This design comes from an exercise in tuning for small area on the open sky130 flow, not from production work. RTL that was checked went through simulation tests only; none was proved equivalent to the original. The series may have gaps, and a smaller design here may also do less where the tests do not look. Only the layout flow was run in run 10; the RTL was not checked for function there. In runs 5 to 7 and 9 to 11 the design's own scripts or RTL, not TritonCTS, make the clock network. The clock port is modelled as an ideal driver, which makes a skipped or thinned clock tree look cheaper than it is; a real chip needs a root buffer or a tree. Power and IR drop assume default switching activity.

[design/flow/run.sh]
#!/bin/bash
# synth_recipe.tcl (not shown) runs the flow's synth.tcl, then flattens the netlist and writes it again
# the make line also repeats each setting of config.mk as NAME=value (left out here)
make -C /OpenROAD-flow-scripts/flow DESIGN_CONFIG=/design/flow/config.mk WORK_HOME=/design/flow/orfs CLKGATE_MAP_FILE= SYNTH_SCRIPT=/design/flow/synth_recipe.tcl finish
[design/flow/config.mk]
export PLATFORM = sky130hd
export DESIGN_NAME = gGMUX_BKeys
export DESIGN_NICKNAME = gGMUX_BKeys
export VERILOG_FILES = /design/flow/design.v
export SDC_FILE = /design/flow/constraint.sdc
export NUM_CORES = 4
export LEC_CHECK = 0
export CAP_MARGIN = 20
export CORE_MARGIN = 2
export CORE_UTILIZATION = 40
export SLEW_MARGIN = 20
[design/flow/constraint.sdc]
create_clock -name core_clock -period 10.0 [get_ports {LPC_CLK33M_GMUX}]
set_input_delay 2.0000 -clock core_clock [delete_from_list [all_inputs] [get_ports {LPC_CLK33M_GMUX}]]
set_output_delay 2.0000 -clock core_clock [all_outputs]
set_load 0.01 [all_outputs]
[design/flow/design.v]
module gGMUX_BKeys (
	input	[2:0]	LVDS_IG_A_DATA	,
	input	[2:0]	LVDS_IG_B_DATA	,
	input	LVDS_IG_A_CLK			,
	input	LVDS_IG_BKL_ON			,
	input	LVDS_IG_PANEL_PWR		,
	output	[2:0]	LVDS_A_DATA		,
	output	[2:0]	LVDS_B_DATA		,
	output	LVDS_A_CLK				,
	output	LVDS_B_CLK				,
	output	LCD_BKLT_EN				,
	output	LCD_PWR_EN				,
	output	LCD_BKLT_PWM			,
	output	P3V3GPU_EN				,
	output	P1V5FB1V8GPU_R_EN		,
	output	P1V0GPU_EN				,
	output	GPUVCORE_EN				,
	output	EG_RESET_L				,
	output	LVDS_DDC_SEL_IG			,
	output	LVDS_DDC_SEL_EG 		,
	output  DP_MUX_EN				,
	output  DP_MUX_SEL_EG			,
	output  GMUX_INT				,
	input  LPC_CLK33M_GMUX 			,
	input  PLT_RESET_L				,
	input  GMUX_RESET_L
);
	assign LVDS_A_DATA[2:0] = LVDS_IG_A_DATA[2:0];
	assign LVDS_B_DATA[2:0] = LVDS_IG_B_DATA[2:0];
	assign LVDS_A_CLK	= LVDS_IG_A_CLK;
	assign LVDS_B_CLK	= LVDS_IG_A_CLK;
	assign LCD_BKLT_EN	= LVDS_IG_BKL_ON;
	assign LCD_PWR_EN	= LVDS_IG_PANEL_PWR;
	assign P3V3GPU_EN			= 0;
	assign P1V5FB1V8GPU_R_EN	= 0;
	assign P1V0GPU_EN			= 0;
	assign GPUVCORE_EN			= 0;
	assign EG_RESET_L			= 0;
	assign LVDS_DDC_SEL_IG		= 1;
	assign LVDS_DDC_SEL_EG		= 0;
	assign DP_MUX_EN 			= 1;
	assign DP_MUX_SEL_EG		= 0;
	assign GMUX_INT				= 1;
	wire Rising_Edge_Event; 
	wire Falling_edge_event; 
	reg Edge_Event_dly; 
	always @(posedge LPC_CLK33M_GMUX) 
	begin
		Edge_Event_dly <= GMUX_RESET_L;
	end
	assign Rising_Edge_Event = (GMUX_RESET_L && !Edge_Event_dly); 
	assign Falling_edge_event = (!GMUX_RESET_L && Edge_Event_dly); 
	localparam Delay = 'h528;  
	localparam N = 5;
	reg[10:0] Delay_Counter;
	reg[13:0] Decoded_Frame; 
	reg[3:0] Bit_Number;
	reg[16:0] Frame_Counter;
	localparam Frame_Time = 'h10000;  
	localparam Brightness_Up = 'h1FFD;
	localparam Brightness_Down = 'h1FFE;
	reg[1:0] Last_Key_Press;
	reg[5:0] N_Frames_Counter;
	always @(posedge LPC_CLK33M_GMUX)
	begin
		if(!PLT_RESET_L) begin
			Delay_Counter <= Delay;
			Decoded_Frame = 'h000;
			Bit_Number = 0;
			Frame_Counter = 0;
			Last_Key_Press = 0;
			N_Frames_Counter = 0;
		end else begin
		if(Rising_Edge_Event == 1 || Falling_edge_event == 1) begin
			Delay_Counter <= 0;
		end else if(Delay_Counter <= Delay-1) begin
       			    if(Delay_Counter == Delay-1) begin
						Decoded_Frame[Bit_Number] = GMUX_RESET_L;
						if(Bit_Number < 13) begin
							Bit_Number= Bit_Number + 1;
						end
						else begin
							Bit_Number = 0;
						end
				end	
				Delay_Counter <= Delay_Counter +1;
		end
		if(GMUX_RESET_L == 1) begin
			Frame_Counter = 0;
		end
		else if(GMUX_RESET_L == 0) begin
			Frame_Counter = Frame_Counter + 1;
		end
		if(Frame_Counter >= Frame_Time) begin
			if(Decoded_Frame == Brightness_Up) begin
				Last_Key_Press[0] = 1;	
				N_Frames_Counter = 0;	
			end else if (Decoded_Frame == 	Brightness_Down) begin
				Last_Key_Press[1] = 1;
				N_Frames_Counter = 0;
			end	else begin	
				N_Frames_Counter = N_Frames_Counter + 1;
			end
			if(N_Frames_Counter >= N && Last_Key_Press > 0 ) begin
				Last_Key_Press = 0; 
				N_Frames_Counter = 0;		
			end
			Frame_Counter = 0;
			Bit_Number = 0;
			Decoded_Frame = 0;		
		end		
		end
	end
	reg Key_Clock;
	localparam  Prescale = 'h400000;
	reg[22:0] Prescale_Counter;  
	always @(posedge LPC_CLK33M_GMUX)
	begin
		if(!PLT_RESET_L) begin
			Prescale_Counter <= 'h0;
			Key_Clock <= 1'b0;
		end else begin
		Prescale_Counter <= Prescale_Counter + 1;
		 if(Prescale_Counter>=(Prescale)) begin
		   Prescale_Counter <= 'h0;
		  end
		  Key_Clock <= Prescale_Counter[22] ;  
		end
	end
	wire Brightness_Trigger ;
	reg  Brightness_Trigger_dly;
	wire Brightness_Trigger_Event ;
	assign Brightness_Trigger = (Key_Clock);
	always @(posedge LPC_CLK33M_GMUX)
	begin
		if(!PLT_RESET_L)
			Brightness_Trigger_dly <= 1'b0;
		else
			Brightness_Trigger_dly <= Brightness_Trigger ;
	end
	assign Brightness_Trigger_Event = (Brightness_Trigger && !Brightness_Trigger_dly)?1:0 ;
	reg [4:0] Brightness_Level;  
	reg [4:0] Brightness_Level_Next;
	always @(*)
	 begin	
			Brightness_Level_Next = Brightness_Level;
			if (Last_Key_Press[0] == 1  && Brightness_Level < 'd16 ) begin
				Brightness_Level_Next = Brightness_Level + 1;
			end else if(Last_Key_Press[1] == 1 && Brightness_Level > 'd0 ) begin
				Brightness_Level_Next = Brightness_Level - 1; 
			end else begin
			end
	 end 	
	always @(posedge LPC_CLK33M_GMUX)
	begin
		if(!PLT_RESET_L)
			Brightness_Level <= 'd11;
		else if(Brightness_Trigger_Event)
			Brightness_Level <= Brightness_Level_Next;
	end
	reg [31:0] Duty_Cycle;  
	wire [31:0] Periode ='d142711;  
	always @(posedge LPC_CLK33M_GMUX)
	begin
		if(!PLT_RESET_L) begin
			Duty_Cycle <= 'd49949;
		end else if (Brightness_Trigger_Event) begin
		case (Brightness_Level_Next)
			'd0 : Duty_Cycle <= 'd0 ;
			'd1 : Duty_Cycle <= 'd2854 ;
			'd2 : Duty_Cycle <= 'd4281 ;
			'd3 : Duty_Cycle <= 'd5708 ;
			'd4 : Duty_Cycle <= 'd8563 ;
			'd5 : Duty_Cycle <= 'd11417 ;
			'd6 : Duty_Cycle <= 'd15698 ;
			'd7 : Duty_Cycle <= 'd19980 ;
			'd8 : Duty_Cycle <= 'd25688 ;
			'd9 : Duty_Cycle <= 'd34251 ;
			'd10 : Duty_Cycle <= 'd41386 ;
			'd11 : Duty_Cycle <= 'd49949 ;
			'd12 : Duty_Cycle <= 'd59939 ;
			'd13 : Duty_Cycle <= 'd72783 ;
			'd14 : Duty_Cycle <= 'd87054 ;
			'd15 : Duty_Cycle <= 'd105606 ;
			'd16 : Duty_Cycle <= 'd127013 ;
			default : ;
		endcase
		end 
	end 
	reg[16:0] PWM_Counter;
	always @(posedge LPC_CLK33M_GMUX)
	 begin
	   if(!PLT_RESET_L)
		PWM_Counter <= 0;
	   else begin
	   PWM_Counter <= PWM_Counter + 1;
	   if(PWM_Counter>=Periode) 
		PWM_Counter <= 0;
	   end
	  end
	assign LCD_BKLT_PWM = (PWM_Counter<Duty_Cycle) ? 1:0 ;		
endmodule
run_1/ir_drop.png
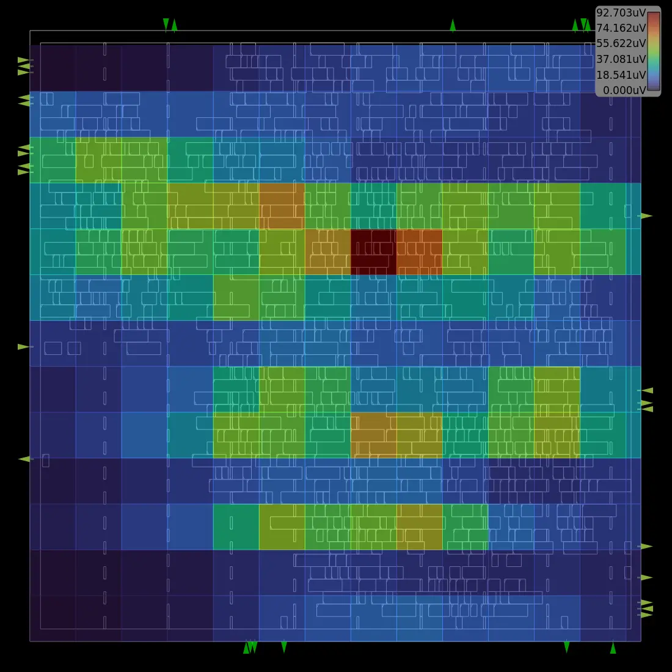
total design power: 1120 µW
pwr/cell area: 153 mW/mm²
Sw Pwr: 258 µW

run_1/detail.png
Bar = 10 µm. Region (52, 52) to (82, 82) µm. Cells in gray, sequential cells in the stronger gray; small squares are vias.
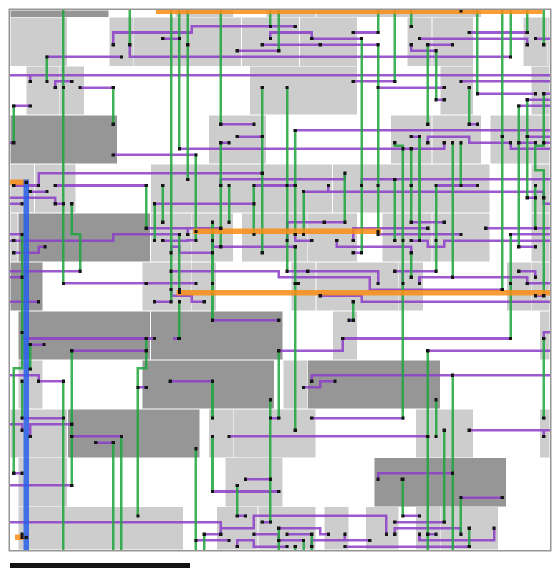
metal 1 -> purple
metal 3 -> orange
metal 4 -> blue
metal 2 -> green
sequential cells in the window = 8
most frequent = dfxtp_1 (8), nor2_1 (6)
netlist names of flops here include = `Frame_Counter` (5), `Brightness_Level` (3)
cells with their middle in the window = 56

run_1/cell_density.png
13 x 13 tiles, from dark blue (low) to red (high), 0 to 100% covered.
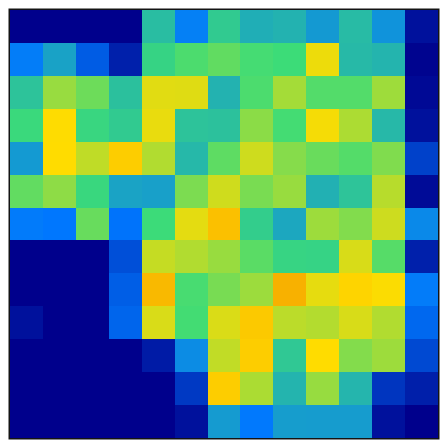
fullest tile = 80%
tiles over 75% full = 5.3%
nearly empty tiles = 17%
densest ninth of the die = center
mean over tiles = 40%
emptiest ninth of the die = south-west
Core Util, Final: 44.5%
initial core utilization: 40.6%
core area: 0.0165 mm²

==> results_dict.tcl, run 1 <==
set metrics [dict create \
    path_buf_inv 2 \
    worstMarginPinSlew_ns 0.945 \
    final_cell_mix "dfxtp_1 (119), nor2_1 (107), nand2_1 (63), nand3_1 (46)" \
    fmax_ghz 0.210 \
    cts_sinks 119 \
    vias_per_cell 5.26 \
    antenna_left 0 \
    fin_crit_sh_pct 47.6 \
    clk_latency_ns 0.41 \
    track_usage_pct 15.9 \
    fp.dieW_um 133 \
    boundaryPins 33 \
    maxUsedRoutingLayer "met4" \
    wirelength_um 13400 \
    crit_family "compound AO/OA/AOI/OAI gates" \
    synth-edff-count 0 \
    ys_seq_area_share_pct 35.7 \
    yosysTopAreaCell "dfxtp_1" \
    grt_overflow 0 \
    die_h_um 133 \
    layout_commonest_cell "dfxtp_1" \
    wire_per_inst_um 13.2 \
    fillerInstances 1630 \
    setup_tns_ns 0 \
    crit_path_cell_trace "inv_1 > ha_1 > a21o_1 > a21o_1 > a21o_1 > a21o_1 > a21oi_1 > o21ai_0 > a31oi_1 > clkdlybuf4s50_1" \
    r2r-start "Bit_Number[0]$_SDFFE_PP0P_" \
    ys_types 80 \
    die_area_mm2 0.0178 \
    cp.required_ns 8.00 \
    io_buffers 3 \
    syn_area_mm2 0.00668 \
    rsz0062_at_grt "no" \
    cp_slowest_cell "clkdlybuf4s50_1" \
    path_depth 10 \
    cts_tree "built" \
    numCtsBuffers 17 \
    worstSetupPathType "flop to output pin" \
    setup_violations 0 \
    postCtsSetupRepairBufs 0 \
    max_slew_margin_pct 36.9 \
    route.detailed.drc 0 \
    largest_reg_flops 23 \
    critPathMaxStageDelay_ns 0.55 \
    critPathLaunch "Duty_Cycle[1]$_SDFFE_PN0P_" \
    synthFlopType "dfxtp_1" \
    hold_path.class "flop to flop" \
    wl_met3_um 606 \
    min_period_ns 4.76 \
    crit_end "LCD_BKLT_PWM" \
    cts_resized 0 \
    cp.arrival_ns 2.76 \
    multi_input_area_mm2 0.00392 \
    grt_antenna_before_repair 0 \
    avgSynthCellArea_um2 8.33 \
    n_antenna_cell 0 \
    drt-pass1-iter-count 5 \
    grt_max_degree 33 \
    wl_met1_um 6840 \
    vias 5354 \
    cts_root_buffer "clkbuf_16" \
    wl_met2_um 5830 \
    hpwl_um 9250 \
    reg2reg_to "N_Frames_Counter[3]$_SDFFE_PN0P_" \
    synthToLayoutAreaGrowth_pct 9.74 \
    startpoint_type "flop" \
    drt_iter0_drc 397 \
    regArea_mm2 0.00238 \
    htreeDepth 4 \
    ctsHoldBuffers 0 \
    r2r_cells 10 \
    end_kind "output pin" \
    yosysWarnings 1 \
    peakVddDrop_uv 116 \
    cts_buffer_depth 2 \
    synth_area_leaders "dfxtp_1 (36%), nor2_1 (6.0%), xor2_1 (5.8%), ha_1 (5.2%), nand2_1 (3.5%)" \
    rows 47 \
    reg2reg_slack_ns 6.41 \
    place_congestion 0.895 \
    async_reset_ff_share_pct 0 \
    stdcell_count 1018 \
    clkTransAtPathRegs_ns 0.06 \
    power.leakage_uw 0.00269 \
    max_flop_register "Prescale_Counter" \
    finClkSkew_ns 0.00707 \
    path_common_cell "a21o_1" \
    grt_pass1_wl_um 23500 \
    synth.top_cell.area_share_pct 35.7 \
    status "complete, no violations" \
    place_inst 986 \
    hold_viol_final 0 \
    drv_cap 0 \
    ys_ff_latch 119 \
    drive_gt1_share_pct 8.77 \
    synthesis.instances 802 \
    cp_max_fo 2 \
    fin_nets 825 \
    drv_slew 0 \
    worstHoldStart "Prescale_Counter[0]$_SDFF_PP0_" \
    grt_pass1_vias 4949 \
]
## run 1: per-layer routing
metal / GRT usage, % / up-vias
met2: 24.2 / 108
met4: 5.14 / 0
met5: 0 / -
li1: - / 2771
met3: 4.30 / 17
met1: 21.9 / 2458
## run 1: area by class of cell
type / instances / area share, %
Timing Repair Buffer: 6 / 0.717
Clock buffer: 18 / 5.99
Multi-Input combinational cell: 611 / 53.4
Sequential cell: 119 / 32.5
Clock inverter: 14 / 2.06
Inverter: 30 / 1.54
Tap cell: 220 / 3.75
## run 1: kinds of logic after synthesis
| kind of cell | share of synthesized area, % |
|---|---|
| compound gates | 15.6 |
| xor+xnor | 9.53 |
| fa+ha+maj | 5.24 |
| buf+inv | 6.20 |
| flops | 35.7 |
| mux | 0.787 |
| other cells | 0.112 |
| simple gates | 26.9 |
## run 1: cell usage after synthesis, types with 8 or more instances
| library cell | n |
|---|---|
| ha_1 | 28 |
| nor3_1 | 16 |
| dfxtp_1 | 119 |
| o211ai_1 | 8 |
| nand2_1 | 63 |
| o21ai_0 | 38 |
| xor2_1 | 44 |
| inv_1 | 30 |
| nor2_1 | 107 |
| a21o_1 | 8 |
| buf_4 | 23 |
| clkbuf_1 | 18 |
| a211oi_1 | 8 |
| nand3_1 | 46 |
| xnor2_1 | 25 |
| nand4_1 | 27 |
| a21oi_1 | 44 |
| and3_1 | 13 |
## run 1: where the power goes
part,total (µW),internal (µW),switching [µW]
Combinational,35.4,11.4,24.0
Clock,601,374,227
Sequential,487,480,6.77
## run 1: worst min-delay path by stage
stage	end	cells past startpoint
6_report	Prescale_Counter[0]$_SDFF_PP0_	1
5_1_grt	Prescale_Counter[0]$_SDFF_PP0_	1
3_5_place_dp	Prescale_Counter[0]$_SDFF_PP0_	1
4_1_cts	Prescale_Counter[0]$_SDFF_PP0_	1
3_3_place_gp	Prescale_Counter[0]$_SDFF_PP0_	1
2_1_floorplan	Prescale_Counter[0]$_SDFF_PP0_	1
## run 1: through the flow
stage	hold slack, ns	cell area, µm²	worst slack [ns]
final	0.438	7330	5.24
after global routing	0.458	7330	5.11
after CTS	0.441	7330	5.21
after detailed placement	0.433	6740	5.02
after global placement	0.428	6740	5.04
after floorplan	0.413	6720	5.88
run_1/sizes.png
Bar = 50 µm.
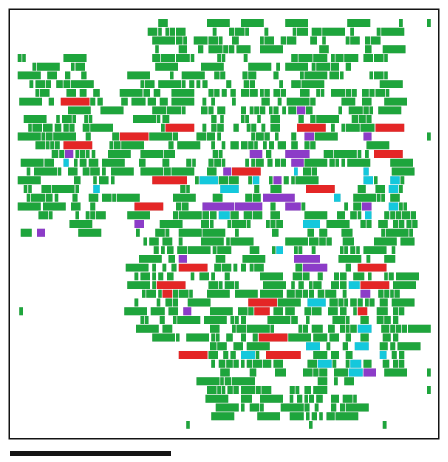

==> run 2: a larger rewrite; changed files in full <==
==> design/flow/design.v <==
module gGMUX_BKeys (
	input	[2:0]	LVDS_IG_A_DATA	,
	input	[2:0]	LVDS_IG_B_DATA	,
	input	LVDS_IG_A_CLK			,
	input	LVDS_IG_BKL_ON			,
	input	LVDS_IG_PANEL_PWR		,
	output	[2:0]	LVDS_A_DATA		,
	output	[2:0]	LVDS_B_DATA		,
	output	LVDS_A_CLK				,
	output	LVDS_B_CLK				,
	output	LCD_BKLT_EN				,
	output	LCD_PWR_EN				,
	output	LCD_BKLT_PWM			,
	output	P3V3GPU_EN				,
	output	P1V5FB1V8GPU_R_EN		,
	output	P1V0GPU_EN				,
	output	GPUVCORE_EN				,
	output	EG_RESET_L				,
	output	LVDS_DDC_SEL_IG			,
	output	LVDS_DDC_SEL_EG 		,
	output  DP_MUX_EN				,
	output  DP_MUX_SEL_EG			,
	output  GMUX_INT				,
	input  LPC_CLK33M_GMUX 			,
	input  PLT_RESET_L				,
	input  GMUX_RESET_L
);
	assign LVDS_A_DATA[2:0] = LVDS_IG_A_DATA[2:0];
	assign LVDS_B_DATA[2:0] = LVDS_IG_B_DATA[2:0];
	assign LVDS_A_CLK	= LVDS_IG_A_CLK;
	assign LVDS_B_CLK	= LVDS_IG_A_CLK;
	assign LCD_BKLT_EN	= LVDS_IG_BKL_ON;
	assign LCD_PWR_EN	= LVDS_IG_PANEL_PWR;
	assign P3V3GPU_EN			= 0;
	assign P1V5FB1V8GPU_R_EN	= 0;
	assign P1V0GPU_EN			= 0;
	assign GPUVCORE_EN			= 0;
	assign EG_RESET_L			= 0;
	assign LVDS_DDC_SEL_IG		= 1;
	assign LVDS_DDC_SEL_EG		= 0;
	assign DP_MUX_EN 			= 1;
	assign DP_MUX_SEL_EG		= 0;
	assign GMUX_INT				= 1;
	wire clk = LPC_CLK33M_GMUX;
	wire rst = !PLT_RESET_L;
	wire line = GMUX_RESET_L;
	reg line_d;
	always @(posedge clk) line_d <= line;
	wire edge_ev = line ^ line_d;
	localparam [16:0] CNT_Z  = 17'h0aaaa;
	localparam [16:0] CNT_S  = 17'h1eeef;
	localparam [16:0] CNT_MS = 17'h026e4;
	localparam [16:0] CNT_C  = 17'h155ab;
	localparam [16:0] CNT_MC = 17'h19ffe;
	reg [16:0] cnt;
	reg        idle;
	wire close  = !line & !line_d & (((cnt ^ CNT_C) & CNT_MC) == 17'd0);
	wire sample = !edge_ev & !idle & (((cnt ^ CNT_S) & CNT_MS) == 17'd0);
	wire cnt_force = rst | edge_ev | close;
	always @(posedge clk) begin
		cnt[16:1] <= cnt_force ? CNT_Z[16:1] : ~cnt[15:0];
		cnt[0]    <= rst ? 1'b0 : edge_ev ? 1'b1 : close ? 1'b0 : cnt[16] ^ cnt[13];
		if (rst)
			idle <= 1'b1;
		else if (edge_ev)
			idle <= 1'b0;
		else if (sample)
			idle <= 1'b1;
	end
	reg [3:0] bitn;
	reg [3:0] run;
	reg       fb0, fb1;
	wire bit_ok = (bitn == 4'd0 || bitn == 4'd1) ? 1'b1 :
	              (bitn == 4'd13) ? !line_d : line_d;
	wire full = (run == 4'd14);
	wire key_up = full & fb0 & !fb1;
	wire key_dn = full & !fb0 & fb1;
	always @(posedge clk) begin
		if (rst || close) begin
			bitn <= 4'd0;
			run  <= 4'd1;
			fb0  <= 1'b0;
			fb1  <= 1'b0;
		end else if (sample) begin
			bitn <= (bitn == 4'd13) ? 4'd0 : bitn + 4'd1;
			run  <= !bit_ok ? 4'd0 : full ? run : run + 4'd1;
			if (bitn == 4'd0) fb0 <= line_d;
			if (bitn == 4'd1) fb1 <= line_d;
		end
	end
	reg [1:0] lkp;
	reg [2:0] nfc;
	always @(posedge clk) begin
		if (rst)
			lkp <= 2'b00;
		else if (close) begin
			if (key_up) lkp[0] <= 1'b1;
			else if (key_dn) lkp[1] <= 1'b1;
			else if (nfc[2]) lkp <= 2'b00;
		end
	end
	always @(posedge clk) begin
		if (close) begin
			if (key_up || key_dn || nfc[2]) nfc <= 3'd0;
			else nfc <= nfc + 3'd1;
		end
	end
	localparam [22:0] PRE_R = 23'h2aaaaa;
	localparam [22:0] PRE_E = 23'h554aa5;
	localparam [22:0] PRE_M = ~23'h058001;
	reg [22:0] pre;
	wire tick = ((pre ^ PRE_E) & PRE_M) == 23'd0;
	wire pre_force = rst | tick;
	always @(posedge clk) begin
		pre[22:1] <= pre_force ? PRE_R[22:1] : ~pre[21:0];
		pre[0]    <= rst ? 1'b0 : tick ? 1'b1 : pre[22] ^ pre[17];
	end
	reg [4:0] level;
	always @(posedge clk) begin
		if (rst) level <= 5'd11;
		else if (tick) begin
			if (lkp[0] && !level[4]) level <= level + 5'd1;
			else if (lkp[1] && level != 5'd0) level <= level - 5'd1;
		end
	end
	wire [16:0] duty =
		level[4]     ? 17'd127013 :
		(level[3:0] == 4'd0) ? 17'd0 :
		(level[3:0] == 4'd1) ? 17'd2854 :
		(level[3:0] == 4'd2) ? 17'd4281 :
		(level[3:0] == 4'd3) ? 17'd5708 :
		(level[3:0] == 4'd4) ? 17'd8563 :
		(level[3:0] == 4'd5) ? 17'd11417 :
		(level[3:0] == 4'd6) ? 17'd15698 :
		(level[3:0] == 4'd7) ? 17'd19980 :
		(level[3:0] == 4'd8) ? 17'd25688 :
		(level[3:0] == 4'd9) ? 17'd34251 :
		(level[3:0] == 4'd10) ? 17'd41386 :
		(level[3:0] == 4'd11) ? 17'd49949 :
		(level[3:0] == 4'd12) ? 17'd59939 :
		(level[3:0] == 4'd13) ? 17'd72783 :
		(level[3:0] == 4'd14) ? 17'd87054 :
		                17'd105606;
	reg [16:0] pwm_cnt;
	always @(posedge clk) begin
		if (rst) pwm_cnt <= 17'd0;
		else pwm_cnt <= pwm_cnt + 17'd1;
	end
	assign LCD_BKLT_PWM = (pwm_cnt < duty);
endmodule
==> design/flow/config.mk <==
export PLATFORM = sky130hd
export DESIGN_NAME = gGMUX_BKeys
export DESIGN_NICKNAME = gGMUX_BKeys
export VERILOG_FILES = /design/flow/design.v
export SDC_FILE = /design/flow/constraint.sdc
export NUM_CORES = 4
export LEC_CHECK = 0
export CAP_MARGIN = 20
export CORE_MARGIN = 2
export CORE_UTILIZATION = 40
export CTS_CLUSTER_DIAMETER = 200
export CTS_CLUSTER_SIZE = 50
export SLEW_MARGIN = 20
run_2/sizes.png
Bar = 20 µm.
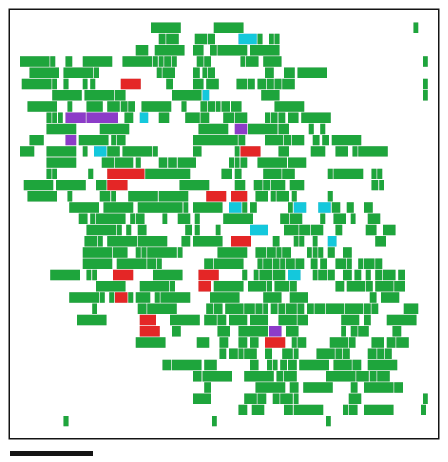
_6 and larger -> red  # cells 14, share 3.2%
_2 cells -> cyan  # cells 10, share 2.3%
_0 and _1 cells -> green  # cells 407, share 93%
_3 and _4 cells -> purple  # cells 5, share 1.1%
Layout area overhead: 5.11%
Buffers, non-clock: 5

run_2/logic_types.png
Bar = 20 µm.
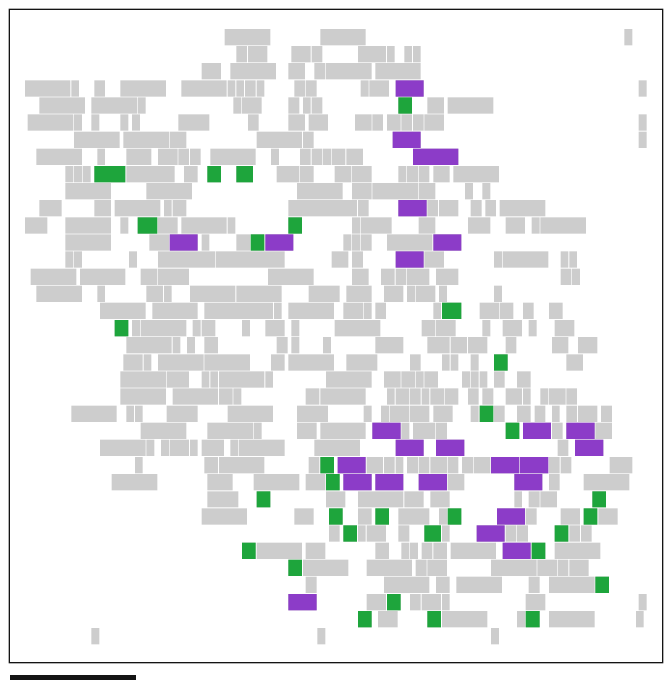
fa/ha/maj cells -> purple  # cells 25
and/or cells -> green  # cells 31
Finished Layout Cells: 569
multi-input combinational area share: 50.8%
most common cell after layout, fill and taps aside: dfxtp_1

run_2/detail.png
Bar = 10 µm. Region (37, 37) to (67, 67) µm. Cells in gray, sequential cells in the stronger gray; small squares are vias.
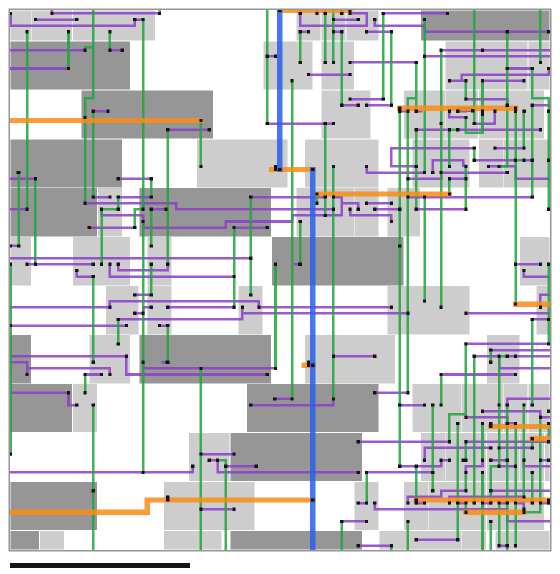
metal 4 -> blue
metal 3 -> orange
metal 2 -> green
metal 1 -> purple
netlist names of flops here include = `pre` (5), `lkp` (2)
most frequent = dfxtp_1 (9), nor2_1 (8), nand2_1 (6)
cells with their middle in the window = 58
sequential cells in the window = 10

==> run 2 against run 1 <==
Compared with the run above: clock skew grew 0.0027 ns; non-clock buffer count is 1 lower; register-to-register slack improved by 1.1 ns; critical path type unchanged; power fell by 49%; clock-buffer cell count shrank 8; hold slack lost 0.071 ns; critical path depth unchanged; still clean on timing, DRC and antenna; combinational power is 56% lower; global-route usage fell by 1.5 points; setup slack got worse by 0.78 ns; design area fell by 43%; routed wire length decreased by 45%.
==> results_dict.tcl, run 2 <==
set metrics [dict create \
    status "complete, no violations" \
    final_area_mm2 0.00417 \
    crit_end "LCD_BKLT_PWM" \
    io_buffers 3 \
    synth_compound_area_share_pct 12.7 \
    drt_iter0_drc 116 \
    synth.top_cell.area_share_pct 38.4 \
    boundaryPins 33 \
    rows 36 \
    placed_cell_area_mm2 0.00396 \
    synth-edff-count 3 \
    power-top-group "sequential cells" \
    peakVddDrop_uv 95.7 \
    cp.arrival_ns 3.53 \
    vias_per_cell 5.09 \
    combPwrFrac_pct 2.7 \
    drt-pass1-iter-count 4 \
    drv_slew 0 \
    grt_antenna_before_repair 0 \
    synthFlopType "dfxtp_1" \
    synth_common_cells "dfxtp_1 (76), nand2_1 (44), nor2_1 (44), ha_1 (24), nand3_1 (23)" \
    ys_ff_latch 79 \
    worstSetupPathType "flop to output pin" \
    max_flop_register "pre" \
    r2r-start "level[4]$_SDFFE_PN0P_" \
    internal_power_uw 436 \
    fp.dieW_um 104 \
    die_h_um 104 \
    async_reset_ff_share_pct 0 \
    startpoint_type "flop" \
    cts_resized 0 \
    fin_crit_sh_pct 55.3 \
    power_density_mw_per_mm2 139 \
    syn_area_mm2 0.00397 \
    synth_most_common_cell "dfxtp_1" \
    rsz0062_at_grt "no" \
    hold_path.class "flop to flop" \
    p_sw_uw 142 \
    cts_tree "built" \
    largest_reg_flops 23 \
    clockPowerShare_pct 41.6 \
    cts_buffer_depth 2 \
    wirelength_um 7320 \
    setup_violations 0 \
    yosys.area_share.simple_pct 25.2 \
    antenna_left 0 \
    synth_fa_ha_area_share_pct 8.08 \
    grt_max_degree 43 \
    finClkSkew_ns 0.00979 \
    reg2reg_to "level[4]$_SDFFE_PN0P_" \
    place_congestion 0.817 \
    grt_overflow 0 \
    grt_pass1_vias 2781 \
    cp_max_fo 27 \
    clk-power_uw 240 \
    muxShareOfSynthArea_pct 1.26 \
    ys_seq_area_share_pct 40.6 \
    grt_pass1_wl_um 12900 \
    cts_sinks 79 \
    drive_gt1_share_pct 6.65 \
    avgSynthCellArea_um2 8.83 \
    htreeDepth 3 \
    pg_seq_uw 322 \
    cp.required_ns 8.00 \
    r2r_cells 6 \
    worst_slack_ns 4.47 \
    min_period_ns 5.53 \
    busiest_layer "met2" \
    power.leakage_uw 0.00160 \
    reg2reg_slack_ns 7.50 \
    gr-usage-met3_pct 2.45 \
    detailedPlace.worstSlack_ns 4.87 \
    die_area_mm2 0.0107 \
    fin_nets 468 \
    met2_usage_pct 23.1 \
    route.detailed.drc 0 \
    postCtsSetupRepairBufs 0 \
    switching_share_pct 24.6 \
    grt.met1_usage_pct 19.4 \
    ctsHoldBuffers 0 \
    setup_tns_ns 0 \
    yosysTopAreaCell "dfxtp_1" \
    n_antenna_cell 0 \
    max_slew_margin_pct 40.0 \
    clkTransAtPathRegs_ns 0.09 \
    hpwl_um 5150 \
    numCtsBuffers 9 \
    clk_latency_ns 0.35 \
    final_cell_mix "dfxtp_1 (76), nor2_1 (44), nand2_1 (44), ha_1 (24), nand3_1 (23)" \
    initial_core_util_pct 41.0 \
    multi_input_area_mm2 0.00212 \
    critPathLaunch "level[0]$_SDFFE_PN1P_" \
]
run 2: cell types whose count changed in the layout (fill, tap and decap cells not counted), sizes merged, moves of 11 or more:
cell	delta
nor2	-64
dfxtp	-43
xor2	-37
o21ai	-26
a21oi	-25
nand3	-23
inv	-22
nand4	-22
nand2	-21
and2	+16
nor3	-11
run 2: logic make-up (layout without fill, tap and decap cells):
kind of cell / after synthesis / after routing
XOR/XNOR: 24 / 24
other: 2 / 10
AO/OA/AOI/OAI: 76 / 76
AND/OR/NAND/NOR: 190 / 190
multiplexers: 5 / 5
flip-flops: 79 / 79
buffers and inverters: 48 / 27
adder cells (fa/ha/maj): 25 / 25
run 2: through the flow:
stage          util [%]  hold slack, ns  instances  power [µW]
2_1_floorplan         -           0.343        457         347
3_3_place_gp       40.9           0.345        552         344
3_5_place_dp       40.9           0.349        553         345
4_1_cts            43.0           0.369        569         587
5_1_grt            43.0           0.390        569         603
6_report           43.0           0.367        569         578
run 2: layout make-up:
| class | count | area share [%] |
|---|---|---|
| timing repair buffer | 5 | 1.02 |
| multi-input combinational | 330 | 50.8 |
| tap | 133 | 3.99 |
| sequential | 79 | 38.7 |
| inverter | 6 | 0.540 |
| clock inverter | 6 | 1.38 |
| clock buffer | 10 | 3.57 |
run 2: worst max-delay path, cell delays in order (launching register included):
cell	delay, ns
dfxtp_1	0.91
or2_2	0.30
a31oi_1	0.11
and2_1	0.19
ha_1	0.28
a21o_1	0.16
a211oi_1	0.21
o21ai_0	0.11
a21o_1	0.20
a21oi_1	0.15
clkdlybuf4s50_1	0.55
run 2: how the worst min path moves through the flow:
stage	end	startpoint	slack (ns)	cells after the start
floorplan	cnt[15]$_SDFF_PP1_	cnt[14]$_SDFF_PP0_	0.34	1
global placement	cnt[1]$_SDFF_PP1_	cnt[0]$_SDFF_PN0_	0.34	1
detailed placement	pre[19]$_SDFF_PP1_	pre[18]$_SDFF_PP0_	0.35	1
CTS	pre[19]$_SDFF_PP1_	pre[18]$_SDFF_PP0_	0.37	1
global route	pre[19]$_SDFF_PP1_	pre[18]$_SDFF_PP0_	0.39	1
finish	pre[17]$_SDFF_PP1_	pre[16]$_SDFF_PP0_	0.37	1
run 2: layer usage:
metal | wire length (µm) | share of wire, %
met4 | 132 | 1.8
met3 | 229 | 3.1
met5 | 0 | 0
met1 | 3600 | 49
met2 | 3360 | 46
==> run 2 -> run 3 <==
--- a/design/flow/config.mk
+++ b/design/flow/config.mk
@@ -8,6 +8,4 @@
 export CAP_MARGIN = 20
 export CORE_MARGIN = 2
 export CORE_UTILIZATION = 40
-export CTS_CLUSTER_DIAMETER = 200
-export CTS_CLUSTER_SIZE = 50
 export SLEW_MARGIN = 20
run_3/ir_drop.png
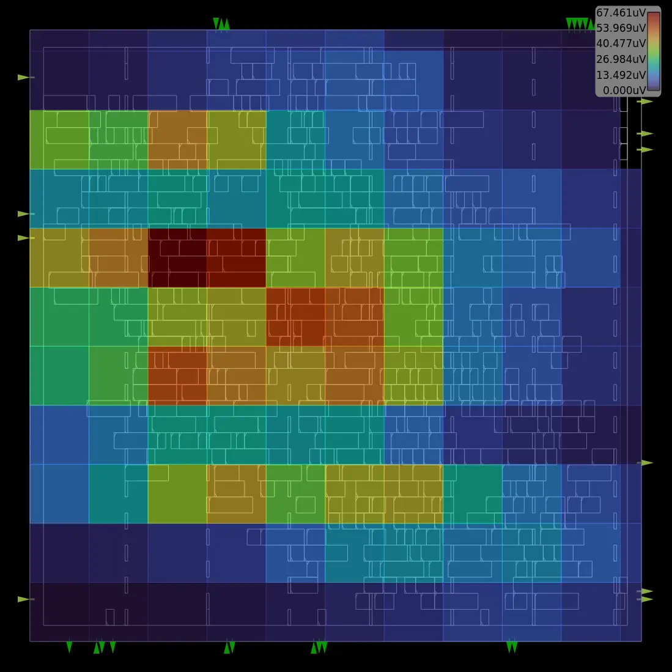
Int Pwr: 436 µW
Sw Pwr: 142 µW
pwr/cell area: 139 mW/mm²
total design power: 578 µW

run_3/cell_density.png
10 x 10 tiles, from dark blue (low) to red (high), 0 to 100% covered.
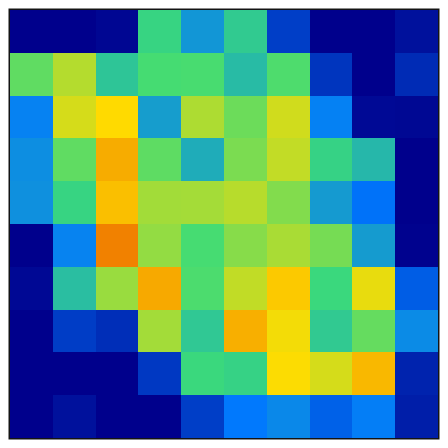
mean over tiles = 37%
fullest tile = 85%
emptiest ninth of the die = south-west
densest ninth of the die = center
nearly empty tiles = 20%
Core Util, Final: 43.0%
core area: 0.00968 mm²
initial core utilization: 41.0%

==> run 3 against run 2 <==
Compared with the run above: still clean; non-clock buffer count stayed put; synthesized area unchanged; power unchanged; critical endpoint unchanged; largest power group unchanged; highest routed layer unchanged.
==> results_dict.tcl, run 3 <==
set metrics [dict create \
    vias_per_cell 5.09 \
    cp_max_fo 27 \
    setup_tns_ns 0 \
    worst_slack_ns 4.47 \
    startpoint_type "flop" \
    synth_most_common_cell "dfxtp_1" \
    grt_pass1_vias 2781 \
    fin_nets 468 \
    async_reset_ff_share_pct 0 \
    drv_slew 0 \
    wirelength_um 7320 \
    htreeDepth 3 \
    largest_reg_flops 23 \
    r2r-start "level[4]$_SDFFE_PN0P_" \
    cts_root_buffer "clkbuf_8" \
    synth.top_cell.area_share_pct 38.4 \
    vias 2899 \
    cts_buffer_depth 2 \
    route.detailed.drc 0 \
    syn_area_mm2 0.00397 \
    synth-xor-area-share_pct 5.30 \
    fin_crit_sh_pct 55.3 \
    fp.dieW_um 104 \
    die_h_um 104 \
    switching_share_pct 24.6 \
    yosysTopAreaCell "dfxtp_1" \
    synth-edff-count 3 \
    setup_violations 0 \
    end_kind "output pin" \
    wire_per_inst_um 12.9 \
    hpwl_um 5150 \
    rows 36 \
    cts_tree "built" \
    avgSynthCellArea_um2 8.83 \
    drive_gt1_share_pct 6.65 \
    postCtsSetupRepairBufs 0 \
    cts_resized 0 \
    cp.required_ns 8.00 \
    peakVddDrop_uv 95.7 \
    synth_top_family_by_area "simple AND/OR/NAND/NOR gates" \
    place_congestion 0.817 \
    fmax_ghz 0.181 \
    grt_overflow 0 \
    n_antenna_cell 0 \
    final_cell_mix "dfxtp_1 (76), nor2_1 (44), nand2_1 (44), ha_1 (24), nand3_1 (23)" \
    muxShareOfSynthArea_pct 1.26 \
    pwr-share-seq_pct 55.8 \
    cts_sinks 79 \
    synthToLayoutAreaGrowth_pct 5.11 \
    boundaryPins 33 \
    drt_iter0_drc 116 \
    power.leakage_uw 0.00160 \
    max_slew_margin_pct 40.0 \
    combPwrFrac_pct 2.7 \
    synth_common_cells "dfxtp_1 (76), nand2_1 (44), nor2_1 (44), ha_1 (24), nand3_1 (23)" \
    ys_ff_latch 79 \
    track_usage_pct 14.4 \
    layout_commonest_cell "dfxtp_1" \
    max_flop_register "pre" \
    hold_viol_final 0 \
    yosys.area_share.simple_pct 25.2 \
    min_period_ns 5.53 \
    synth_fa_ha_area_share_pct 8.08 \
    placed_cell_area_mm2 0.00396 \
    numCtsBuffers 9 \
    clk_latency_ns 0.35 \
    synthFlopType "dfxtp_1" \
    grt_max_degree 43 \
    synthesis.instances 449 \
    rsz0062_at_grt "no" \
    finClkSkew_ns 0.00979 \
    synth_area_leaders "dfxtp_1 (38%), ha_1 (7.6%), nand2_1 (4.2%), nor2_1 (4.2%), buf_4 (3.8%)" \
    status "complete, no violations" \
    ys_seq_area_share_pct 40.6 \
    worstHoldStart "pre[16]$_SDFF_PP0_" \
    grt_antenna_before_repair 0 \
    final_area_mm2 0.00417 \
    antenna_left 0 \
    clockPowerShare_pct 41.6 \
    synth_compound_area_share_pct 12.7 \
    grt_pass1_wl_um 12900 \
    critPathLaunch "level[0]$_SDFFE_PN1P_" \
    drv_cap 0 \
    drt-pass1-iter-count 4 \
    worstSetupPathType "flop to output pin" \
    die_area_mm2 0.0107 \
    clkTransAtPathRegs_ns 0.09 \
    hold_path.class "flop to flop" \
    cp.arrival_ns 3.53 \
    detailedPlace.worstSlack_ns 4.87 \
    yosysWarnings 1 \
    ctsHoldBuffers 0 \
    worstMarginPinSlew_ns 0.899 \
    reg_top3 "pre: 23 flops, cnt: 17 flops, pwm_cnt: 17 flops" \
    ys_types 60 \
    io_buffers 3 \
]
-- run 3: cell counts in the layout (fill, tap and decap cells not counted) --
No cell type changed its count.
-- run 3: worst max-delay path, stage by stage, from the launching register on --
cell	delay (ns)
dfxtp_1	0.91
or2_2	0.30
a31oi_1	0.11
and2_1	0.19
ha_1	0.28
a21o_1	0.16
a211oi_1	0.21
o21ai_0	0.11
a21o_1	0.20
a21oi_1	0.15
clkdlybuf4s50_1	0.55
-- run 3: layer usage --
metal  up-vias  wire length, µm  track usage, %  part of all wire (%)
met5         -                0               0                     0
met4         0              132            5.79                   1.8
met3        13              229            2.45                   3.1
met2        44             3360            23.1                    46
met1      1342             3600            19.4                    49
li1       1500                -               -                     -
-- run 3: power groups by stage --
stage               clock [µW]  sequential [µW]  combinational [µW]
finish                     240              322                15.4
global route               263              323                17.3
CTS                        249              322                15.5
detailed placement           0              330                15.5
global placement             0              329                14.8
floorplan                    0              328                18.9
-- run 3: logic make-up after synthesis --
kind of cell,after synthesis
simple gates,190
flops,79
compound gates,76
fa+ha+maj,25
xor+xnor,24
mux,5
buf+inv,48
other cells,2
-- run 3: final cells by class --
class                   instances  area, µm²
clock buffers                  10        149
clock inverters                 6       57.6
fillers                       951       5520
inverters                       6       22.5
multi-input cells             330       2120
flip-flops and latches         79       1610
well taps                     133        166
repair buffers                  5       42.5
-- run 3: path summary, 6_finish.rpt --
kind                           end  depth (start not counted)  slack (ns)
max reg2reg  level[4]$_SDFFE_PN0P_                          6        7.50
min reg2reg     pre[17]$_SDFF_PP1_                          1        0.37
min             pre[17]$_SDFF_PP1_                          1        0.37
max                   LCD_BKLT_PWM                         10        4.47
-- run 3: stage by stage --
stage | hold WS [ns] | std cells | util (%)
final | 0.367 | 569 | 43.0
after detailed placement | 0.349 | 553 | 40.9
after CTS | 0.369 | 569 | 43.0
after floorplan | 0.343 | 457 | -
after global routing | 0.390 | 569 | 43.0
after global placement | 0.345 | 552 | 40.9
==> run 3 -> run 4 <==
--- a/design/flow/config.mk
+++ b/design/flow/config.mk
@@ -7,5 +7,9 @@
 export LEC_CHECK = 0
 export CAP_MARGIN = 20
 export CORE_MARGIN = 2
-export CORE_UTILIZATION = 40
+export CORE_UTILIZATION = 70
+export CTS_BUF_LIST = sky130_fd_sc_hd__clkbuf_8
+export CTS_CLUSTER_DIAMETER = 300
+export CTS_CLUSTER_SIZE = 100
+export PLACE_DENSITY = 0.8
 export SLEW_MARGIN = 20
run_4/logic_types.png
Bar = 20 µm.
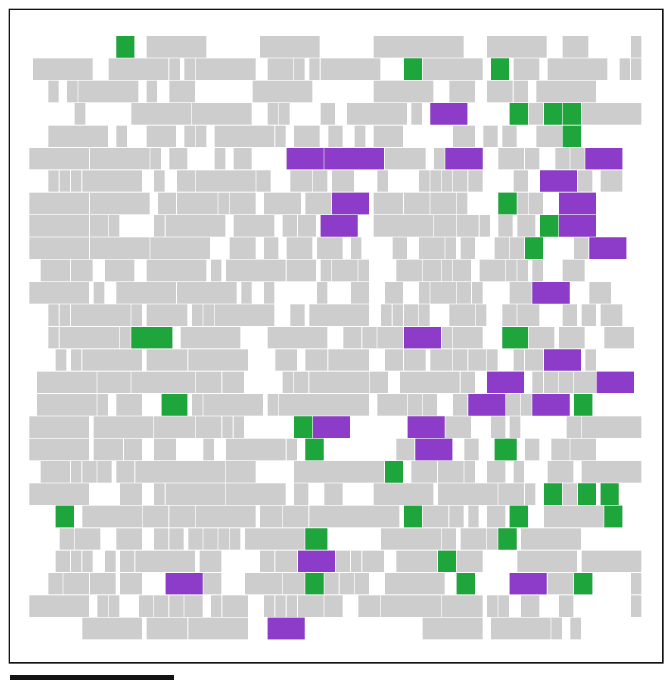
and/or cells -> green  # cells 31, where widely spread
fa/ha/maj cells -> purple  # cells 25
Finished Layout Cells: 507
multi-input combinational area share: 51.6%

run_4/cell_density.png
8 x 8 tiles, from dark blue (low) to red (high), 0 to 100% covered.
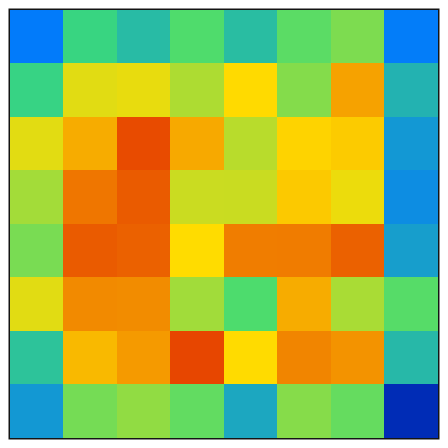
mean over tiles = 64%
tiles over 75% full = 38%
fullest tile = 92%
initial core utilization: 72.5%
core area: 0.00547 mm²
Core Util, Final: 75.2%

run_4/sizes.png
Bar = 20 µm.
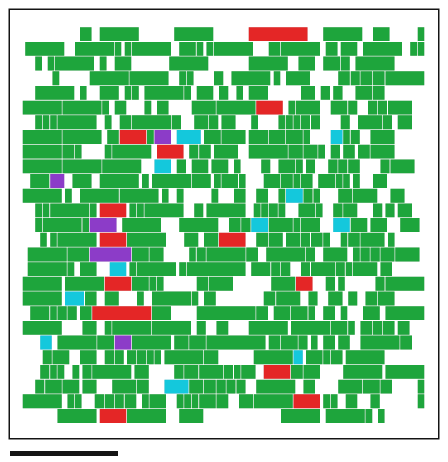
_6 and larger -> red  # cells 13, share 3.0%
_2 cells -> cyan  # cells 11, share 2.5%
_3 and _4 cells -> purple  # cells 5, share 1.1%
_0 and _1 cells -> green  # cells 406, share 93%
Setup WS post-layout: 4.53 ns
post-route cell area: 0.00412 mm²

==> run 4 against run 3 <==
Compared with the run above: register-to-register slack improved by 0.02 ns; clock power increased by 11%; routed wire length decreased by 3.1%; hold slack improved by 0.0012 ns; critical path depth unchanged; critical path type unchanged; largest cell class unchanged.
==> results_dict.tcl, run 4 <==
set metrics [dict create \
    hpwl_um 4930 \
    max_flop_register "pre" \
    ys_seq_area_share_pct 40.6 \
    wire_per_inst_um 14.0 \
    ys_types 60 \
    rsz0062_at_grt "no" \
    end_kind "output pin" \
    avgSynthCellArea_um2 8.83 \
    hold_viol_final 0 \
    synth.top_cell.area_share_pct 38.4 \
    grt_max_degree 43 \
    ys_ff_latch 79 \
    synth_area_leaders "dfxtp_1 (38%), ha_1 (7.6%), nand2_1 (4.2%), nor2_1 (4.2%), buf_4 (3.8%)" \
    postCtsSetupRepairBufs 0 \
    synth-edff-count 3 \
    cp_slowest_cell "dfxtp_1" \
    power_density_mw_per_mm2 146 \
    drv_cap 0 \
    wirelength_um 7090 \
    syn_area_mm2 0.00397 \
    cts_sinks 79 \
    grt_antenna_before_repair 0 \
    status "complete, no violations" \
    cp.required_ns 8.00 \
    clk_latency_ns 0.35 \
    numCtsBuffers 9 \
    largest_reg_flops 23 \
    worstSetupPathType "flop to output pin" \
    fin_nets 467 \
    grt_pass1_vias 2714 \
    cts_tree "built" \
    critPathMaxStageDelay_ns 0.88 \
    route.detailed.drc 0 \
    peakVddDrop_uv 120 \
    drive_gt1_share_pct 6.67 \
    place_congestion 0.847 \
    yosysTopAreaCell "dfxtp_1" \
    crit_path_cell_trace "or2_2 > a31oi_1 > and2_1 > ha_1 > a21o_1 > a211oi_1 > o21ai_0 > a21o_1 > a21oi_1 > clkdlybuf4s50_1" \
    cts_resized 0 \
    vias 2926 \
]
==> run 4: per-layer routing <==
layer / track usage, % / part of all wire, % / wire, µm / vias up
met3: 6.25 / 3.8 / 271 / 13
met5: 0 / 0 / 0 / -
met4: 8.79 / 2.3 / 165 / 0
li1: - / - / - / 1492
met2: 40.3 / 48 / 3380 / 53
met1: 30.3 / 46 / 3270 / 1368
==> run 4: cells by family after synthesis <==
kind of cell	Yosys count	share of synthesized area (%)
xor+xnor	24	5.30
compound gates	76	12.7
simple gates	190	25.2
mux	5	1.26
fa+ha+maj	25	8.08
buf+inv	48	6.69
other cells	2	0.189
flops	79	40.6
==> run 4: area by class of cell <==
type | count | area (µm²)
multi-input combinational | 330 | 2120
inverter | 6 | 22.5
tap | 72 | 90.1
sequential | 79 | 1610
clock buffer | 10 | 138
fill | 400 | 1360
clock inverter | 6 | 91.3
timing repair buffer | 4 | 37.5
==> run 4: critical path: cells and delay by family (launching register included) <==
kind	cells	cell delay [ns]
buffers and inverters	1	0.55
AND/OR/NAND/NOR	2	0.49
adder cells (fa/ha/maj)	1	0.28
flip-flops	1	0.88
AO/OA/AOI/OAI	6	0.91
==> run 4: final timing paths <==
check	from	to	slack, ns	cells after the start
worst max register to register	level[4]$_SDFFE_PN0P_	level[4]$_SDFFE_PN0P_	7.52	6
worst min-delay path	cnt[0]$_SDFF_PN0_	cnt[1]$_SDFF_PP1_	0.37	1
worst max-delay path	level[0]$_SDFFE_PN1P_	LCD_BKLT_PWM	4.53	10
worst min register to register	cnt[0]$_SDFF_PN0_	cnt[1]$_SDFF_PP1_	0.37	1
==> run 4: metrics by stage <==
| step | instance area (µm²) | std cells | util (%) |
|---|---|---|---|
| 6_report | 4120 | 507 | 75.2 |
| 2_1_floorplan | 4000 | 457 | - |
| 3_3_place_gp | 3880 | 491 | 70.9 |
| 3_5_place_dp | 3890 | 491 | 71.0 |
| 5_1_grt | 4120 | 507 | 75.2 |
| 4_1_cts | 4120 | 507 | 75.2 |
==> run 4: power groups by stage <==
stage	Sequential (µW)	Clock, µW	Combinational [µW]
6_report	322	266	14.9
5_1_grt	322	283	17.2
4_1_cts	322	271	15.2
3_5_place_dp	329	0	14.7
3_3_place_gp	329	0	14.6
2_1_floorplan	328	0	18.9
run_4/detail.png
Bar = 10 µm. Region (25, 25) to (55, 55) µm. Cells in gray, sequential cells in the stronger gray; small squares are vias.
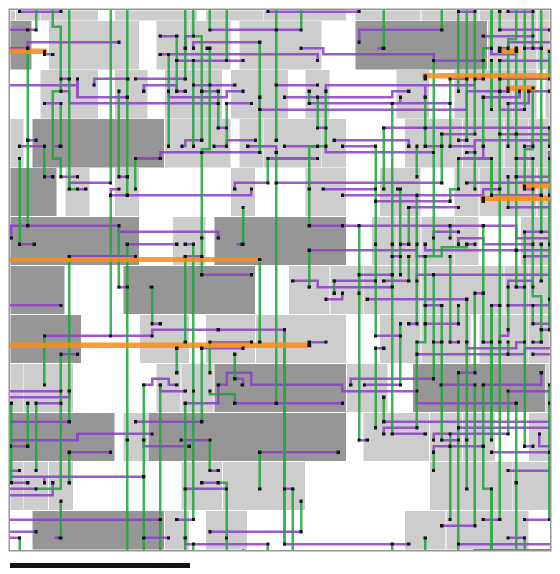

--- run 5 (changed files replaced; the others as in run 4) ---
removed: design/flow/run.sh
==> design/flow/design.v <==
module gGMUX_BKeys (
	input	[2:0]	LVDS_IG_A_DATA	,
	input	[2:0]	LVDS_IG_B_DATA	,
	input	LVDS_IG_A_CLK			,
	input	LVDS_IG_BKL_ON			,
	input	LVDS_IG_PANEL_PWR		,
	output	[2:0]	LVDS_A_DATA		,
	output	[2:0]	LVDS_B_DATA		,
	output	LVDS_A_CLK				,
	output	LVDS_B_CLK				,
	output	LCD_BKLT_EN				,
	output	LCD_PWR_EN				,
	output	LCD_BKLT_PWM			,
	output	P3V3GPU_EN				,
	output	P1V5FB1V8GPU_R_EN		,
	output	P1V0GPU_EN				,
	output	GPUVCORE_EN				,
	output	EG_RESET_L				,
	output	LVDS_DDC_SEL_IG			,
	output	LVDS_DDC_SEL_EG 		,
	output  DP_MUX_EN				,
	output  DP_MUX_SEL_EG			,
	output  GMUX_INT				,
	input  LPC_CLK33M_GMUX 			,
	input  PLT_RESET_L				,
	input  GMUX_RESET_L
);
	assign LVDS_A_DATA[2:0] = LVDS_IG_A_DATA[2:0];
	assign LVDS_B_DATA[2:0] = LVDS_IG_B_DATA[2:0];
	assign LVDS_A_CLK	= LVDS_IG_A_CLK;
	assign LVDS_B_CLK	= LVDS_IG_A_CLK;
	assign LCD_BKLT_EN	= LVDS_IG_BKL_ON;
	assign LCD_PWR_EN	= LVDS_IG_PANEL_PWR;
	assign P3V3GPU_EN			= 0;
	assign P1V5FB1V8GPU_R_EN	= 0;
	assign P1V0GPU_EN			= 0;
	assign GPUVCORE_EN			= 0;
	assign EG_RESET_L			= 0;
	assign LVDS_DDC_SEL_IG		= 1;
	assign LVDS_DDC_SEL_EG		= 0;
	assign DP_MUX_EN 			= 1;
	assign DP_MUX_SEL_EG		= 0;
	assign GMUX_INT				= 1;
	wire clk = LPC_CLK33M_GMUX;
	wire rst = !PLT_RESET_L;
	wire line = GMUX_RESET_L;
	function [16:0] inc17(input [16:0] x);
		integer i;
		reg c;
		begin
			c = 1'b1;
			for (i = 0; i < 17; i = i + 1) begin
				inc17[i] = x[i] ^ c;
				c = c & x[i];
			end
		end
	endfunction
	reg line_d;
	always @(posedge clk) line_d <= line;
	wire edge_ev = line ^ line_d;
	localparam [16:0] CNT_Z  = 17'h0aaaa;
	localparam [16:0] CNT_S  = 17'h1eeef;
	localparam [16:0] CNT_MS = 17'h026e4;
	localparam [16:0] CNT_C  = 17'h155ab;
	localparam [16:0] CNT_MC = 17'h19ffe;
	reg [16:0] cnt;
	reg        idle;
	wire close  = !line & !line_d & (((cnt ^ CNT_C) & CNT_MC) == 17'd0);
	wire sample = !edge_ev & !idle & (((cnt ^ CNT_S) & CNT_MS) == 17'd0);
	wire cnt_force = rst | edge_ev | close;
	always @(posedge clk) begin
		cnt[16:1] <= cnt_force ? CNT_Z[16:1] : ~cnt[15:0];
		cnt[0]    <= rst ? 1'b0 : edge_ev ? 1'b1 : close ? 1'b0 : cnt[16] ^ cnt[13];
		if (rst)
			idle <= 1'b1;
		else if (edge_ev)
			idle <= 1'b0;
		else if (sample)
			idle <= 1'b1;
	end
	reg [3:0] bitn;
	reg [3:0] run;
	reg       fb0, fb1;
	wire bit_ok = (bitn == 4'd0 || bitn == 4'd1) ? 1'b1 :
	              (bitn == 4'd13) ? !line_d : line_d;
	wire full = (run == 4'd14);
	wire key_up = full & fb0 & !fb1;
	wire key_dn = full & !fb0 & fb1;
	always @(posedge clk) begin
		if (rst || close) begin
			bitn <= 4'd0;
			run  <= 4'd1;
			fb0  <= 1'b0;
			fb1  <= 1'b0;
		end else if (sample) begin
			bitn <= (bitn == 4'd13) ? 4'd0 : inc17({13'd0, bitn});
			run  <= !bit_ok ? 4'd0 : full ? run : inc17({13'd0, run});
			if (bitn == 4'd0) fb0 <= line_d;
			if (bitn == 4'd1) fb1 <= line_d;
		end
	end
	reg [1:0] lkp;
	reg [2:0] nfc;
	always @(posedge clk) begin
		if (rst)
			lkp <= 2'b00;
		else if (close) begin
			if (key_up) lkp[0] <= 1'b1;
			else if (key_dn) lkp[1] <= 1'b1;
			else if (nfc[2]) lkp <= 2'b00;
		end
	end
	always @(posedge clk) begin
		if (close) begin
			if (key_up || key_dn || nfc[2]) nfc <= 3'd0;
			else nfc <= inc17({14'd0, nfc});
		end
	end
	localparam [22:0] PRE_R = 23'h2aaaaa;
	localparam [22:0] PRE_E = 23'h554aa5;
	localparam [22:0] PRE_M = ~23'h058001;
	reg [22:0] pre;
	wire tick = ((pre ^ PRE_E) & PRE_M) == 23'd0;
	wire pre_force = rst | tick;
	always @(posedge clk) begin
		pre[22:1] <= pre_force ? PRE_R[22:1] : ~pre[21:0];
		pre[0]    <= rst ? 1'b0 : tick ? 1'b1 : pre[22] ^ pre[17];
	end
	reg [4:0] level;
	always @(posedge clk) begin
		if (rst) level <= 5'd11;
		else if (tick) begin
			if (lkp[0] && !level[4]) level <= inc17({12'd0, level});
			else if (lkp[1] && level != 5'd0) level <= ~inc17({12'd0, ~level});
		end
	end
	wire [16:0] duty =
		level[4]     ? 17'd127013 :
		(level[3:0] == 4'd0) ? 17'd0 :
		(level[3:0] == 4'd1) ? 17'd2854 :
		(level[3:0] == 4'd2) ? 17'd4281 :
		(level[3:0] == 4'd3) ? 17'd5708 :
		(level[3:0] == 4'd4) ? 17'd8563 :
		(level[3:0] == 4'd5) ? 17'd11417 :
		(level[3:0] == 4'd6) ? 17'd15698 :
		(level[3:0] == 4'd7) ? 17'd19980 :
		(level[3:0] == 4'd8) ? 17'd25688 :
		(level[3:0] == 4'd9) ? 17'd34251 :
		(level[3:0] == 4'd10) ? 17'd41386 :
		(level[3:0] == 4'd11) ? 17'd49949 :
		(level[3:0] == 4'd12) ? 17'd59939 :
		(level[3:0] == 4'd13) ? 17'd72783 :
		(level[3:0] == 4'd14) ? 17'd87054 :
		                17'd105606;
	reg [16:0] pwm_cnt;
	always @(posedge clk) begin
		if (rst) pwm_cnt <= 17'd0;
		else pwm_cnt <= inc17(pwm_cnt);
	end
	wire [16:0] ge;
	assign ge[0] = pwm_cnt[0] | ~duty[0];
	genvar gi;
	generate
		for (gi = 1; gi < 17; gi = gi + 1) begin : g_cmp
			assign ge[gi] = (pwm_cnt[gi] & ~duty[gi]) | (pwm_cnt[gi] & ge[gi-1]) | (~duty[gi] & ge[gi-1]);
		end
	endgenerate
	assign LCD_BKLT_PWM = ~ge[16];
endmodule
==> design/flow/flow/run.sh <==
#!/bin/bash
# Own layout flow: the standard flow (standard.sh) with three changes,
# all through ORFS's own variables:
#  - synthesis maps the logic with an area-oriented ABC script
#    (flow/abc_area.script in place of abc_speed.script) and leaves adders
#    to ABC too (ADDER_MAP_FILE empty); registers are mapped as before;
#  - clock tree: one clock buffer drives all register clock pins
#    (flow/manual_cts.tcl in place of clock_tree_synthesis in cts.tcl);
#  - everything else is ORFS's scripts unchanged.
set -euo pipefail
W=$(pwd)
S="$W/scripts"
rm -rf "$S"
mkdir -p "$S"
for f in "$FLOW_HOME"/scripts/*; do ln -s "$f" "$S"/; done
rm -f "$S/abc_speed.script" "$S/cts.tcl"
cp "$W/flow/abc_area.script" "$S/abc_speed.script"
cp "$W/flow/manual_cts.tcl" "$S/manual_cts.tcl"
sed 's|^log_cmd clock_tree_synthesis {\*}\$cts_args$|source $::env(SCRIPTS_DIR)/manual_cts.tcl\nmanual_cts|' \
  "$FLOW_HOME/scripts/cts.tcl" > "$S/cts.tcl"
grep -q '^manual_cts$' "$S/cts.tcl"
export MANUAL_CTS_BUF=sky130_fd_sc_hd__clkbuf_8
export MANUAL_CTS_GROUPS=4
bash "$W/standard.sh" SCRIPTS_DIR="$S" ADDER_MAP_FILE= finish > "$W/flow_make.log" 2>&1
==> design/flow/flow/abc_area.script <==
&get -n
&st
&dch -f
&nf -a
&put
strash
dch -f
amap
topo
==> design/flow/flow/manual_cts.tcl <==
# Clock distribution for a small design: the register clock pins are split
# into MANUAL_CTS_GROUPS groups of nearly equal size by location
# (balanced k-means); one clock buffer
# (MANUAL_CTS_BUF) at the centre of each group drives its clock pins, and
# the clock port drives only these buffers.  Used by cts.tcl in place of
# clock_tree_synthesis (see run.sh).
proc manual_cts {} {
  set block [ord::get_db_block]
  set db [ord::get_db]
  set master [$db findMaster $::env(MANUAL_CTS_BUF)]
  set k $::env(MANUAL_CTS_GROUPS)
  set src [lindex [get_property [lindex [all_clocks] 0] sources] 0]
  set bterm [$block findBTerm [get_full_name $src]]
  set clk [$bterm getNet]
  set sinks [$clk getITerms]
  set pts {}
  foreach it $sinks {
    set loc [[$it getInst] getLocation]
    lappend pts [list [lindex $loc 0] [lindex $loc 1]]
  }
  set n [llength $pts]
  if {$k > $n} { set k $n }
  # k-means, seeded with sinks spread along the sorted x order
  set order [lsort -integer -index 0 $pts]
  set cs {}
  for {set j 0} {$j < $k} {incr j} {
    lappend cs [lindex $order [expr {int(($j + 0.5) * $n / $k)}]]
  }
  # balanced k-means: each group takes at most cap pins; pins that lose
  # most by not getting their nearest centre choose first
  set cap [expr {($n + $k - 1) / $k}]
  set assign {}
  for {set iter 0} {$iter < 30} {incr iter} {
    set rows {}
    set i 0
    foreach p $pts {
      set ds {}
      for {set j 0} {$j < $k} {incr j} {
        set c [lindex $cs $j]
        lappend ds [list $j [expr {abs([lindex $p 0] - [lindex $c 0]) + abs([lindex $p 1] - [lindex $c 1])}]]
      }
      set ds [lsort -integer -index 1 $ds]
      set regret [expr {[lindex $ds end 1] - [lindex $ds 0 1]}]
      lappend rows [list $i $regret $ds]
      incr i
    }
    set rows [lsort -integer -decreasing -index 1 $rows]
    set used {}
    for {set j 0} {$j < $k} {incr j} { lappend used 0 }
    set assign [lrepeat $n 0]
    foreach r $rows {
      foreach d [lindex $r 2] {
        set j [lindex $d 0]
        if {[lindex $used $j] < $cap} {
          lset used $j [expr {[lindex $used $j] + 1}]
          lset assign [lindex $r 0] $j
          break
        }
      }
    }
    set ncs {}
    for {set j 0} {$j < $k} {incr j} {
      set sx 0; set sy 0; set m 0
      foreach p $pts a $assign {
        if {$a == $j} { incr sx [lindex $p 0]; incr sy [lindex $p 1]; incr m }
      }
      if {$m == 0} { lappend ncs [lindex $cs $j] } else { lappend ncs [list [expr {$sx / $m}] [expr {$sy / $m}]] }
    }
    if {$ncs eq $cs} { break }
    set cs $ncs
  }
  set bufs {}
  for {set j 0} {$j < $k} {incr j} {
    set nn [odb::dbNet_create $block "clknet_${j}_[$clk getName]"]
    $nn setSigType CLOCK
    set inst [odb::dbInst_create $block $master "clkbuf_${j}_[$clk getName]"]
    lappend bufs [list $inst $nn]
  }
  foreach it $sinks a $assign {
    $it disconnect
    $it connect [lindex [lindex $bufs $a] 1]
  }
  for {set j 0} {$j < $k} {incr j} {
    set inst [lindex [lindex $bufs $j] 0]
    [$inst findITerm A] connect $clk
    [$inst findITerm X] connect [lindex [lindex $bufs $j] 1]
    set c [lindex $cs $j]
    $inst setLocation [lindex $c 0] [lindex $c 1]
    $inst setPlacementStatus PLACED
    puts "manual_cts: [$inst getName] drives [llength [[lindex [lindex $bufs $j] 1] getITerms]] pins"
  }
  set_propagated_clock [all_clocks]
}
==> design/flow/standard.sh <==
#!/bin/bash
# synth_recipe.tcl (not shown) runs the flow's synth.tcl, then flattens the netlist and writes it again
# the make line also repeats each setting of config.mk as NAME=value (left out here)
make -C /OpenROAD-flow-scripts/flow DESIGN_CONFIG=/design/flow/config.mk WORK_HOME=/design/flow/orfs CLKGATE_MAP_FILE= SYNTH_SCRIPT=/design/flow/synth_recipe.tcl "${@:-finish}"
==> design/flow/config.mk <==
export PLATFORM = sky130hd
export DESIGN_NAME = gGMUX_BKeys
export DESIGN_NICKNAME = gGMUX_BKeys
export VERILOG_FILES = /design/flow/design.v
export SDC_FILE = /design/flow/constraint.sdc
export NUM_CORES = 4
export LEC_CHECK = 0
export CAP_MARGIN = 20
export CORE_MARGIN = 2
export CORE_UTILIZATION = 40
export SLEW_MARGIN = 20
run_5/detail.png
Bar = 10 µm. Region (32, 32) to (62, 62) µm. Cells in gray, sequential cells in the stronger gray; small squares are vias.
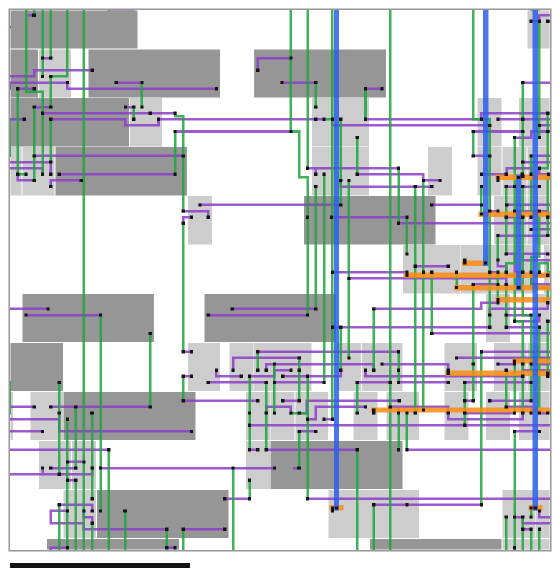
metal 4 -> blue
metal 2 -> green
metal 3 -> orange
metal 1 -> purple
cells with their middle in the window = 54
netlist names of flops here include = `level` (4), `pre` (4), `cnt` (2)
most frequent = dfxtp_1 (11), nor2_1 (10), clkinv_1 (8)
sequential cells in the window = 11

run_5/logic_types.png
Bar = 20 µm.
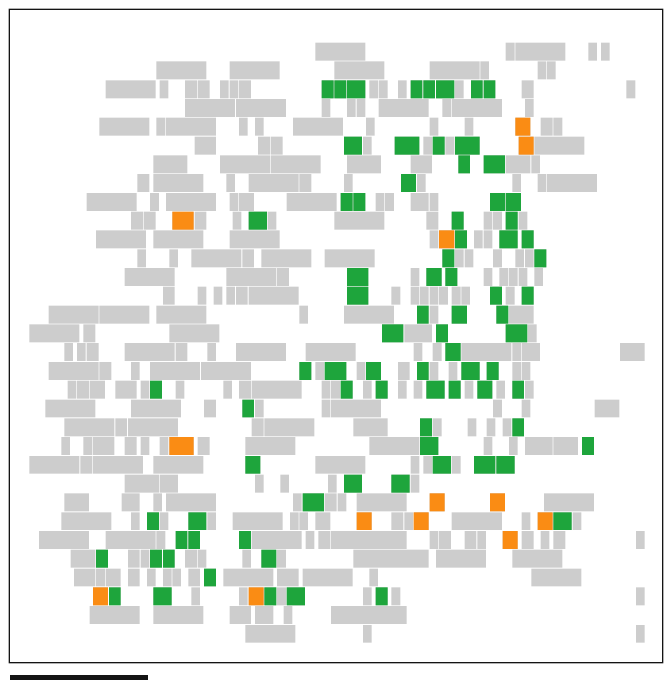
and/or cells -> orange  # cells 13
aoi and oai cells -> green  # cells 81
multi-input combinational area share: 42.1%
most common cell after layout, fill and taps aside: nor2_1

==> run 5 against run 4 <==
Compared with the run above: still clean on timing, DRC and antenna; register-to-register slack lost 0.40 ns; utilization shrank 32 points; clock power shrank 56%; highest routed layer unchanged.
==> results_dict.tcl, run 5 <==
set metrics [dict create \
    finClkSkew_ns 0.00973 \
    cts_resized 0 \
    synthFlopType "dfxtp_1" \
    fmax_ghz 0.162 \
    ctsHoldBuffers 0 \
    yosysWarnings 1 \
    synth_most_common_cell "nor2_1" \
    ys_ff_latch 79 \
    detailedPlace.worstSlack_ns 4.12 \
    pwr-share-seq_pct 71.1 \
    place_inst 497 \
    drt_iter0_drc 198 \
    synth_common_cells "nor2_1 (90), dfxtp_1 (76), clkinv_1 (30), nand2_1 (26), nand3_1 (26)" \
    worstMarginPinSlew_ns 0.921 \
    die_h_um 94.4 \
    hold_ws_ns 0.389 \
    vias 2683 \
    status "complete, no violations" \
    grt_max_degree 22 \
    synthesis.instances 401 \
    track_usage_pct 14.5 \
    hold_viol_final 0 \
    drv_slew 0 \
    cp_max_fo 13 \
    fin_nets 413 \
    cp.required_ns 8.00 \
    postCtsSetupRepairBufs 0 \
    boundaryPins 33 \
    core_mm2 0.00781 \
    end_kind "output pin" \
    hpwl_um 4450 \
    avgSynthCellArea_um2 8.16 \
    ys_seq_area_share_pct 49.3 \
    io_buffers 3 \
    grt_pass1_vias 2475 \
    min_period_ns 6.19 \
    n_antenna_cell 0 \
    syn_area_mm2 0.00327 \
    yosysTopAreaCell "dfxtp_1" \
    route.detailed.drc 0 \
    power.leakage_uw 0.00119 \
    rsz0062_at_grt "no" \
    synth.top_cell.area_share_pct 46.5 \
    grt_antenna_before_repair 0 \
    max_slew_margin_pct 38.1 \
    die_area_mm2 0.00892 \
    cp.arrival_ns 4.19 \
    peakVddDrop_uv 107 \
    rows 32 \
    stdcell_count 501 \
    hold_path.class "flop to flop" \
    drt-pass1-iter-count 5 \
    internal_power_uw 361 \
    combPwrFrac_pct 3.1 \
    switching_share_pct 20.2 \
    largest_reg_flops 23 \
    fin_crit_sh_pct 61.9 \
    cp_slowest_cell "dfxtp_1" \
    grt_overflow 0 \
    crit_path_cell_trace "clkinv_1 > nor2_1 > nor2_1 > a31oi_1 > nand2_1 > a221o_1 > o221ai_1 > a222oi_1 > o21ai_0 > a222oi_1 > nor2_1 > a21o_1 > o21ai_0 > o211ai_1 > nand2_1 > o221ai_1 > nand2_1 > o221a_1 > a221o_1 > o21ai_0 > clkdlybuf4s50_1" \
    power_density_mw_per_mm2 133 \
    final_util_pct 43.4 \
    drive_gt1_share_pct 1.75 \
    async_reset_ff_share_pct 0 \
    synth-edff-count 3 \
    worstSetupPathType "flop to output pin" \
    startpoint_type "flop" \
    place_congestion 0.882 \
    antenna_left 0 \
    wirelength_um 6270 \
    synthToLayoutAreaGrowth_pct 3.52 \
    p_sw_uw 91.0 \
    setup_tns_ns 0 \
    synth_area_leaders "dfxtp_1 (47%), nor2_1 (10%), buf_4 (4.6%), nand3_1 (4.0%), o21ai_0 (3.5%)" \
    ys_types 39 \
    vias_per_cell 5.36 \
    drv_cap 0 \
    final_cell_mix "nor2_1 (90), dfxtp_1 (76), clkinv_1 (30), nand3_1 (26), nand2_1 (26)" \
    grt_pass1_wl_um 11000 \
    wire_per_inst_um 12.5 \
    fp.dieW_um 94.4 \
    max_flop_register "pre" \
    clkTransAtPathRegs_ns 0.12 \
    clk_latency_ns 0.17 \
    reg_top3 "pre: 23 flops, cnt: 17 flops, pwm_cnt: 17 flops" \
    clockPowerShare_pct 25.8 \
    initial_core_util_pct 41.9 \
    critPathMaxStageDelay_ns 0.60 \
]
run_5/sizes.png
Bar = 20 µm.
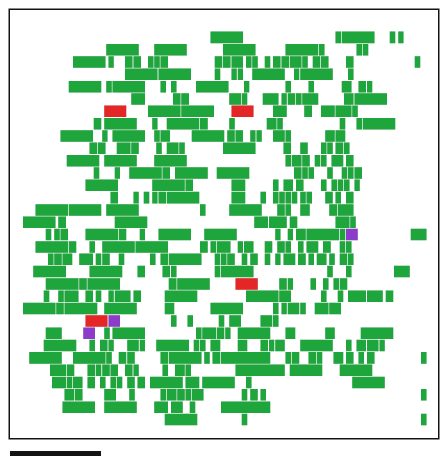
_0 and _1 cells -> green  # cells 392, share 98%
_3 and _4 cells -> purple  # cells 3, share 0.75%
_6 and larger -> red  # cells 4, share 1.0%
Setup WS post-layout: 3.81 ns
post-route cell area: 0.00339 mm²

==> run 5: changes by cell type after synthesis, sizes merged, moves of 16 or more <==
| cell | previous run | this run |
|---|---|---|
| and2 | 20 | 4 |
| clkbuf | 17 | 0 |
| clkinv | 0 | 30 |
| ha | 24 | 0 |
| nand2 | 44 | 26 |
| nor2 | 44 | 90 |
| xnor2 | 16 | 0 |
==> run 5: path summary, 6_finish.rpt <==
kind,from,endpoint,slack (ns),cells after the start
setup reg to reg,cnt[9]$_SDFF_PP1_,bitn[1]$_SDFFE_PP0P_,7.12,7
hold / removal,pre[15]$_SDFF_PP1_,pre[16]$_SDFF_PP0_,0.39,1
hold reg to reg,pre[15]$_SDFF_PP1_,pre[16]$_SDFF_PP0_,0.39,1
setup / recovery,level[2]$_SDFFE_PN0P_,LCD_BKLT_PWM,3.81,21
==> run 5: area by class of cell <==
class,instances,area (µm²)
Sequential cell,79,1610
Fill cell,815,4420
Inverter,30,113
Tap cell,102,128
Buffer,4,55.1
Timing Repair Buffer,6,52.6
Multi-Input combinational cell,280,1430
==> run 5: power by group through the flow <==
stage / Sequential [µW] / Combinational (µW) / Clock [µW]
4_1_cts: 321 / 14.2 / 122
5_1_grt: 322 / 16.3 / 133
6_report: 321 / 14.2 / 117
2_1_floorplan: 328 / 16.0 / 0
3_5_place_dp: 328 / 14.2 / 0
3_3_place_gp: 328 / 14.2 / 0
==> run 5: critical path: cells and delay by family, from the launching register on <==
family                 cells  cell delay (ns)
flip-flops                 1             0.60
AO/OA/AOI/OAI             13             1.82
buffers and inverters      2             0.91
AND/OR/NAND/NOR            6             0.71
==> run 5: kinds of logic (layout without fill, tap and decap cells) <==
group | after synthesis | count (layout) | share of synthesized area, %
flops | 79 | 79 | 49.3
compound gates | 92 | 92 | 18.4
other cells | 2 | 10 | 0.230
simple gates | 178 | 178 | 24.1
buf+inv | 50 | 40 | 8.03
==> run 5: metrics by stage <==
stage	total power (µW)	instance area, µm²
after detailed placement	342	3330
after global routing	471	3390
after floorplan	344	3300
after CTS	457	3390
after global placement	342	3330
final	452	3390
==> run 5: per-layer routing <==
metal  track usage (%)  part of all wire [%]  vias up
met3             0.878                   3.8       17
met4              4.95                   3.4        0
li1                  -                     -     1383
met1              20.0                    50     1217
met5                 0                     0        -
met2              24.1                    43       66
run_5/cell_density.png
9 x 9 tiles, from dark blue (low) to red (high), 0 to 100% covered.
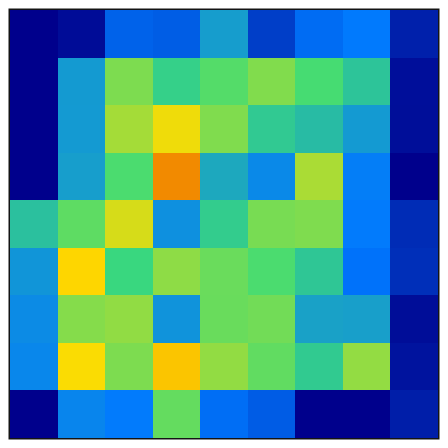

==> run 5 -> run 6 <==
--- a/design/flow/flow/run.sh
+++ b/design/flow/flow/run.sh
@@ -6,6 +6,8 @@
 #    to ABC too (ADDER_MAP_FILE empty); registers are mapped as before;
 #  - clock tree: one clock buffer drives all register clock pins
 #    (flow/manual_cts.tcl in place of clock_tree_synthesis in cts.tcl);
+#  - constant outputs share one tie cell per value (SKIP_REPAIR_TIE_FANOUT)
+#    and ports are buffered with buf_1 (BUFFER_PORTS_ARGS);
 #  - everything else is ORFS's scripts unchanged.
 set -euo pipefail
 W=$(pwd)
@@ -19,6 +21,7 @@
 sed 's|^log_cmd clock_tree_synthesis {\*}\$cts_args$|source $::env(SCRIPTS_DIR)/manual_cts.tcl\nmanual_cts|' \
   "$FLOW_HOME/scripts/cts.tcl" > "$S/cts.tcl"
 grep -q '^manual_cts$' "$S/cts.tcl"
-export MANUAL_CTS_BUF=sky130_fd_sc_hd__clkbuf_8
+export MANUAL_CTS_BUF=sky130_fd_sc_hd__buf_8
 export MANUAL_CTS_GROUPS=4
-bash "$W/standard.sh" SCRIPTS_DIR="$S" ADDER_MAP_FILE= finish > "$W/flow_make.log" 2>&1
+bash "$W/standard.sh" SCRIPTS_DIR="$S" ADDER_MAP_FILE= SKIP_REPAIR_TIE_FANOUT=1 \
+  BUFFER_PORTS_ARGS="-buffer_cell sky130_fd_sc_hd__buf_1" finish > "$W/flow_make.log" 2>&1
==> design/flow/flow/abc_area.script (replaced) <==
&get -n
&st
&dch -f
&nf -a
&put
strash
dch -f
amap
strash
dch -f
amap
topo
--- a/design/flow/config.mk
+++ b/design/flow/config.mk
@@ -7,5 +7,6 @@
 export LEC_CHECK = 0
 export CAP_MARGIN = 20
 export CORE_MARGIN = 2
-export CORE_UTILIZATION = 40
+export CORE_UTILIZATION = 70
+export PLACE_DENSITY = 0.85
 export SLEW_MARGIN = 20
run_6/cell_density.png
7 x 7 tiles, from dark blue (low) to red (high), 0 to 100% covered.
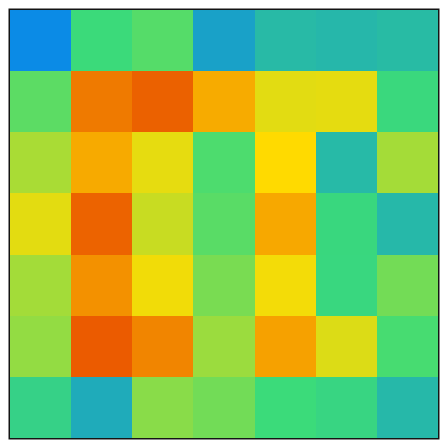
tiles over 75% full = 22%
densest ninth of the die = west
mean over tiles = 61%
fullest tile = 90%
initial core utilization: 73.8%
core area: 0.00441 mm²

run_6/sizes.png
Bar = 20 µm.
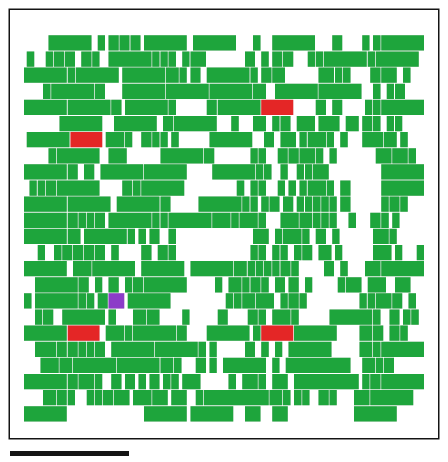
_0 and _1 cells -> green  # cells 387, share 99%
_6 and larger -> red  # cells 4, share 1.0%
_3 and _4 cells -> purple  # cells 1, share 0.26%
Layout area overhead: -0.192%
post-route cell area: 0.00325 mm²
Setup WS post-layout: 4.36 ns

run_6/ir_drop.png
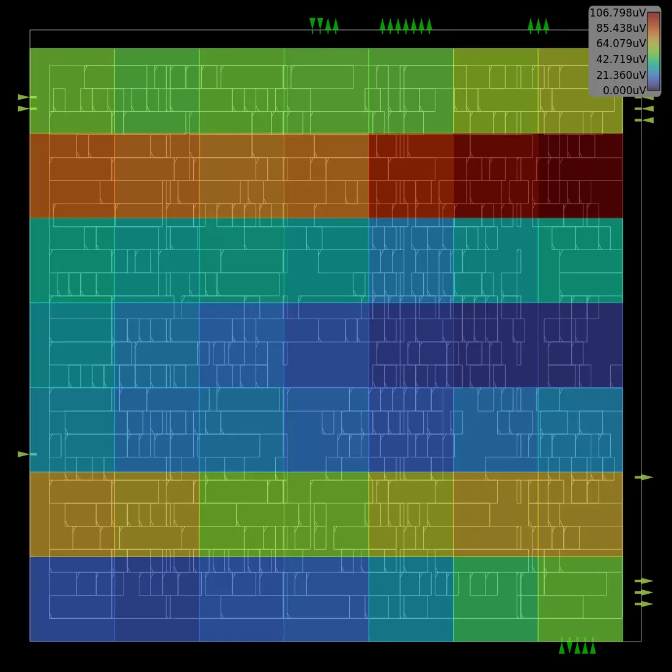
Int Pwr: 368 µW
total design power: 452 µW
pwr/cell area: 139 mW/mm²
Sw Pwr: 84.2 µW

==> run 6 against run 5 <==
Compared with the run above: final cell count fell by 11%; clock skew fell by 0.0051 ns; first-iteration DRC count rose by 39%; synthesized cell count rose by 0.75%; setup slack improved by 0.55 ns; fmax rose by 9.7%; design area fell by 4.1%; critical path depth rose by 5; critical endpoint unchanged; register-to-register slack improved by 0.07 ns; sequential power barely moved; largest power group unchanged.
==> results_dict.tcl, run 6 <==
set metrics [dict create \
    setup_tns_ns 0 \
    power.leakage_uw 0.00114 \
    rsz0062_at_grt "no" \
    startpoint_type "flop" \
    place_congestion 0.972 \
    combPwrFrac_pct 2.8 \
    drt_iter0_drc 276 \
    grt_pass1_wl_um 10300 \
    worstHoldStart "pre[15]$_SDFF_PP1_" \
    status "complete, no violations" \
    reg2reg_to "pwm_cnt[16]$_SDFF_PN0_" \
    crit_family "compound AO/OA/AOI/OAI gates" \
    ys_ff_latch 79 \
    fmax_ghz 0.177 \
    die_h_um 72.2 \
    cp_slowest_cell "dfxtp_1" \
    yosysWarnings 1 \
    clk_latency_ns 0.13 \
    worstSetupPathType "flop to output pin" \
    hold_path.class "flop to flop" \
    placed_cell_area_mm2 0.00319 \
    largest_reg_flops 23 \
    fp.dieW_um 72.2 \
    max_slew_margin_pct 36.0 \
    n_antenna_cell 0 \
    detailedPlace.worstSlack_ns 4.61 \
    setup_violations 0 \
    drv_cap 0 \
    finClkSkew_ns 0.00460 \
    vias 2660 \
    io_buffers 3 \
    track_usage_pct 23.4 \
    clockPowerShare_pct 26.1 \
    die_area_mm2 0.00521 \
    vias_per_cell 5.99 \
    cp.arrival_ns 3.64 \
    holdPathStages 1 \
    synth_most_common_cell "nor2_1" \
    min_period_ns 5.64 \
    max_flop_register "pre" \
    synth-edff-count 3 \
    path_buf_inv 3 \
    grt_pass1_vias 2410 \
    hold_path_end "pre[16]$_SDFF_PP0_" \
    worstMarginPinSlew_ns 0.953 \
    synth_area_leaders "dfxtp_1 (47%), nor2_1 (11%), buf_4 (4.6%), nand3_1 (3.8%), clkinv_1 (3.8%)" \
    pwr-share-seq_pct 71.0 \
    cts_resized 0 \
    wire_per_inst_um 13.5 \
    yosysTopAreaCell "dfxtp_1" \
    ctsHoldBuffers 0 \
    end_kind "output pin" \
    critPathMaxStageDelay_ns 0.45 \
    rows 24 \
    fin_nets 406 \
    cp_max_fo 7 \
    synthesis.instances 404 \
    antenna_left 0 \
    switching_share_pct 18.6 \
]
[run 6: cell type report]
cell class	count	area [µm²]
multi-input combinational	272	1370
buffer	4	60.1
sequential	79	1610
fill	337	1160
timing repair buffer	4	18.8
tap	52	65.1
inverter	33	124
[run 6: cell families after synthesis]
kind of cell | after synthesis | share of synthesized area [%]
flops | 79 | 49.5
buf+inv | 53 | 8.42
simple gates | 184 | 24.5
compound gates | 86 | 17.4
other cells | 2 | 0.231
[run 6: how the worst max path moves through the flow]
stage	start	end	slack [ns]	cells past startpoint
after floorplan	level[0]$_SDFFE_PN1P_	LCD_BKLT_PWM	5.04	25
final	level[0]$_SDFFE_PN1P_	LCD_BKLT_PWM	4.36	26
after global placement	level[0]$_SDFFE_PN1P_	LCD_BKLT_PWM	4.65	26
after global routing	level[0]$_SDFFE_PN1P_	LCD_BKLT_PWM	3.91	26
after detailed placement	level[0]$_SDFFE_PN1P_	LCD_BKLT_PWM	4.61	26
after CTS	level[0]$_SDFFE_PN1P_	LCD_BKLT_PWM	4.42	26
[run 6: power groups by stage]
| stage | Clock (µW) | Sequential [µW] | Combinational, µW |
|---|---|---|---|
| 6_report | 118 | 321 | 12.9 |
| 5_1_grt | 133 | 321 | 14.7 |
| 4_1_cts | 122 | 321 | 12.8 |
| 3_5_place_dp | 0 | 328 | 12.8 |
| 3_3_place_gp | 0 | 328 | 12.5 |
| 2_1_floorplan | 0 | 328 | 15.9 |
[run 6: through the flow]
stage | std cells | hold slack [ns]
floorplan | 404 | 0.367
global route | 444 | 0.413
finish | 444 | 0.397
detailed placement | 440 | 0.376
CTS | 444 | 0.398
global placement | 440 | 0.372
[run 6: metal layers]
metal  track usage (%)  routed length (µm)  vias to the layer above
met5                 0                   0                        -
met2              43.8                3000                       45
li1                  -                   -                     1370
met1              30.3                2760                     1238
met4              2.94                  48                        0
met3              1.81                 193                        7
run_6/logic_types.png
Bar = 20 µm.
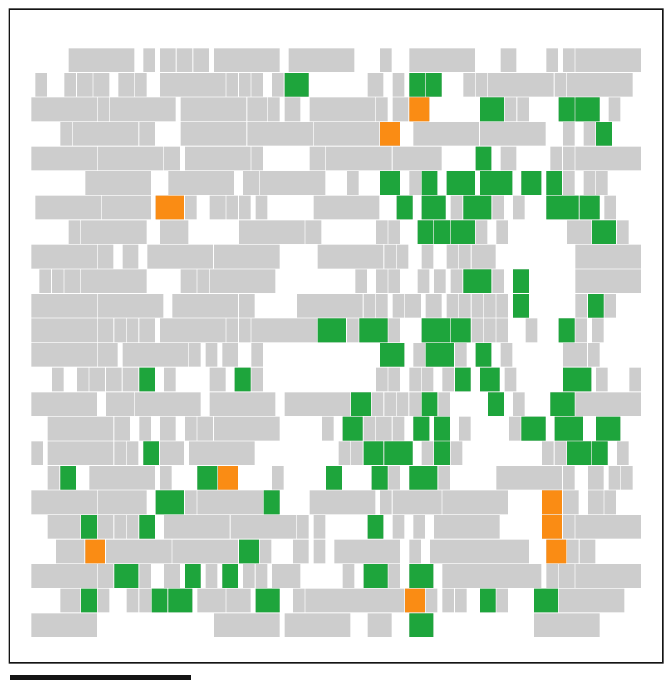

==> run 6 -> run 7 <==
--- a/design/flow/config.mk
+++ b/design/flow/config.mk
@@ -7,6 +7,5 @@
 export LEC_CHECK = 0
 export CAP_MARGIN = 20
 export CORE_MARGIN = 2
-export CORE_UTILIZATION = 70
-export PLACE_DENSITY = 0.85
+export CORE_UTILIZATION = 40
 export SLEW_MARGIN = 20
run_7/logic_types.png
Bar = 20 µm.
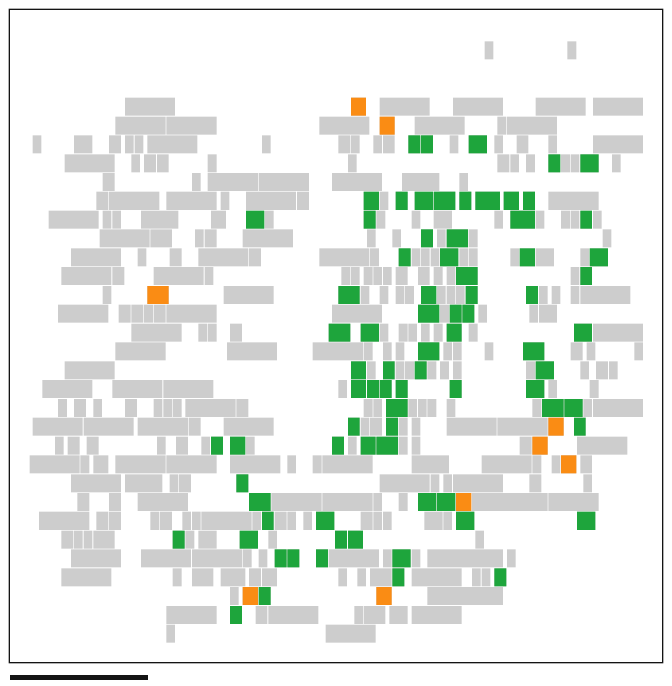
aoi and oai cells -> green  # cells 79
and/or cells -> orange  # cells 9
multi-input combinational area share: 41.3%
Finished Layout Cells: 495

run_7/ir_drop.png
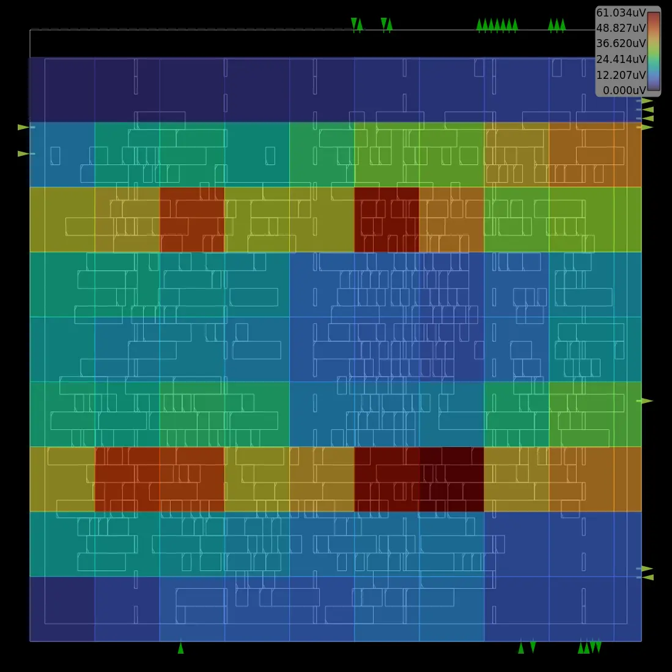
Int Pwr: 368 µW
total design power: 457 µW
Sw Pwr: 89.0 µW

run_7/cell_density.png
9 x 9 tiles, from dark blue (low) to red (high), 0 to 100% covered.
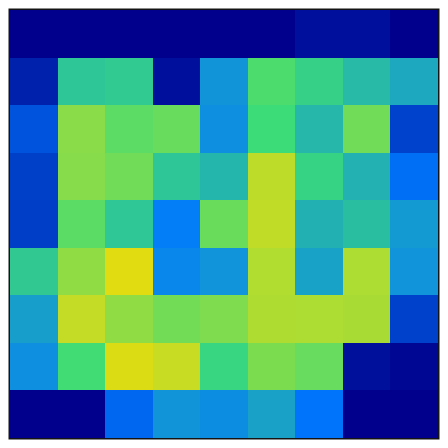
fullest tile = 71%
nearly empty tiles = 15%
mean over tiles = 36%
Core Util, Final: 42.5%
initial core utilization: 41.7%
core area: 0.00781 mm²

==> run 7 against run 6 <==
Compared with the run above: still clean; setup slack got worse by 0.00061 ns; via count is 3.7% lower; die area rose by 70%; critical path type unchanged; largest cell class unchanged; largest power group unchanged.
==> results_dict.tcl, run 7 <==
set metrics [dict create \
    regArea_mm2 0.00161 \
    die_area_mm2 0.00888 \
    critPathLaunch "level[0]$_SDFFE_PN1P_" \
    place_congestion 0.929 \
    ys_types 34 \
    rows 32 \
    async_reset_ff_share_pct 0 \
    fmax_ghz 0.177 \
    wirelength_um 5970 \
    power.leakage_uw 0.00114 \
    max_flop_register "pre" \
    vias 2562 \
    cp_max_fo 7 \
    hold_viol_final 0 \
    boundaryPins 33 \
    worst_slack_ns 4.36 \
    grt_pass1_wl_um 10700 \
    io_buffers 3 \
    synth_common_cells "nor2_1 (95), dfxtp_1 (76), clkinv_1 (33), nand2_1 (29), nand3_1 (25)" \
    synth_area_leaders "dfxtp_1 (47%), nor2_1 (11%), buf_4 (4.6%), nand3_1 (3.8%), clkinv_1 (3.8%)" \
    synthesis.instances 404 \
    path_depth 26 \
    cts_resized 0 \
    holdPathStages 1 \
    wire_per_inst_um 12.1 \
    route.detailed.drc 0 \
    end_kind "output pin" \
    avgSynthCellArea_um2 8.06 \
    reg_top3 "pre: 23 flops, cnt: 17 flops, pwm_cnt: 17 flops" \
    grt_max_degree 24 \
    drt-pass1-iter-count 4 \
    cp.arrival_ns 3.64 \
    r2r_cells 13 \
    synth_most_common_cell "nor2_1" \
    synth-edff-count 3 \
    track_usage_pct 14.0 \
    setup_violations 0 \
    layout_commonest_cell "nor2_1" \
    hpwl_um 4220 \
    yosysTopAreaCell "dfxtp_1" \
    critPathMaxStageDelay_ns 0.45 \
    placed_cell_area_mm2 0.00326 \
    grt_pass1_vias 2439 \
    syn_area_mm2 0.00326 \
    fin_nets 407 \
    worstMarginPinSlew_ns 0.986 \
    die_h_um 94.2 \
    r2r-start "pwm_cnt[2]$_SDFF_PN0_" \
    startpoint_type "flop" \
    cp.required_ns 8.00 \
    yosysWarnings 1 \
    rsz0062_at_grt "no" \
    power_density_mw_per_mm2 138 \
    status "complete, no violations" \
    final_area_mm2 0.00332 \
    clk_latency_ns 0.14 \
    ys_ff_latch 79 \
    reg2reg_slack_ns 7.16 \
    worstSetupPathType "flop to output pin" \
    finClkSkew_ns 0.00911 \
    ctsHoldBuffers 0 \
    fillerInstances 805 \
    ys_seq_area_share_pct 49.5 \
    path_buf_inv 3 \
    hold_ws_ns 0.393 \
    antenna_left 0 \
    peakVddDrop_uv 119 \
    fp.dieW_um 94.2 \
    detailedPlace.worstSlack_ns 4.55 \
    crit_family "compound AO/OA/AOI/OAI gates" \
    max_slew_margin_pct 33.7 \
    n_antenna_cell 0 \
    crit_end "LCD_BKLT_PWM" \
    hold_path.class "flop to flop" \
    grt_antenna_before_repair 0 \
    synth.top_cell.area_share_pct 46.7 \
    final_cell_mix "nor2_1 (95), dfxtp_1 (76), clkinv_1 (33), nand2_1 (29), nand3_1 (25)" \
    synthToLayoutAreaGrowth_pct 1.96 \
    cp_slowest_cell "dfxtp_1" \
    vias_per_cell 5.18 \
    reg2reg_to "pwm_cnt[16]$_SDFF_PN0_" \
    drv_slew 0 \
    largest_reg_flops 23 \
    multi_input_area_mm2 0.00137 \
    drive_gt1_share_pct 1.53 \
    min_period_ns 5.64 \
    synthFlopType "dfxtp_1" \
    postCtsSetupRepairBufs 0 \
    grt_overflow 0 \
    fin_crit_sh_pct 56.4 \
    clkTransAtPathRegs_ns 0.10 \
    drt_iter0_drc 117 \
    path_common_cell "nor2_1" \
    drv_cap 0 \
    setup_tns_ns 0 \
]
-- run 7: cell types whose count changed in the layout (fill, tap and decap cells not counted) --
cell,change
buf_4,+1
-- run 7: routing by layer --
layer	vias to the layer above	wire (µm)	GRT usage, %
li1	1374	-	-
met3	6	110	0.803
met5	-	0	0
met2	18	2650	23.6
met1	1164	3120	20.0
met4	0	88	2.29
-- run 7: power breakdown --
part / switching, µW / internal [µW] / total (µW)
Sequential: 2.02 / 319 / 321
Clock: 76.8 / 45.9 / 123
Combinational: 10.1 / 3.28 / 13.4
-- run 7: logic make-up (layout without fill, tap and decap cells) --
| logic type | after synthesis | count (layout) | share of synthesized area (%) |
|---|---|---|---|
| flip-flops | 79 | 79 | 49.5 |
| AND/OR/NAND/NOR | 184 | 184 | 24.5 |
| other | 2 | 2 | 0.231 |
| AO/OA/AOI/OAI | 86 | 86 | 17.4 |
| buffers and inverters | 53 | 42 | 8.42 |
-- run 7: worst min path at each step --
stage | startpoint | end
3_3_place_gp | pre[15]$_SDFF_PP1_ | pre[16]$_SDFF_PP0_
5_1_grt | pre[15]$_SDFF_PP1_ | pre[16]$_SDFF_PP0_
6_report | pre[15]$_SDFF_PP1_ | pre[16]$_SDFF_PP0_
4_1_cts | pre[15]$_SDFF_PP1_ | pre[16]$_SDFF_PP0_
3_5_place_dp | pre[0]$_SDFF_PN0_ | pre[1]$_SDFF_PP1_
2_1_floorplan | pre[16]$_SDFF_PP0_ | pre[17]$_SDFF_PP1_
-- run 7: final cells by class --
type                            count  share of cell area, %
Buffer                              4                   1.81
Inverter                           33                   3.73
Multi-Input combinational cell    272                   41.3
Sequential cell                    79                   48.5
Tap cell                          102                   3.84
Timing Repair Buffer                5                  0.792
-- run 7: through the flow --
| stage | instances | total power (µW) |
|---|---|---|
| 2_1_floorplan | 404 | 344 |
| 3_3_place_gp | 491 | 342 |
| 3_5_place_dp | 491 | 342 |
| 4_1_cts | 495 | 463 |
| 5_1_grt | 495 | 477 |
| 6_report | 495 | 457 |
==> run 7 -> run 8 <==
--- a/design/flow/flow/run.sh
+++ b/design/flow/flow/run.sh
@@ -21,7 +21,7 @@
 sed 's|^log_cmd clock_tree_synthesis {\*}\$cts_args$|source $::env(SCRIPTS_DIR)/manual_cts.tcl\nmanual_cts|' \
   "$FLOW_HOME/scripts/cts.tcl" > "$S/cts.tcl"
 grep -q '^manual_cts$' "$S/cts.tcl"
-export MANUAL_CTS_BUF=sky130_fd_sc_hd__buf_8
+export MANUAL_CTS_BUF=sky130_fd_sc_hd__buf_6
 export MANUAL_CTS_GROUPS=4
 bash "$W/standard.sh" SCRIPTS_DIR="$S" ADDER_MAP_FILE= SKIP_REPAIR_TIE_FANOUT=1 \
   BUFFER_PORTS_ARGS="-buffer_cell sky130_fd_sc_hd__buf_1" finish > "$W/flow_make.log" 2>&1
--- a/design/flow/config.mk
+++ b/design/flow/config.mk
@@ -7,5 +7,6 @@
 export LEC_CHECK = 0
 export CAP_MARGIN = 20
 export CORE_MARGIN = 2
-export CORE_UTILIZATION = 40
+export CORE_UTILIZATION = 85
+export PLACE_DENSITY = 0.92
 export SLEW_MARGIN = 20
==> run 8 against run 7 <==
Compared with the run above: the run now fails in 3_1_place_gp_skip_io; synthesized cell count stayed put; synthesized area stayed put.
==> results_dict.tcl, run 8 <==
set metrics [dict create \
    rows 22 \
    syn_area_mm2 0.00326 \
    ys_seq_area_share_pct 49.5 \
    yosysTopAreaCell "dfxtp_1" \
    yosysWarnings 1 \
    yosys.area_share.simple_pct 24.5 \
    ys_ff_latch 79 \
    synth-xor-area-share_pct 0 \
    synthesis.instances 404 \
    async_reset_ff_share_pct 0 \
    synth_compound_area_share_pct 17.4 \
    synth-edff-count 3 \
    error "[ERROR GPL-0301] Utilization 102.273 % exceeds 100%." \
    stop_stage "3_1_place_gp_skip_io" \
    synth_common_cells "nor2_1 (95), dfxtp_1 (76), clkinv_1 (33), nand2_1 (29), nand3_1 (25)" \
    muxShareOfSynthArea_pct 0 \
    synth_most_common_cell "nor2_1" \
    status "did not finish" \
    fp.dieW_um 65.9 \
    die_h_um 65.9 \
    synth.top_cell.area_share_pct 46.7 \
    initial_core_util_pct 88.9 \
    synth_top_family_by_area "simple AND/OR/NAND/NOR gates" \
    ys_types 34 \
    avgSynthCellArea_um2 8.06 \
    synthFlopType "dfxtp_1" \
    synth_area_leaders "dfxtp_1 (47%), nor2_1 (11%), buf_4 (4.6%), nand3_1 (3.8%), clkinv_1 (3.8%)" \
    synth_fa_ha_area_share_pct 0 \
]
==> run 8: kinds of logic after synthesis <==
logic type / count (synthesis)
flip-flops: 79
other: 2
buffers and inverters: 53
AO/OA/AOI/OAI: 86
AND/OR/NAND/NOR: 184
==> run 8 -> run 9 <==
--- a/design/flow/config.mk
+++ b/design/flow/config.mk
@@ -7,6 +7,6 @@
 export LEC_CHECK = 0
 export CAP_MARGIN = 20
 export CORE_MARGIN = 2
-export CORE_UTILIZATION = 85
-export PLACE_DENSITY = 0.92
+export CORE_UTILIZATION = 70
+export PLACE_DENSITY = 0.85
 export SLEW_MARGIN = 20
run_9/cell_density.png
7 x 7 tiles, from dark blue (low) to red (high), 0 to 100% covered.
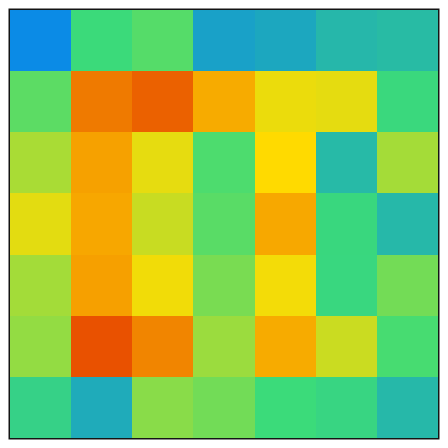
densest ninth of the die = west
tiles over 75% full = 22%
fullest tile = 91%
Core Util, Final: 73.3%
initial core utilization: 73.8%
core area: 0.00441 mm²

run_9/ir_drop.png
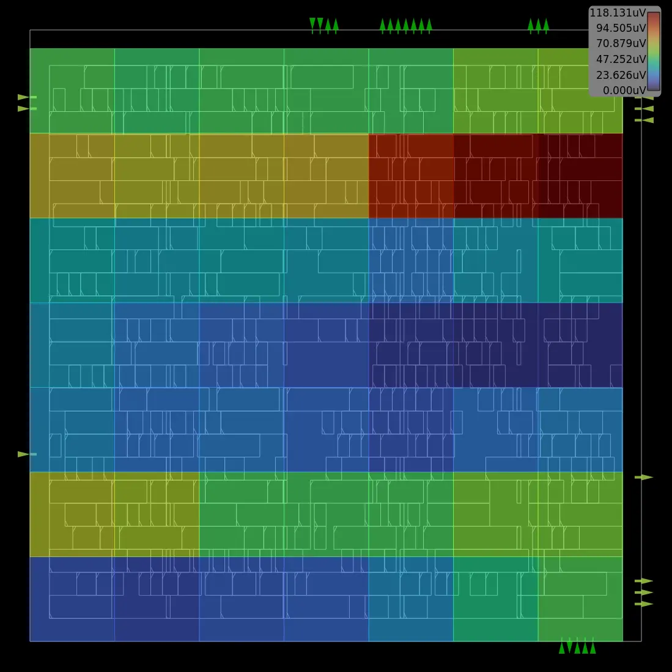
pwr/cell area: 136 mW/mm²
total design power: 439 µW
Sw Pwr: 84.0 µW

==> run 9 against run 8 <==
Compared with the run above: now clean on timing, DRC and antenna; synthesized area did not move; synthesized cell count did not move.
==> results_dict.tcl, run 9 <==
set metrics [dict create \
    final_cell_mix "nor2_1 (95), dfxtp_1 (76), clkinv_1 (33), nand2_1 (29), nand3_1 (25)" \
    hold_ws_ns 0.401 \
    syn_area_mm2 0.00326 \
    ys_ff_latch 79 \
    cp_max_fo 7 \
    fp.dieW_um 72.2 \
    fin_crit_sh_pct 56.8 \
    reg_top3 "pre: 23 flops, cnt: 17 flops, pwm_cnt: 17 flops" \
    path_common_cell "nor2_1" \
    holdPathStages 1 \
    postCtsSetupRepairBufs 0 \
    grt_max_degree 24 \
    rsz0062_at_grt "no" \
    cp_slowest_cell "dfxtp_1" \
    grt_overflow 0 \
    wire_per_inst_um 13.3 \
    yosysTopAreaCell "dfxtp_1" \
    ys_types 34 \
    rows 24 \
    min_period_ns 5.68 \
    clk_latency_ns 0.14 \
    peakVddDrop_uv 155 \
    hold_path.class "flop to flop" \
    avgSynthCellArea_um2 8.06 \
    max_slew_margin_pct 36.4 \
    hpwl_um 4260 \
    layout_commonest_cell "nor2_1" \
    critPathMaxStageDelay_ns 0.46 \
    setup_violations 0 \
    end_kind "output pin" \
    fmax_ghz 0.176 \
    antenna_left 0 \
    drt_iter0_drc 281 \
    io_buffers 3 \
    drv_cap 0 \
    synth.top_cell.area_share_pct 46.7 \
    worstMarginPinSlew_ns 0.947 \
    synthesis.instances 404 \
    cp.arrival_ns 3.68 \
    vias 2655 \
    cts_resized 0 \
    drv_slew 0 \
    finClkSkew_ns 0.00466 \
    max_flop_register "pre" \
    drt-pass1-iter-count 5 \
    boundaryPins 33 \
    status "complete, no violations" \
    route.detailed.drc 0 \
    place_congestion 0.972 \
    setup_tns_ns 0 \
    synth-edff-count 3 \
    async_reset_ff_share_pct 0 \
]
run_9/sizes.png
Bar = 20 µm.
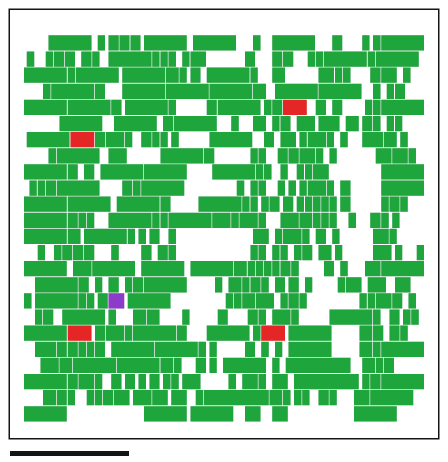
_3 and _4 cells -> purple  # cells 1, share 0.26%
_6 and larger -> red  # cells 4, share 1.0%
_0 and _1 cells -> green  # cells 387, share 99%
Setup WS post-layout: 4.32 ns
Layout area overhead: -0.653%
post-route cell area: 0.00323 mm²

-- run 9: cell counts after synthesis --
No cell type changed its count.
-- run 9: metal layers --
layer	routed length (µm)	global-route usage, %	vias up	share of wire [%]
met5	0	0	-	0
met4	48	2.52	0	0.81
met3	264	1.81	7	4.5
met2	2940	43.0	68	50
met1	2640	30.3	1208	45
li1	-	-	1372	-
-- run 9: final timing paths --
| check | startpoint | end | slack, ns |
|---|---|---|---|
| worst min register to register | pre[15]$_SDFF_PP1_ | pre[16]$_SDFF_PP0_ | 0.40 |
| worst min-delay path | pre[15]$_SDFF_PP1_ | pre[16]$_SDFF_PP0_ | 0.40 |
| worst max-delay path | level[0]$_SDFFE_PN1P_ | LCD_BKLT_PWM | 4.32 |
| worst max register to register | pwm_cnt[2]$_SDFF_PN0_ | pwm_cnt[16]$_SDFF_PN0_ | 7.19 |
-- run 9: power by group --
part	internal (µW)	total, µW	switching [µW]	leakage (µW)
clock network	32.5	105	72.2	0.0000242
logic	3.02	12.8	9.79	0.000459
registers	319	321	2.04	0.000651
total	355	439	84.0	0.00113
-- run 9: layout make-up --
type	count	area [µm²]
tap	52	65.1
inverter	33	124
sequential	79	1610
timing repair buffer	4	18.8
fill	344	1180
buffer	4	45.0
multi-input combinational	272	1370
-- run 9: cell families after synthesis --
logic type,synth area share (%)
other,0.231
buffers and inverters,8.42
AOI/OAI and AO/OA,17.4
and+or+nand+nor,24.5
DFF,49.5
-- run 9: critical path: cells and delay by family, from the launching register on --
kind | cells | cell delay [ns]
compound gates | 13 | 1.58
buf+inv | 3 | 0.44
flops | 1 | 0.46
simple gates | 10 | 1.06
-- run 9: per-stage QoR --
step	utilization, %	instances
after floorplan	-	404
after global placement	72.3	440
after detailed placement	72.3	440
after CTS	73.3	444
after global routing	73.3	444
final	73.3	444
run_9/detail.png
Bar = 10 µm. Region (21, 21) to (51, 51) µm. Cells in gray, sequential cells in the stronger gray; small squares are vias.
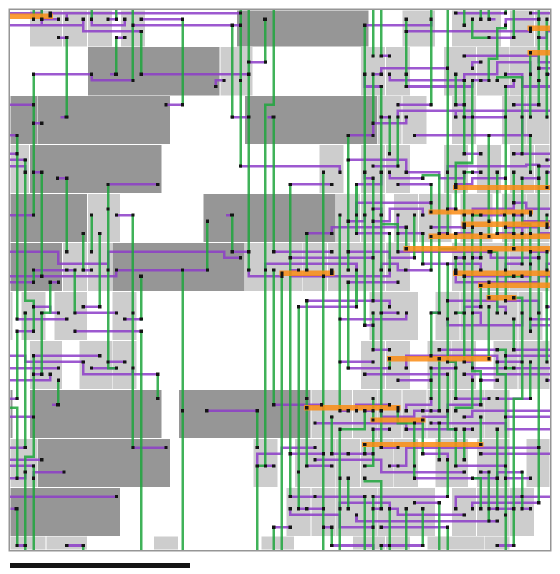

==> run 9 -> run 10 <==
--- a/design/flow/design.v
+++ b/design/flow/design.v
@@ -80,23 +80,31 @@
 	end
 	reg [3:0] bitn;
 	reg [3:0] run;
-	reg       fb0, fb1;
-	wire bit_ok = (bitn == 4'd0 || bitn == 4'd1) ? 1'b1 :
-	              (bitn == 4'd13) ? !line_d : line_d;
+	reg       fb0;
+	wire pos0  = (bitn == 4'd0);
+	wire pos1  = (bitn == 4'd1);
+	wire pos13 = (bitn == 4'd13);
+	wire flip  = pos0 & (line_d ^ fb0);
+	wire bit_ok = pos0 | (pos1 ? (line_d ^ fb0) : pos13 ? !line_d : line_d);
 	wire full = (run == 4'd14);
-	wire key_up = full & fb0 & !fb1;
-	wire key_dn = full & !fb0 & fb1;
+	wire key_up = full & fb0;
+	wire key_dn = full & !fb0;
 	always @(posedge clk) begin
 		if (rst || close) begin
 			bitn <= 4'd0;
 			run  <= 4'd1;
 			fb0  <= 1'b0;
-			fb1  <= 1'b0;
 		end else if (sample) begin
-			bitn <= (bitn == 4'd13) ? 4'd0 : inc17({13'd0, bitn});
-			run  <= !bit_ok ? 4'd0 : full ? run : inc17({13'd0, run});
-			if (bitn == 4'd0) fb0 <= line_d;
-			if (bitn == 4'd1) fb1 <= line_d;
+			bitn <= pos13 ? 4'd0 : inc17({13'd0, bitn});
+			if (!bit_ok)
+				run <= 4'd0;
+			else if (flip && full)
+				run <= 4'd13;
+			else if (flip && run == 4'd12)
+				run <= 4'd14;
+			else if (!full)
+				run <= inc17({13'd0, run});
+			if (pos0) fb0 <= line_d;
 		end
 	end
 	reg [1:0] lkp;
--- a/design/flow/flow/run.sh
+++ b/design/flow/flow/run.sh
@@ -21,7 +21,7 @@
 sed 's|^log_cmd clock_tree_synthesis {\*}\$cts_args$|source $::env(SCRIPTS_DIR)/manual_cts.tcl\nmanual_cts|' \
   "$FLOW_HOME/scripts/cts.tcl" > "$S/cts.tcl"
 grep -q '^manual_cts$' "$S/cts.tcl"
-export MANUAL_CTS_BUF=sky130_fd_sc_hd__buf_6
+export MANUAL_CTS_BUF=sky130_fd_sc_hd__buf_8
 export MANUAL_CTS_GROUPS=4
 bash "$W/standard.sh" SCRIPTS_DIR="$S" ADDER_MAP_FILE= SKIP_REPAIR_TIE_FANOUT=1 \
   BUFFER_PORTS_ARGS="-buffer_cell sky130_fd_sc_hd__buf_1" finish > "$W/flow_make.log" 2>&1
--- a/design/flow/config.mk
+++ b/design/flow/config.mk
@@ -7,6 +7,5 @@
 export LEC_CHECK = 0
 export CAP_MARGIN = 20
 export CORE_MARGIN = 2
-export CORE_UTILIZATION = 70
-export PLACE_DENSITY = 0.85
+export CORE_UTILIZATION = 40
 export SLEW_MARGIN = 20
run_10/detail.png
Bar = 10 µm. Region (33, 33) to (63, 63) µm. Cells in gray, sequential cells in the stronger gray; small squares are vias.
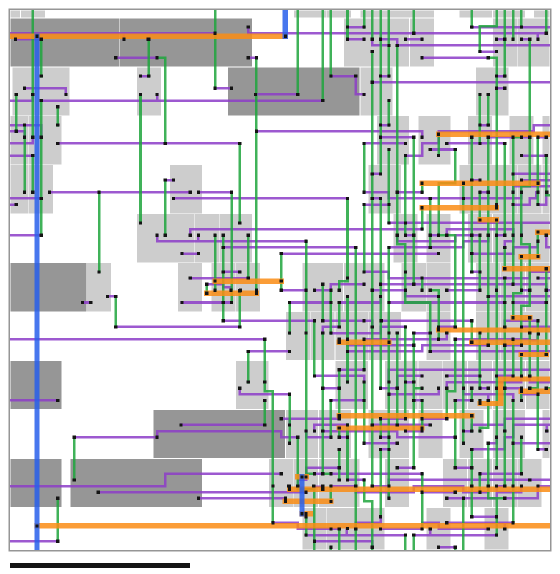
metal 3 -> orange
metal 1 -> purple
metal 4 -> blue
metal 2 -> green
sequential cells in the window = 6
cells with their middle in the window = 78
most frequent = nor2_1 (25), clkinv_1 (13)
netlist names of flops here include = `level` (3), `lkp` (2)

run_10/sizes.png
Bar = 20 µm.
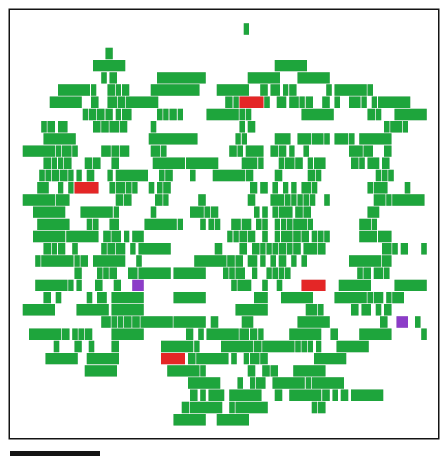
_6 and larger -> red  # cells 4, share 0.96%
_0 and _1 cells -> green  # cells 410, share 99%
_3 and _4 cells -> purple  # cells 2, share 0.48%
Setup WS post-layout: 4.24 ns
post-route cell area: 0.00341 mm²
Layout area overhead: 2.02%

run_10/ir_drop.png
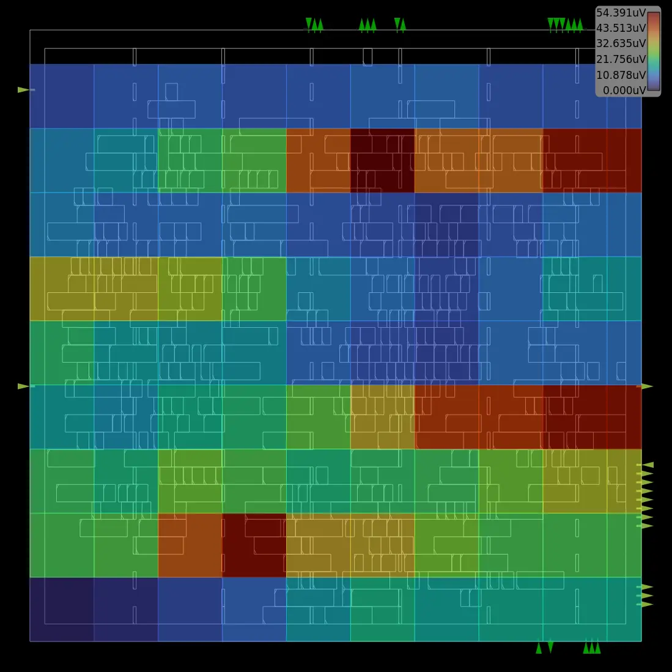
Sw Pwr: 87.0 µW
total design power: 452 µW
Int Pwr: 365 µW
pwr/cell area: 133 mW/mm²

==> run 10 against run 9 <==
Compared with the run above: largest power group unchanged; power grew 3.0%; global-route usage shrank 8.8 points; setup slack lost 0.079 ns.
==> results_dict.tcl, run 10 <==
set metrics [dict create \
    max_flop_register "pre" \
    wirelength_um 6370 \
    yosysTopAreaCell "dfxtp_1" \
    ys_seq_area_share_pct 47.7 \
    min_period_ns 5.76 \
    path_buf_inv 4 \
    grt_overflow 0 \
    place_congestion 0.947 \
    boundaryPins 33 \
    synth_area_leaders "dfxtp_1 (45%), nor2_1 (12%), buf_4 (4.5%), nand3_1 (4.0%), clkinv_1 (3.9%)" \
    worstHoldStart "pre[18]$_SDFF_PP0_" \
    synth_compound_area_share_pct 16.6 \
    rows 33 \
    r2r_cells 10 \
    yosysWarnings 1 \
    drv_slew 0 \
    antenna_left 0 \
    core_mm2 0.00813 \
    reg_top3 "pre: 23 flops, cnt: 17 flops, pwm_cnt: 17 flops" \
    die_h_um 95.4 \
    place_inst 517 \
    synth_fa_ha_area_share_pct 0 \
    vias 2822 \
    setup_violations 0 \
    ys_types 36 \
    track_usage_pct 14.3 \
    critPathMaxStageDelay_ns 0.56 \
    reg2reg_to "bitn[3]$_SDFFE_PP0P_" \
    io_buffers 3 \
    async_reset_ff_share_pct 0 \
    ys_ff_latch 78 \
    muxShareOfSynthArea_pct 0 \
    finClkSkew_ns 0.00845 \
    status "complete, no violations" \
    die_area_mm2 0.00909 \
    drt_iter0_drc 117 \
    cts_resized 0 \
    synthFlopType "dfxtp_1" \
    synth_common_cells "nor2_1 (105), dfxtp_1 (75), clkinv_1 (35), nand3_1 (27)" \
    postCtsSetupRepairBufs 0 \
    drive_gt1_share_pct 1.44 \
    path_common_cell "nor2_1" \
    synth_most_common_cell "nor2_1" \
    power.leakage_uw 0.00113 \
    grt_antenna_before_repair 0 \
    initial_core_util_pct 41.0 \
    drv_cap 0 \
    final_cell_mix "nor2_1 (105), dfxtp_1 (75), clkinv_1 (35), nand3_1 (27)" \
    fmax_ghz 0.174 \
    worstSetupPathType "flop to output pin" \
    grt_pass1_wl_um 11000 \
    startpoint_type "flop" \
    largest_reg_flops 23 \
    cp.required_ns 8.00 \
    setup_tns_ns 0 \
    hold_viol_final 0 \
    hpwl_um 4660 \
    cp.arrival_ns 3.76 \
    regArea_mm2 0.00159 \
    stdcell_count 521 \
    synth_top_family_by_area "simple AND/OR/NAND/NOR gates" \
    end_kind "output pin" \
    vias_per_cell 5.42 \
    ctsHoldBuffers 0 \
    multi_input_area_mm2 0.00147 \
    worstMarginPinSlew_ns 0.913 \
    fin_nets 430 \
    reg2reg_slack_ns 7.05 \
    wire_per_inst_um 12.2 \
    r2r-start "line_d$_DFF_P_" \
    hold_path_end "pre[19]$_SDFF_PP1_" \
    fp.dieW_um 95.4 \
    yosys.area_share.simple_pct 27.0 \
    cp_slowest_cell "dfxtp_1" \
    synth-xor-area-share_pct 0 \
    synth-edff-count 3 \
    fin_crit_sh_pct 57.6 \
    layout_commonest_cell "nor2_1" \
    max_slew_margin_pct 39.1 \
    route.detailed.drc 0 \
    synth.top_cell.area_share_pct 45.0 \
    grt_max_degree 24 \
    syn_area_mm2 0.00334 \
    fillerInstances 796 \
    clk_latency_ns 0.13 \
    grt_pass1_vias 2498 \
    synthesis.instances 427 \
    clkTransAtPathRegs_ns 0.11 \
    n_antenna_cell 0 \
    avgSynthCellArea_um2 7.82 \
    crit_family "compound AO/OA/AOI/OAI gates" \
    hold_path.class "flop to flop" \
    holdPathStages 1 \
    peakVddDrop_uv 101 \
    cp_max_fo 11 \
    rsz0062_at_grt "no" \
    crit_path_cell_trace "clkinv_1 > nor2_1 > clkinv_1 > nor2_1 > o21ai_0 > nor2_1 > a21oi_1 > a222oi_1 > clkinv_1 > o221ai_1 > a221oi_1 > o32ai_1 > o21ai_0 > nand2_1 > a21o_1 > o221ai_1 > o211ai_1 > nand2_1 > o221a_1 > a221oi_1 > nor2_1 > a21oi_1 > buf_1" \
    drt-pass1-iter-count 5 \
]
==> run 10: cell count changes in the layout (fill, tap and decap cells not counted), sizes merged, moves of 3 or more <==
cell,before,now
or2,0,4
nand4b,3,0
a21oi,16,26
a22oi,7,3
nor2,95,105
nor3,19,26
nand2,29,20
==> run 10: where the power goes <==
part | switching [µW] | internal [µW] | total (µW)
combinational | 11.2 | 3.60 | 14.8
sequential | 1.70 | 315 | 317
clock | 74.1 | 45.9 | 120
==> run 10: area by class of cell <==
class | count | area share (%)
inverter | 35 | 3.86
buffer | 4 | 1.76
tap | 105 | 3.86
multi-input combinational | 294 | 43.0
timing repair buffer | 5 | 0.771
sequential | 78 | 46.7
==> run 10: worst max-delay path by stage <==
stage | from | end | slack, ns | depth (start not counted)
after floorplan | level[2]$_SDFFE_PN0P_ | LCD_BKLT_PWM | 4.95 | 22
after global placement | level[2]$_SDFFE_PN0P_ | LCD_BKLT_PWM | 4.54 | 23
after detailed placement | level[2]$_SDFFE_PN0P_ | LCD_BKLT_PWM | 4.46 | 23
after CTS | level[2]$_SDFFE_PN0P_ | LCD_BKLT_PWM | 4.27 | 23
after global routing | level[2]$_SDFFE_PN0P_ | LCD_BKLT_PWM | 3.73 | 23
final | level[2]$_SDFFE_PN0P_ | LCD_BKLT_PWM | 4.24 | 23
==> run 10: logic make-up after synthesis <==
logic type | Yosys count
flip-flops | 78
AO/OA/AOI/OAI | 88
AND/OR/NAND/NOR | 204
buffers and inverters | 55
other | 2
==> run 10: routing by layer <==
layer  routed length (µm)  vias to the layer above  global-route usage, %
met2                 2930                       69                   24.9
met3                  279                       10                   1.26
met4                   82                        0                   2.05
li1                     -                     1453                      -
met5                    0                        -                      0
met1                 3080                     1290                   19.7
==> run 10: per-stage QoR <==
| step | hold WS [ns] | instance area [µm²] | power [µW] | worst slack (ns) | utilization [%] |
|---|---|---|---|---|---|
| floorplan | 0.367 | 3340 | 341 | 4.95 | - |
| global placement | 0.373 | 3350 | 339 | 4.54 | 41.1 |
| detailed placement | 0.374 | 3350 | 339 | 4.46 | 41.1 |
| CTS | 0.397 | 3410 | 458 | 4.27 | 41.9 |
| global route | 0.406 | 3410 | 470 | 3.73 | 41.9 |
| finish | 0.395 | 3410 | 452 | 4.24 | 41.9 |
run_10/logic_types.png
Bar = 20 µm.
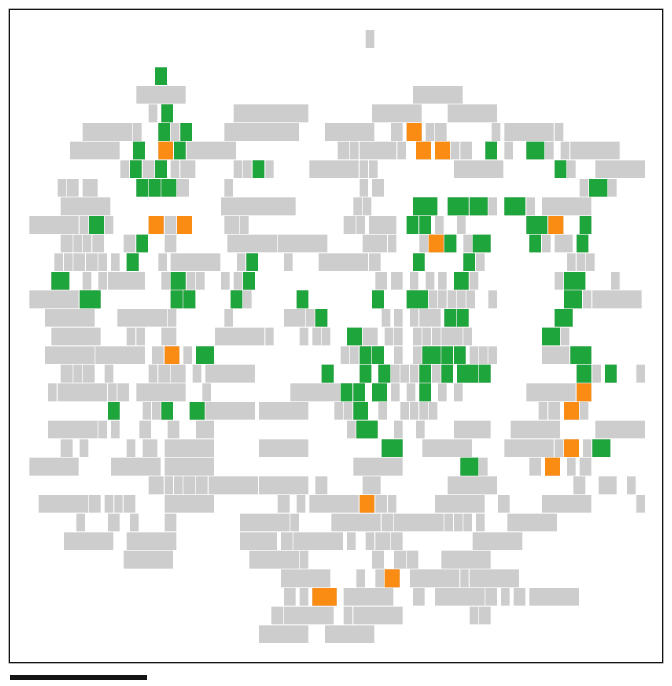

==> run 10 -> run 11 <==
--- a/design/flow/design.v
+++ b/design/flow/design.v
@@ -80,31 +80,23 @@
 	end
 	reg [3:0] bitn;
 	reg [3:0] run;
-	reg       fb0;
-	wire pos0  = (bitn == 4'd0);
-	wire pos1  = (bitn == 4'd1);
-	wire pos13 = (bitn == 4'd13);
-	wire flip  = pos0 & (line_d ^ fb0);
-	wire bit_ok = pos0 | (pos1 ? (line_d ^ fb0) : pos13 ? !line_d : line_d);
+	reg       fb0, fb1;
+	wire bit_ok = (bitn == 4'd0 || bitn == 4'd1) ? 1'b1 :
+	              (bitn == 4'd13) ? !line_d : line_d;
 	wire full = (run == 4'd14);
-	wire key_up = full & fb0;
-	wire key_dn = full & !fb0;
+	wire key_up = full & fb0 & !fb1;
+	wire key_dn = full & !fb0 & fb1;
 	always @(posedge clk) begin
 		if (rst || close) begin
 			bitn <= 4'd0;
 			run  <= 4'd1;
 			fb0  <= 1'b0;
+			fb1  <= 1'b0;
 		end else if (sample) begin
-			bitn <= pos13 ? 4'd0 : inc17({13'd0, bitn});
-			if (!bit_ok)
-				run <= 4'd0;
-			else if (flip && full)
-				run <= 4'd13;
-			else if (flip && run == 4'd12)
-				run <= 4'd14;
-			else if (!full)
-				run <= inc17({13'd0, run});
-			if (pos0) fb0 <= line_d;
+			bitn <= (bitn == 4'd13) ? 4'd0 : inc17({13'd0, bitn});
+			run  <= !bit_ok ? 4'd0 : full ? run : inc17({13'd0, run});
+			if (bitn == 4'd0) fb0 <= line_d;
+			if (bitn == 4'd1) fb1 <= line_d;
 		end
 	end
 	reg [1:0] lkp;
==> design/flow/flow/run.sh (replaced) <==
#!/bin/bash
# Own layout flow: the standard flow (standard.sh, ORFS) with these
# changes, made through ORFS's own variables and a copy of its scripts
# folder in which two files are replaced:
#  - synthesis maps the logic with an area-oriented ABC script
#    (flow/abc_area.script in place of abc_speed.script) and leaves adders
#    to ABC too (ADDER_MAP_FILE empty); the rest of the synthesis, including
#    how registers are mapped and named, is the standard one;
#  - clock tree: cts.tcl calls manual_cts (flow/manual_cts.tcl) in place of
#    clock_tree_synthesis: the register clock pins are split by location
#    into MANUAL_CTS_GROUPS groups of nearly equal size, each driven by one
#    MANUAL_CTS_BUF buffer that the clock port drives; the rest of cts.tcl
#    (placement legalisation, timing repair) is unchanged;
#  - constant outputs share one tie cell per value (SKIP_REPAIR_TIE_FANOUT)
#    and ports are buffered with buf_1 (BUFFER_PORTS_ARGS);
set -euo pipefail
W=$(pwd)
S="$W/scripts"
rm -rf "$S"
mkdir -p "$S"
for f in "$FLOW_HOME"/scripts/*; do ln -s "$f" "$S"/; done
rm -f "$S/abc_speed.script" "$S/cts.tcl"
cp "$W/flow/abc_area.script" "$S/abc_speed.script"
cp "$W/flow/manual_cts.tcl" "$S/manual_cts.tcl"
sed 's|^log_cmd clock_tree_synthesis {\*}\$cts_args$|source $::env(SCRIPTS_DIR)/manual_cts.tcl\nmanual_cts|' \
  "$FLOW_HOME/scripts/cts.tcl" > "$S/cts.tcl"
grep -q '^manual_cts$' "$S/cts.tcl"
export MANUAL_CTS_BUF=sky130_fd_sc_hd__buf_6
export MANUAL_CTS_GROUPS=4
bash "$W/standard.sh" SCRIPTS_DIR="$S" ADDER_MAP_FILE= SKIP_REPAIR_TIE_FANOUT=1 \
  BUFFER_PORTS_ARGS="-buffer_cell sky130_fd_sc_hd__buf_1" finish > "$W/flow_make.log" 2>&1
--- a/design/flow/config.mk
+++ b/design/flow/config.mk
@@ -7,5 +7,6 @@
 export LEC_CHECK = 0
 export CAP_MARGIN = 20
 export CORE_MARGIN = 2
-export CORE_UTILIZATION = 40
+export CORE_UTILIZATION = 70
+export PLACE_DENSITY = 0.85
 export SLEW_MARGIN = 20
run_11/logic_types.png
Bar = 20 µm.
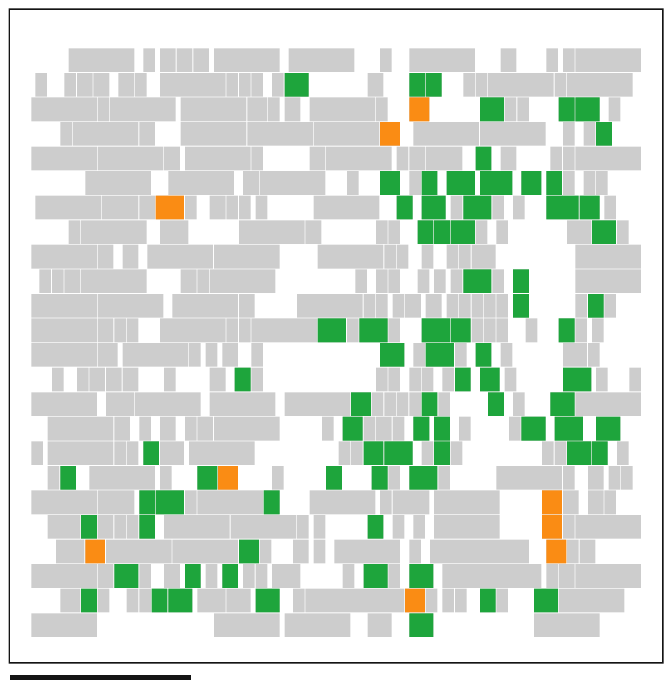
and/or cells -> orange  # cells 9, where widely spread
aoi and oai cells -> green  # cells 79, where widely spread
multi-input combinational area share: 42.4%
Finished Layout Cells: 444

==> run 11 against run 10 <==
Compared with the run above: global-route usage up 8.8 points; critical path depth up 3; power is 2.9% lower; sequential power is 1% higher; combinational power decreased by 14%; register-to-register slack gained 0.14 ns; first-iteration DRC count rose by 140%.
==> results_dict.tcl, run 11 <==
set metrics [dict create \
    combPwrFrac_pct 2.9 \
    end_kind "output pin" \
    cp.required_ns 8.00 \
    hpwl_um 4260 \
    synthToLayoutAreaGrowth_pct -0.653 \
    fp.dieW_um 72.2 \
    power_uw 439 \
    cp_max_fo 7 \
    syn_area_mm2 0.00326 \
    die_area_mm2 0.00521 \
    drv_slew 0 \
    r2r-start "pwm_cnt[2]$_SDFF_PN0_" \
    final_cell_mix "nor2_1 (95), dfxtp_1 (76), clkinv_1 (33), nand2_1 (29), nand3_1 (25)" \
    min_period_ns 5.68 \
    ys_types 34 \
    hold_path.class "flop to flop" \
    die_h_um 72.2 \
    drt-pass1-iter-count 5 \
    pg_seq_uw 321 \
    layout_commonest_cell "nor2_1" \
    yosysWarnings 1 \
    fin_crit_sh_pct 56.8 \
    reg2reg_slack_ns 7.19 \
    postCtsSetupRepairBufs 0 \
    synth-edff-count 3 \
    cp.arrival_ns 3.68 \
    power.leakage_uw 0.00113 \
    cts_resized 0 \
    final_util_pct 73.3 \
    io_buffers 3 \
    fmax_ghz 0.176 \
    largest_reg_flops 23 \
    grt_pass1_vias 2389 \
    worst_slack_ns 4.32 \
    hold_path_end "pre[16]$_SDFF_PP0_" \
    ys_seq_area_share_pct 49.5 \
    max_slew_margin_pct 36.4 \
    synth.top_cell.area_share_pct 46.7 \
    reg_top3 "pre: 23 flops, cnt: 17 flops, pwm_cnt: 17 flops" \
    antenna_left 0 \
    drive_gt1_share_pct 1.28 \
    synth-xor-area-share_pct 0 \
    status "complete, no violations" \
    drv_cap 0 \
    comb-power_uw 12.8 \
    holdPathStages 1 \
    grt_max_degree 24 \
    internal_power_uw 355 \
    muxShareOfSynthArea_pct 0 \
    synth_fa_ha_area_share_pct 0 \
    vias 2655 \
    rows 24 \
    fin_nets 406 \
    hold_viol_final 0 \
    grt_pass1_wl_um 10200 \
    grt_antenna_before_repair 0 \
    core_mm2 0.00441 \
    initial_core_util_pct 73.8 \
    synth_top_family_by_area "simple AND/OR/NAND/NOR gates" \
    peakVddDrop_uv 155 \
    switching_share_pct 19.2 \
    drt_iter0_drc 281 \
    pwr-share-seq_pct 73.2 \
    max_flop_register "pre" \
    async_reset_ff_share_pct 0 \
    ys_ff_latch 79 \
    synthesis.instances 404 \
    vias_per_cell 5.98 \
    avgSynthCellArea_um2 8.06 \
    finClkSkew_ns 0.00466 \
    wire_per_inst_um 13.3 \
    clk_latency_ns 0.14 \
    place_congestion 0.972 \
    synth_compound_area_share_pct 17.4 \
    synth_most_common_cell "nor2_1" \
    synth_area_leaders "dfxtp_1 (47%), nor2_1 (11%), buf_4 (4.6%), nand3_1 (3.8%), clkinv_1 (3.8%)" \
    place_inst 440 \
    worstSetupPathType "flop to output pin" \
    detailedPlace.worstSlack_ns 4.61 \
    rsz0062_at_grt "no" \
    synth_common_cells "nor2_1 (95), dfxtp_1 (76), clkinv_1 (33), nand2_1 (29), nand3_1 (25)" \
    boundaryPins 33 \
    track_usage_pct 23.1 \
    clockPowerShare_pct 23.9 \
    clkTransAtPathRegs_ns 0.12 \
    synthFlopType "dfxtp_1" \
    setup_tns_ns 0 \
    yosys.area_share.simple_pct 24.5 \
    n_antenna_cell 0 \
    power_density_mw_per_mm2 136 \
    fillerInstances 344 \
    wirelength_um 5890 \
    grt_overflow 0 \
    setup_violations 0 \
    power-top-group "sequential cells" \
    reg2reg_to "pwm_cnt[16]$_SDFF_PN0_" \
    p_sw_uw 84.0 \
    ctsHoldBuffers 0 \
    r2r_cells 13 \
]
[run 11: changes by cell type after synthesis, sizes merged, moves of 3 or more]
cell / change
a21oi: -10
nand4b: +3
a22oi: +4
nor2: -10
or2: -4
nor3: -7
nand2: +9
[run 11: routing by layer]
layer  up-vias  wire (µm)  track usage, %
met5         -          0               0
met4         0         48            2.52
met3         7        264            1.81
met2        68       2940            43.0
met1      1208       2640            30.3
li1       1372          -               -
[run 11: cell type report]
| cell class | instances | area, µm² | area share (%) |
|---|---|---|---|
| tap | 52 | 65.1 | 2.01 |
| timing repair buffer | 4 | 18.8 | 0.580 |
| multi-input combinational | 272 | 1370 | 42.4 |
| sequential | 79 | 1610 | 49.8 |
| inverter | 33 | 124 | 3.83 |
| buffer | 4 | 45.0 | 1.39 |
[run 11: worst max-delay path by stage]
| stage | from | endpoint |
|---|---|---|
| after global placement | level[0]$_SDFFE_PN1P_ | LCD_BKLT_PWM |
| after CTS | level[0]$_SDFFE_PN1P_ | LCD_BKLT_PWM |
| after detailed placement | level[0]$_SDFFE_PN1P_ | LCD_BKLT_PWM |
| after global routing | level[0]$_SDFFE_PN1P_ | LCD_BKLT_PWM |
| after floorplan | level[0]$_SDFFE_PN1P_ | LCD_BKLT_PWM |
| final | level[0]$_SDFFE_PN1P_ | LCD_BKLT_PWM |
[run 11: cells by family after synthesis]
| group | after synthesis |
|---|---|
| AOI/OAI and AO/OA | 86 |
| buffers and inverters | 53 |
| DFF | 79 |
| other | 2 |
| and+or+nand+nor | 184 |
[run 11: per-stage QoR]
stage,hold slack [ns],cell area [µm²]
after floorplan,0.367,3260
after global placement,0.372,3190
after detailed placement,0.376,3190
after CTS,0.401,3230
after global routing,0.418,3230
final,0.401,3230
[run 11: worst max-delay path, cell delays in order (launching register included)]
cell and delay (ns):
dfxtp_1 0.46, clkinv_1 0.21, nor2_1 0.32, nor2_1 0.14, clkinv_1 0.10, nor2_1 0.04
nor2_1 0.09, nor3_1 0.07, nand2_1 0.10, a22oi_1 0.08, o21ai_0 0.07, o221ai_1 0.12
a222oi_1 0.24, o22ai_1 0.11, a222oi_1 0.24, nor2_1 0.09, a21o_1 0.16, o21ai_0 0.07
nand2_1 0.07, a21o_1 0.15, o221ai_1 0.06, o211ai_1 0.11, nand2_1 0.07, o221ai_1 0.10
nand2_1 0.07, o21ai_0 0.07, buf_1 0.13

-- separate check: timing with driven ports --
The flow's constraints put no driver on any port. The routed layouts listed below were extracted and timed again, unchanged, in two steps. Step 1, drivers: a clkbuf_16 drives LPC_CLK33M_GMUX and a buf_2 each remaining input, both assumed. Step 2, shift: input delay + t, output delay - t, t = (earliest + latest rising clock arrival at the registers) / 2. This alone moves slack from input paths to output paths. a / b / c = ideal / step 1 / step 2; a / b = the first two.
run | shift t [ns] | slack for setup (ns) | cell pins on the clock port's net
run 1 | 0.450 | 5.244 / 5.205 / 4.926 | 1
run 2 | 0.377 | 4.466 / 4.436 / 4.813 | 1
run 3 | 0.377 | 4.466 / 4.436 / 4.813 | 1
run 4 | 0.373 | 4.534 / 4.505 / 4.878 | 1
run 5 | 0.226 | 3.815 / 3.756 / 3.981 | 4
run 6 | 0.194 | 4.360 / 4.293 / 4.487 | 4
run 7 | 0.205 | 4.360 / 4.286 / 4.490 | 4
run 9 | 0.199 | 4.315 / 4.257 / 4.455 | 4
run 10 | 0.202 | 4.237 / 4.163 / 4.365 | 4
run 11 | 0.199 | 4.315 / 4.257 / 4.455 | 4
After both steps every run listed still meets setup and hold. For run 1, which loses most, drivers alone change the setup slack by -0.039 ns; drivers and shift together by -0.318 ns.
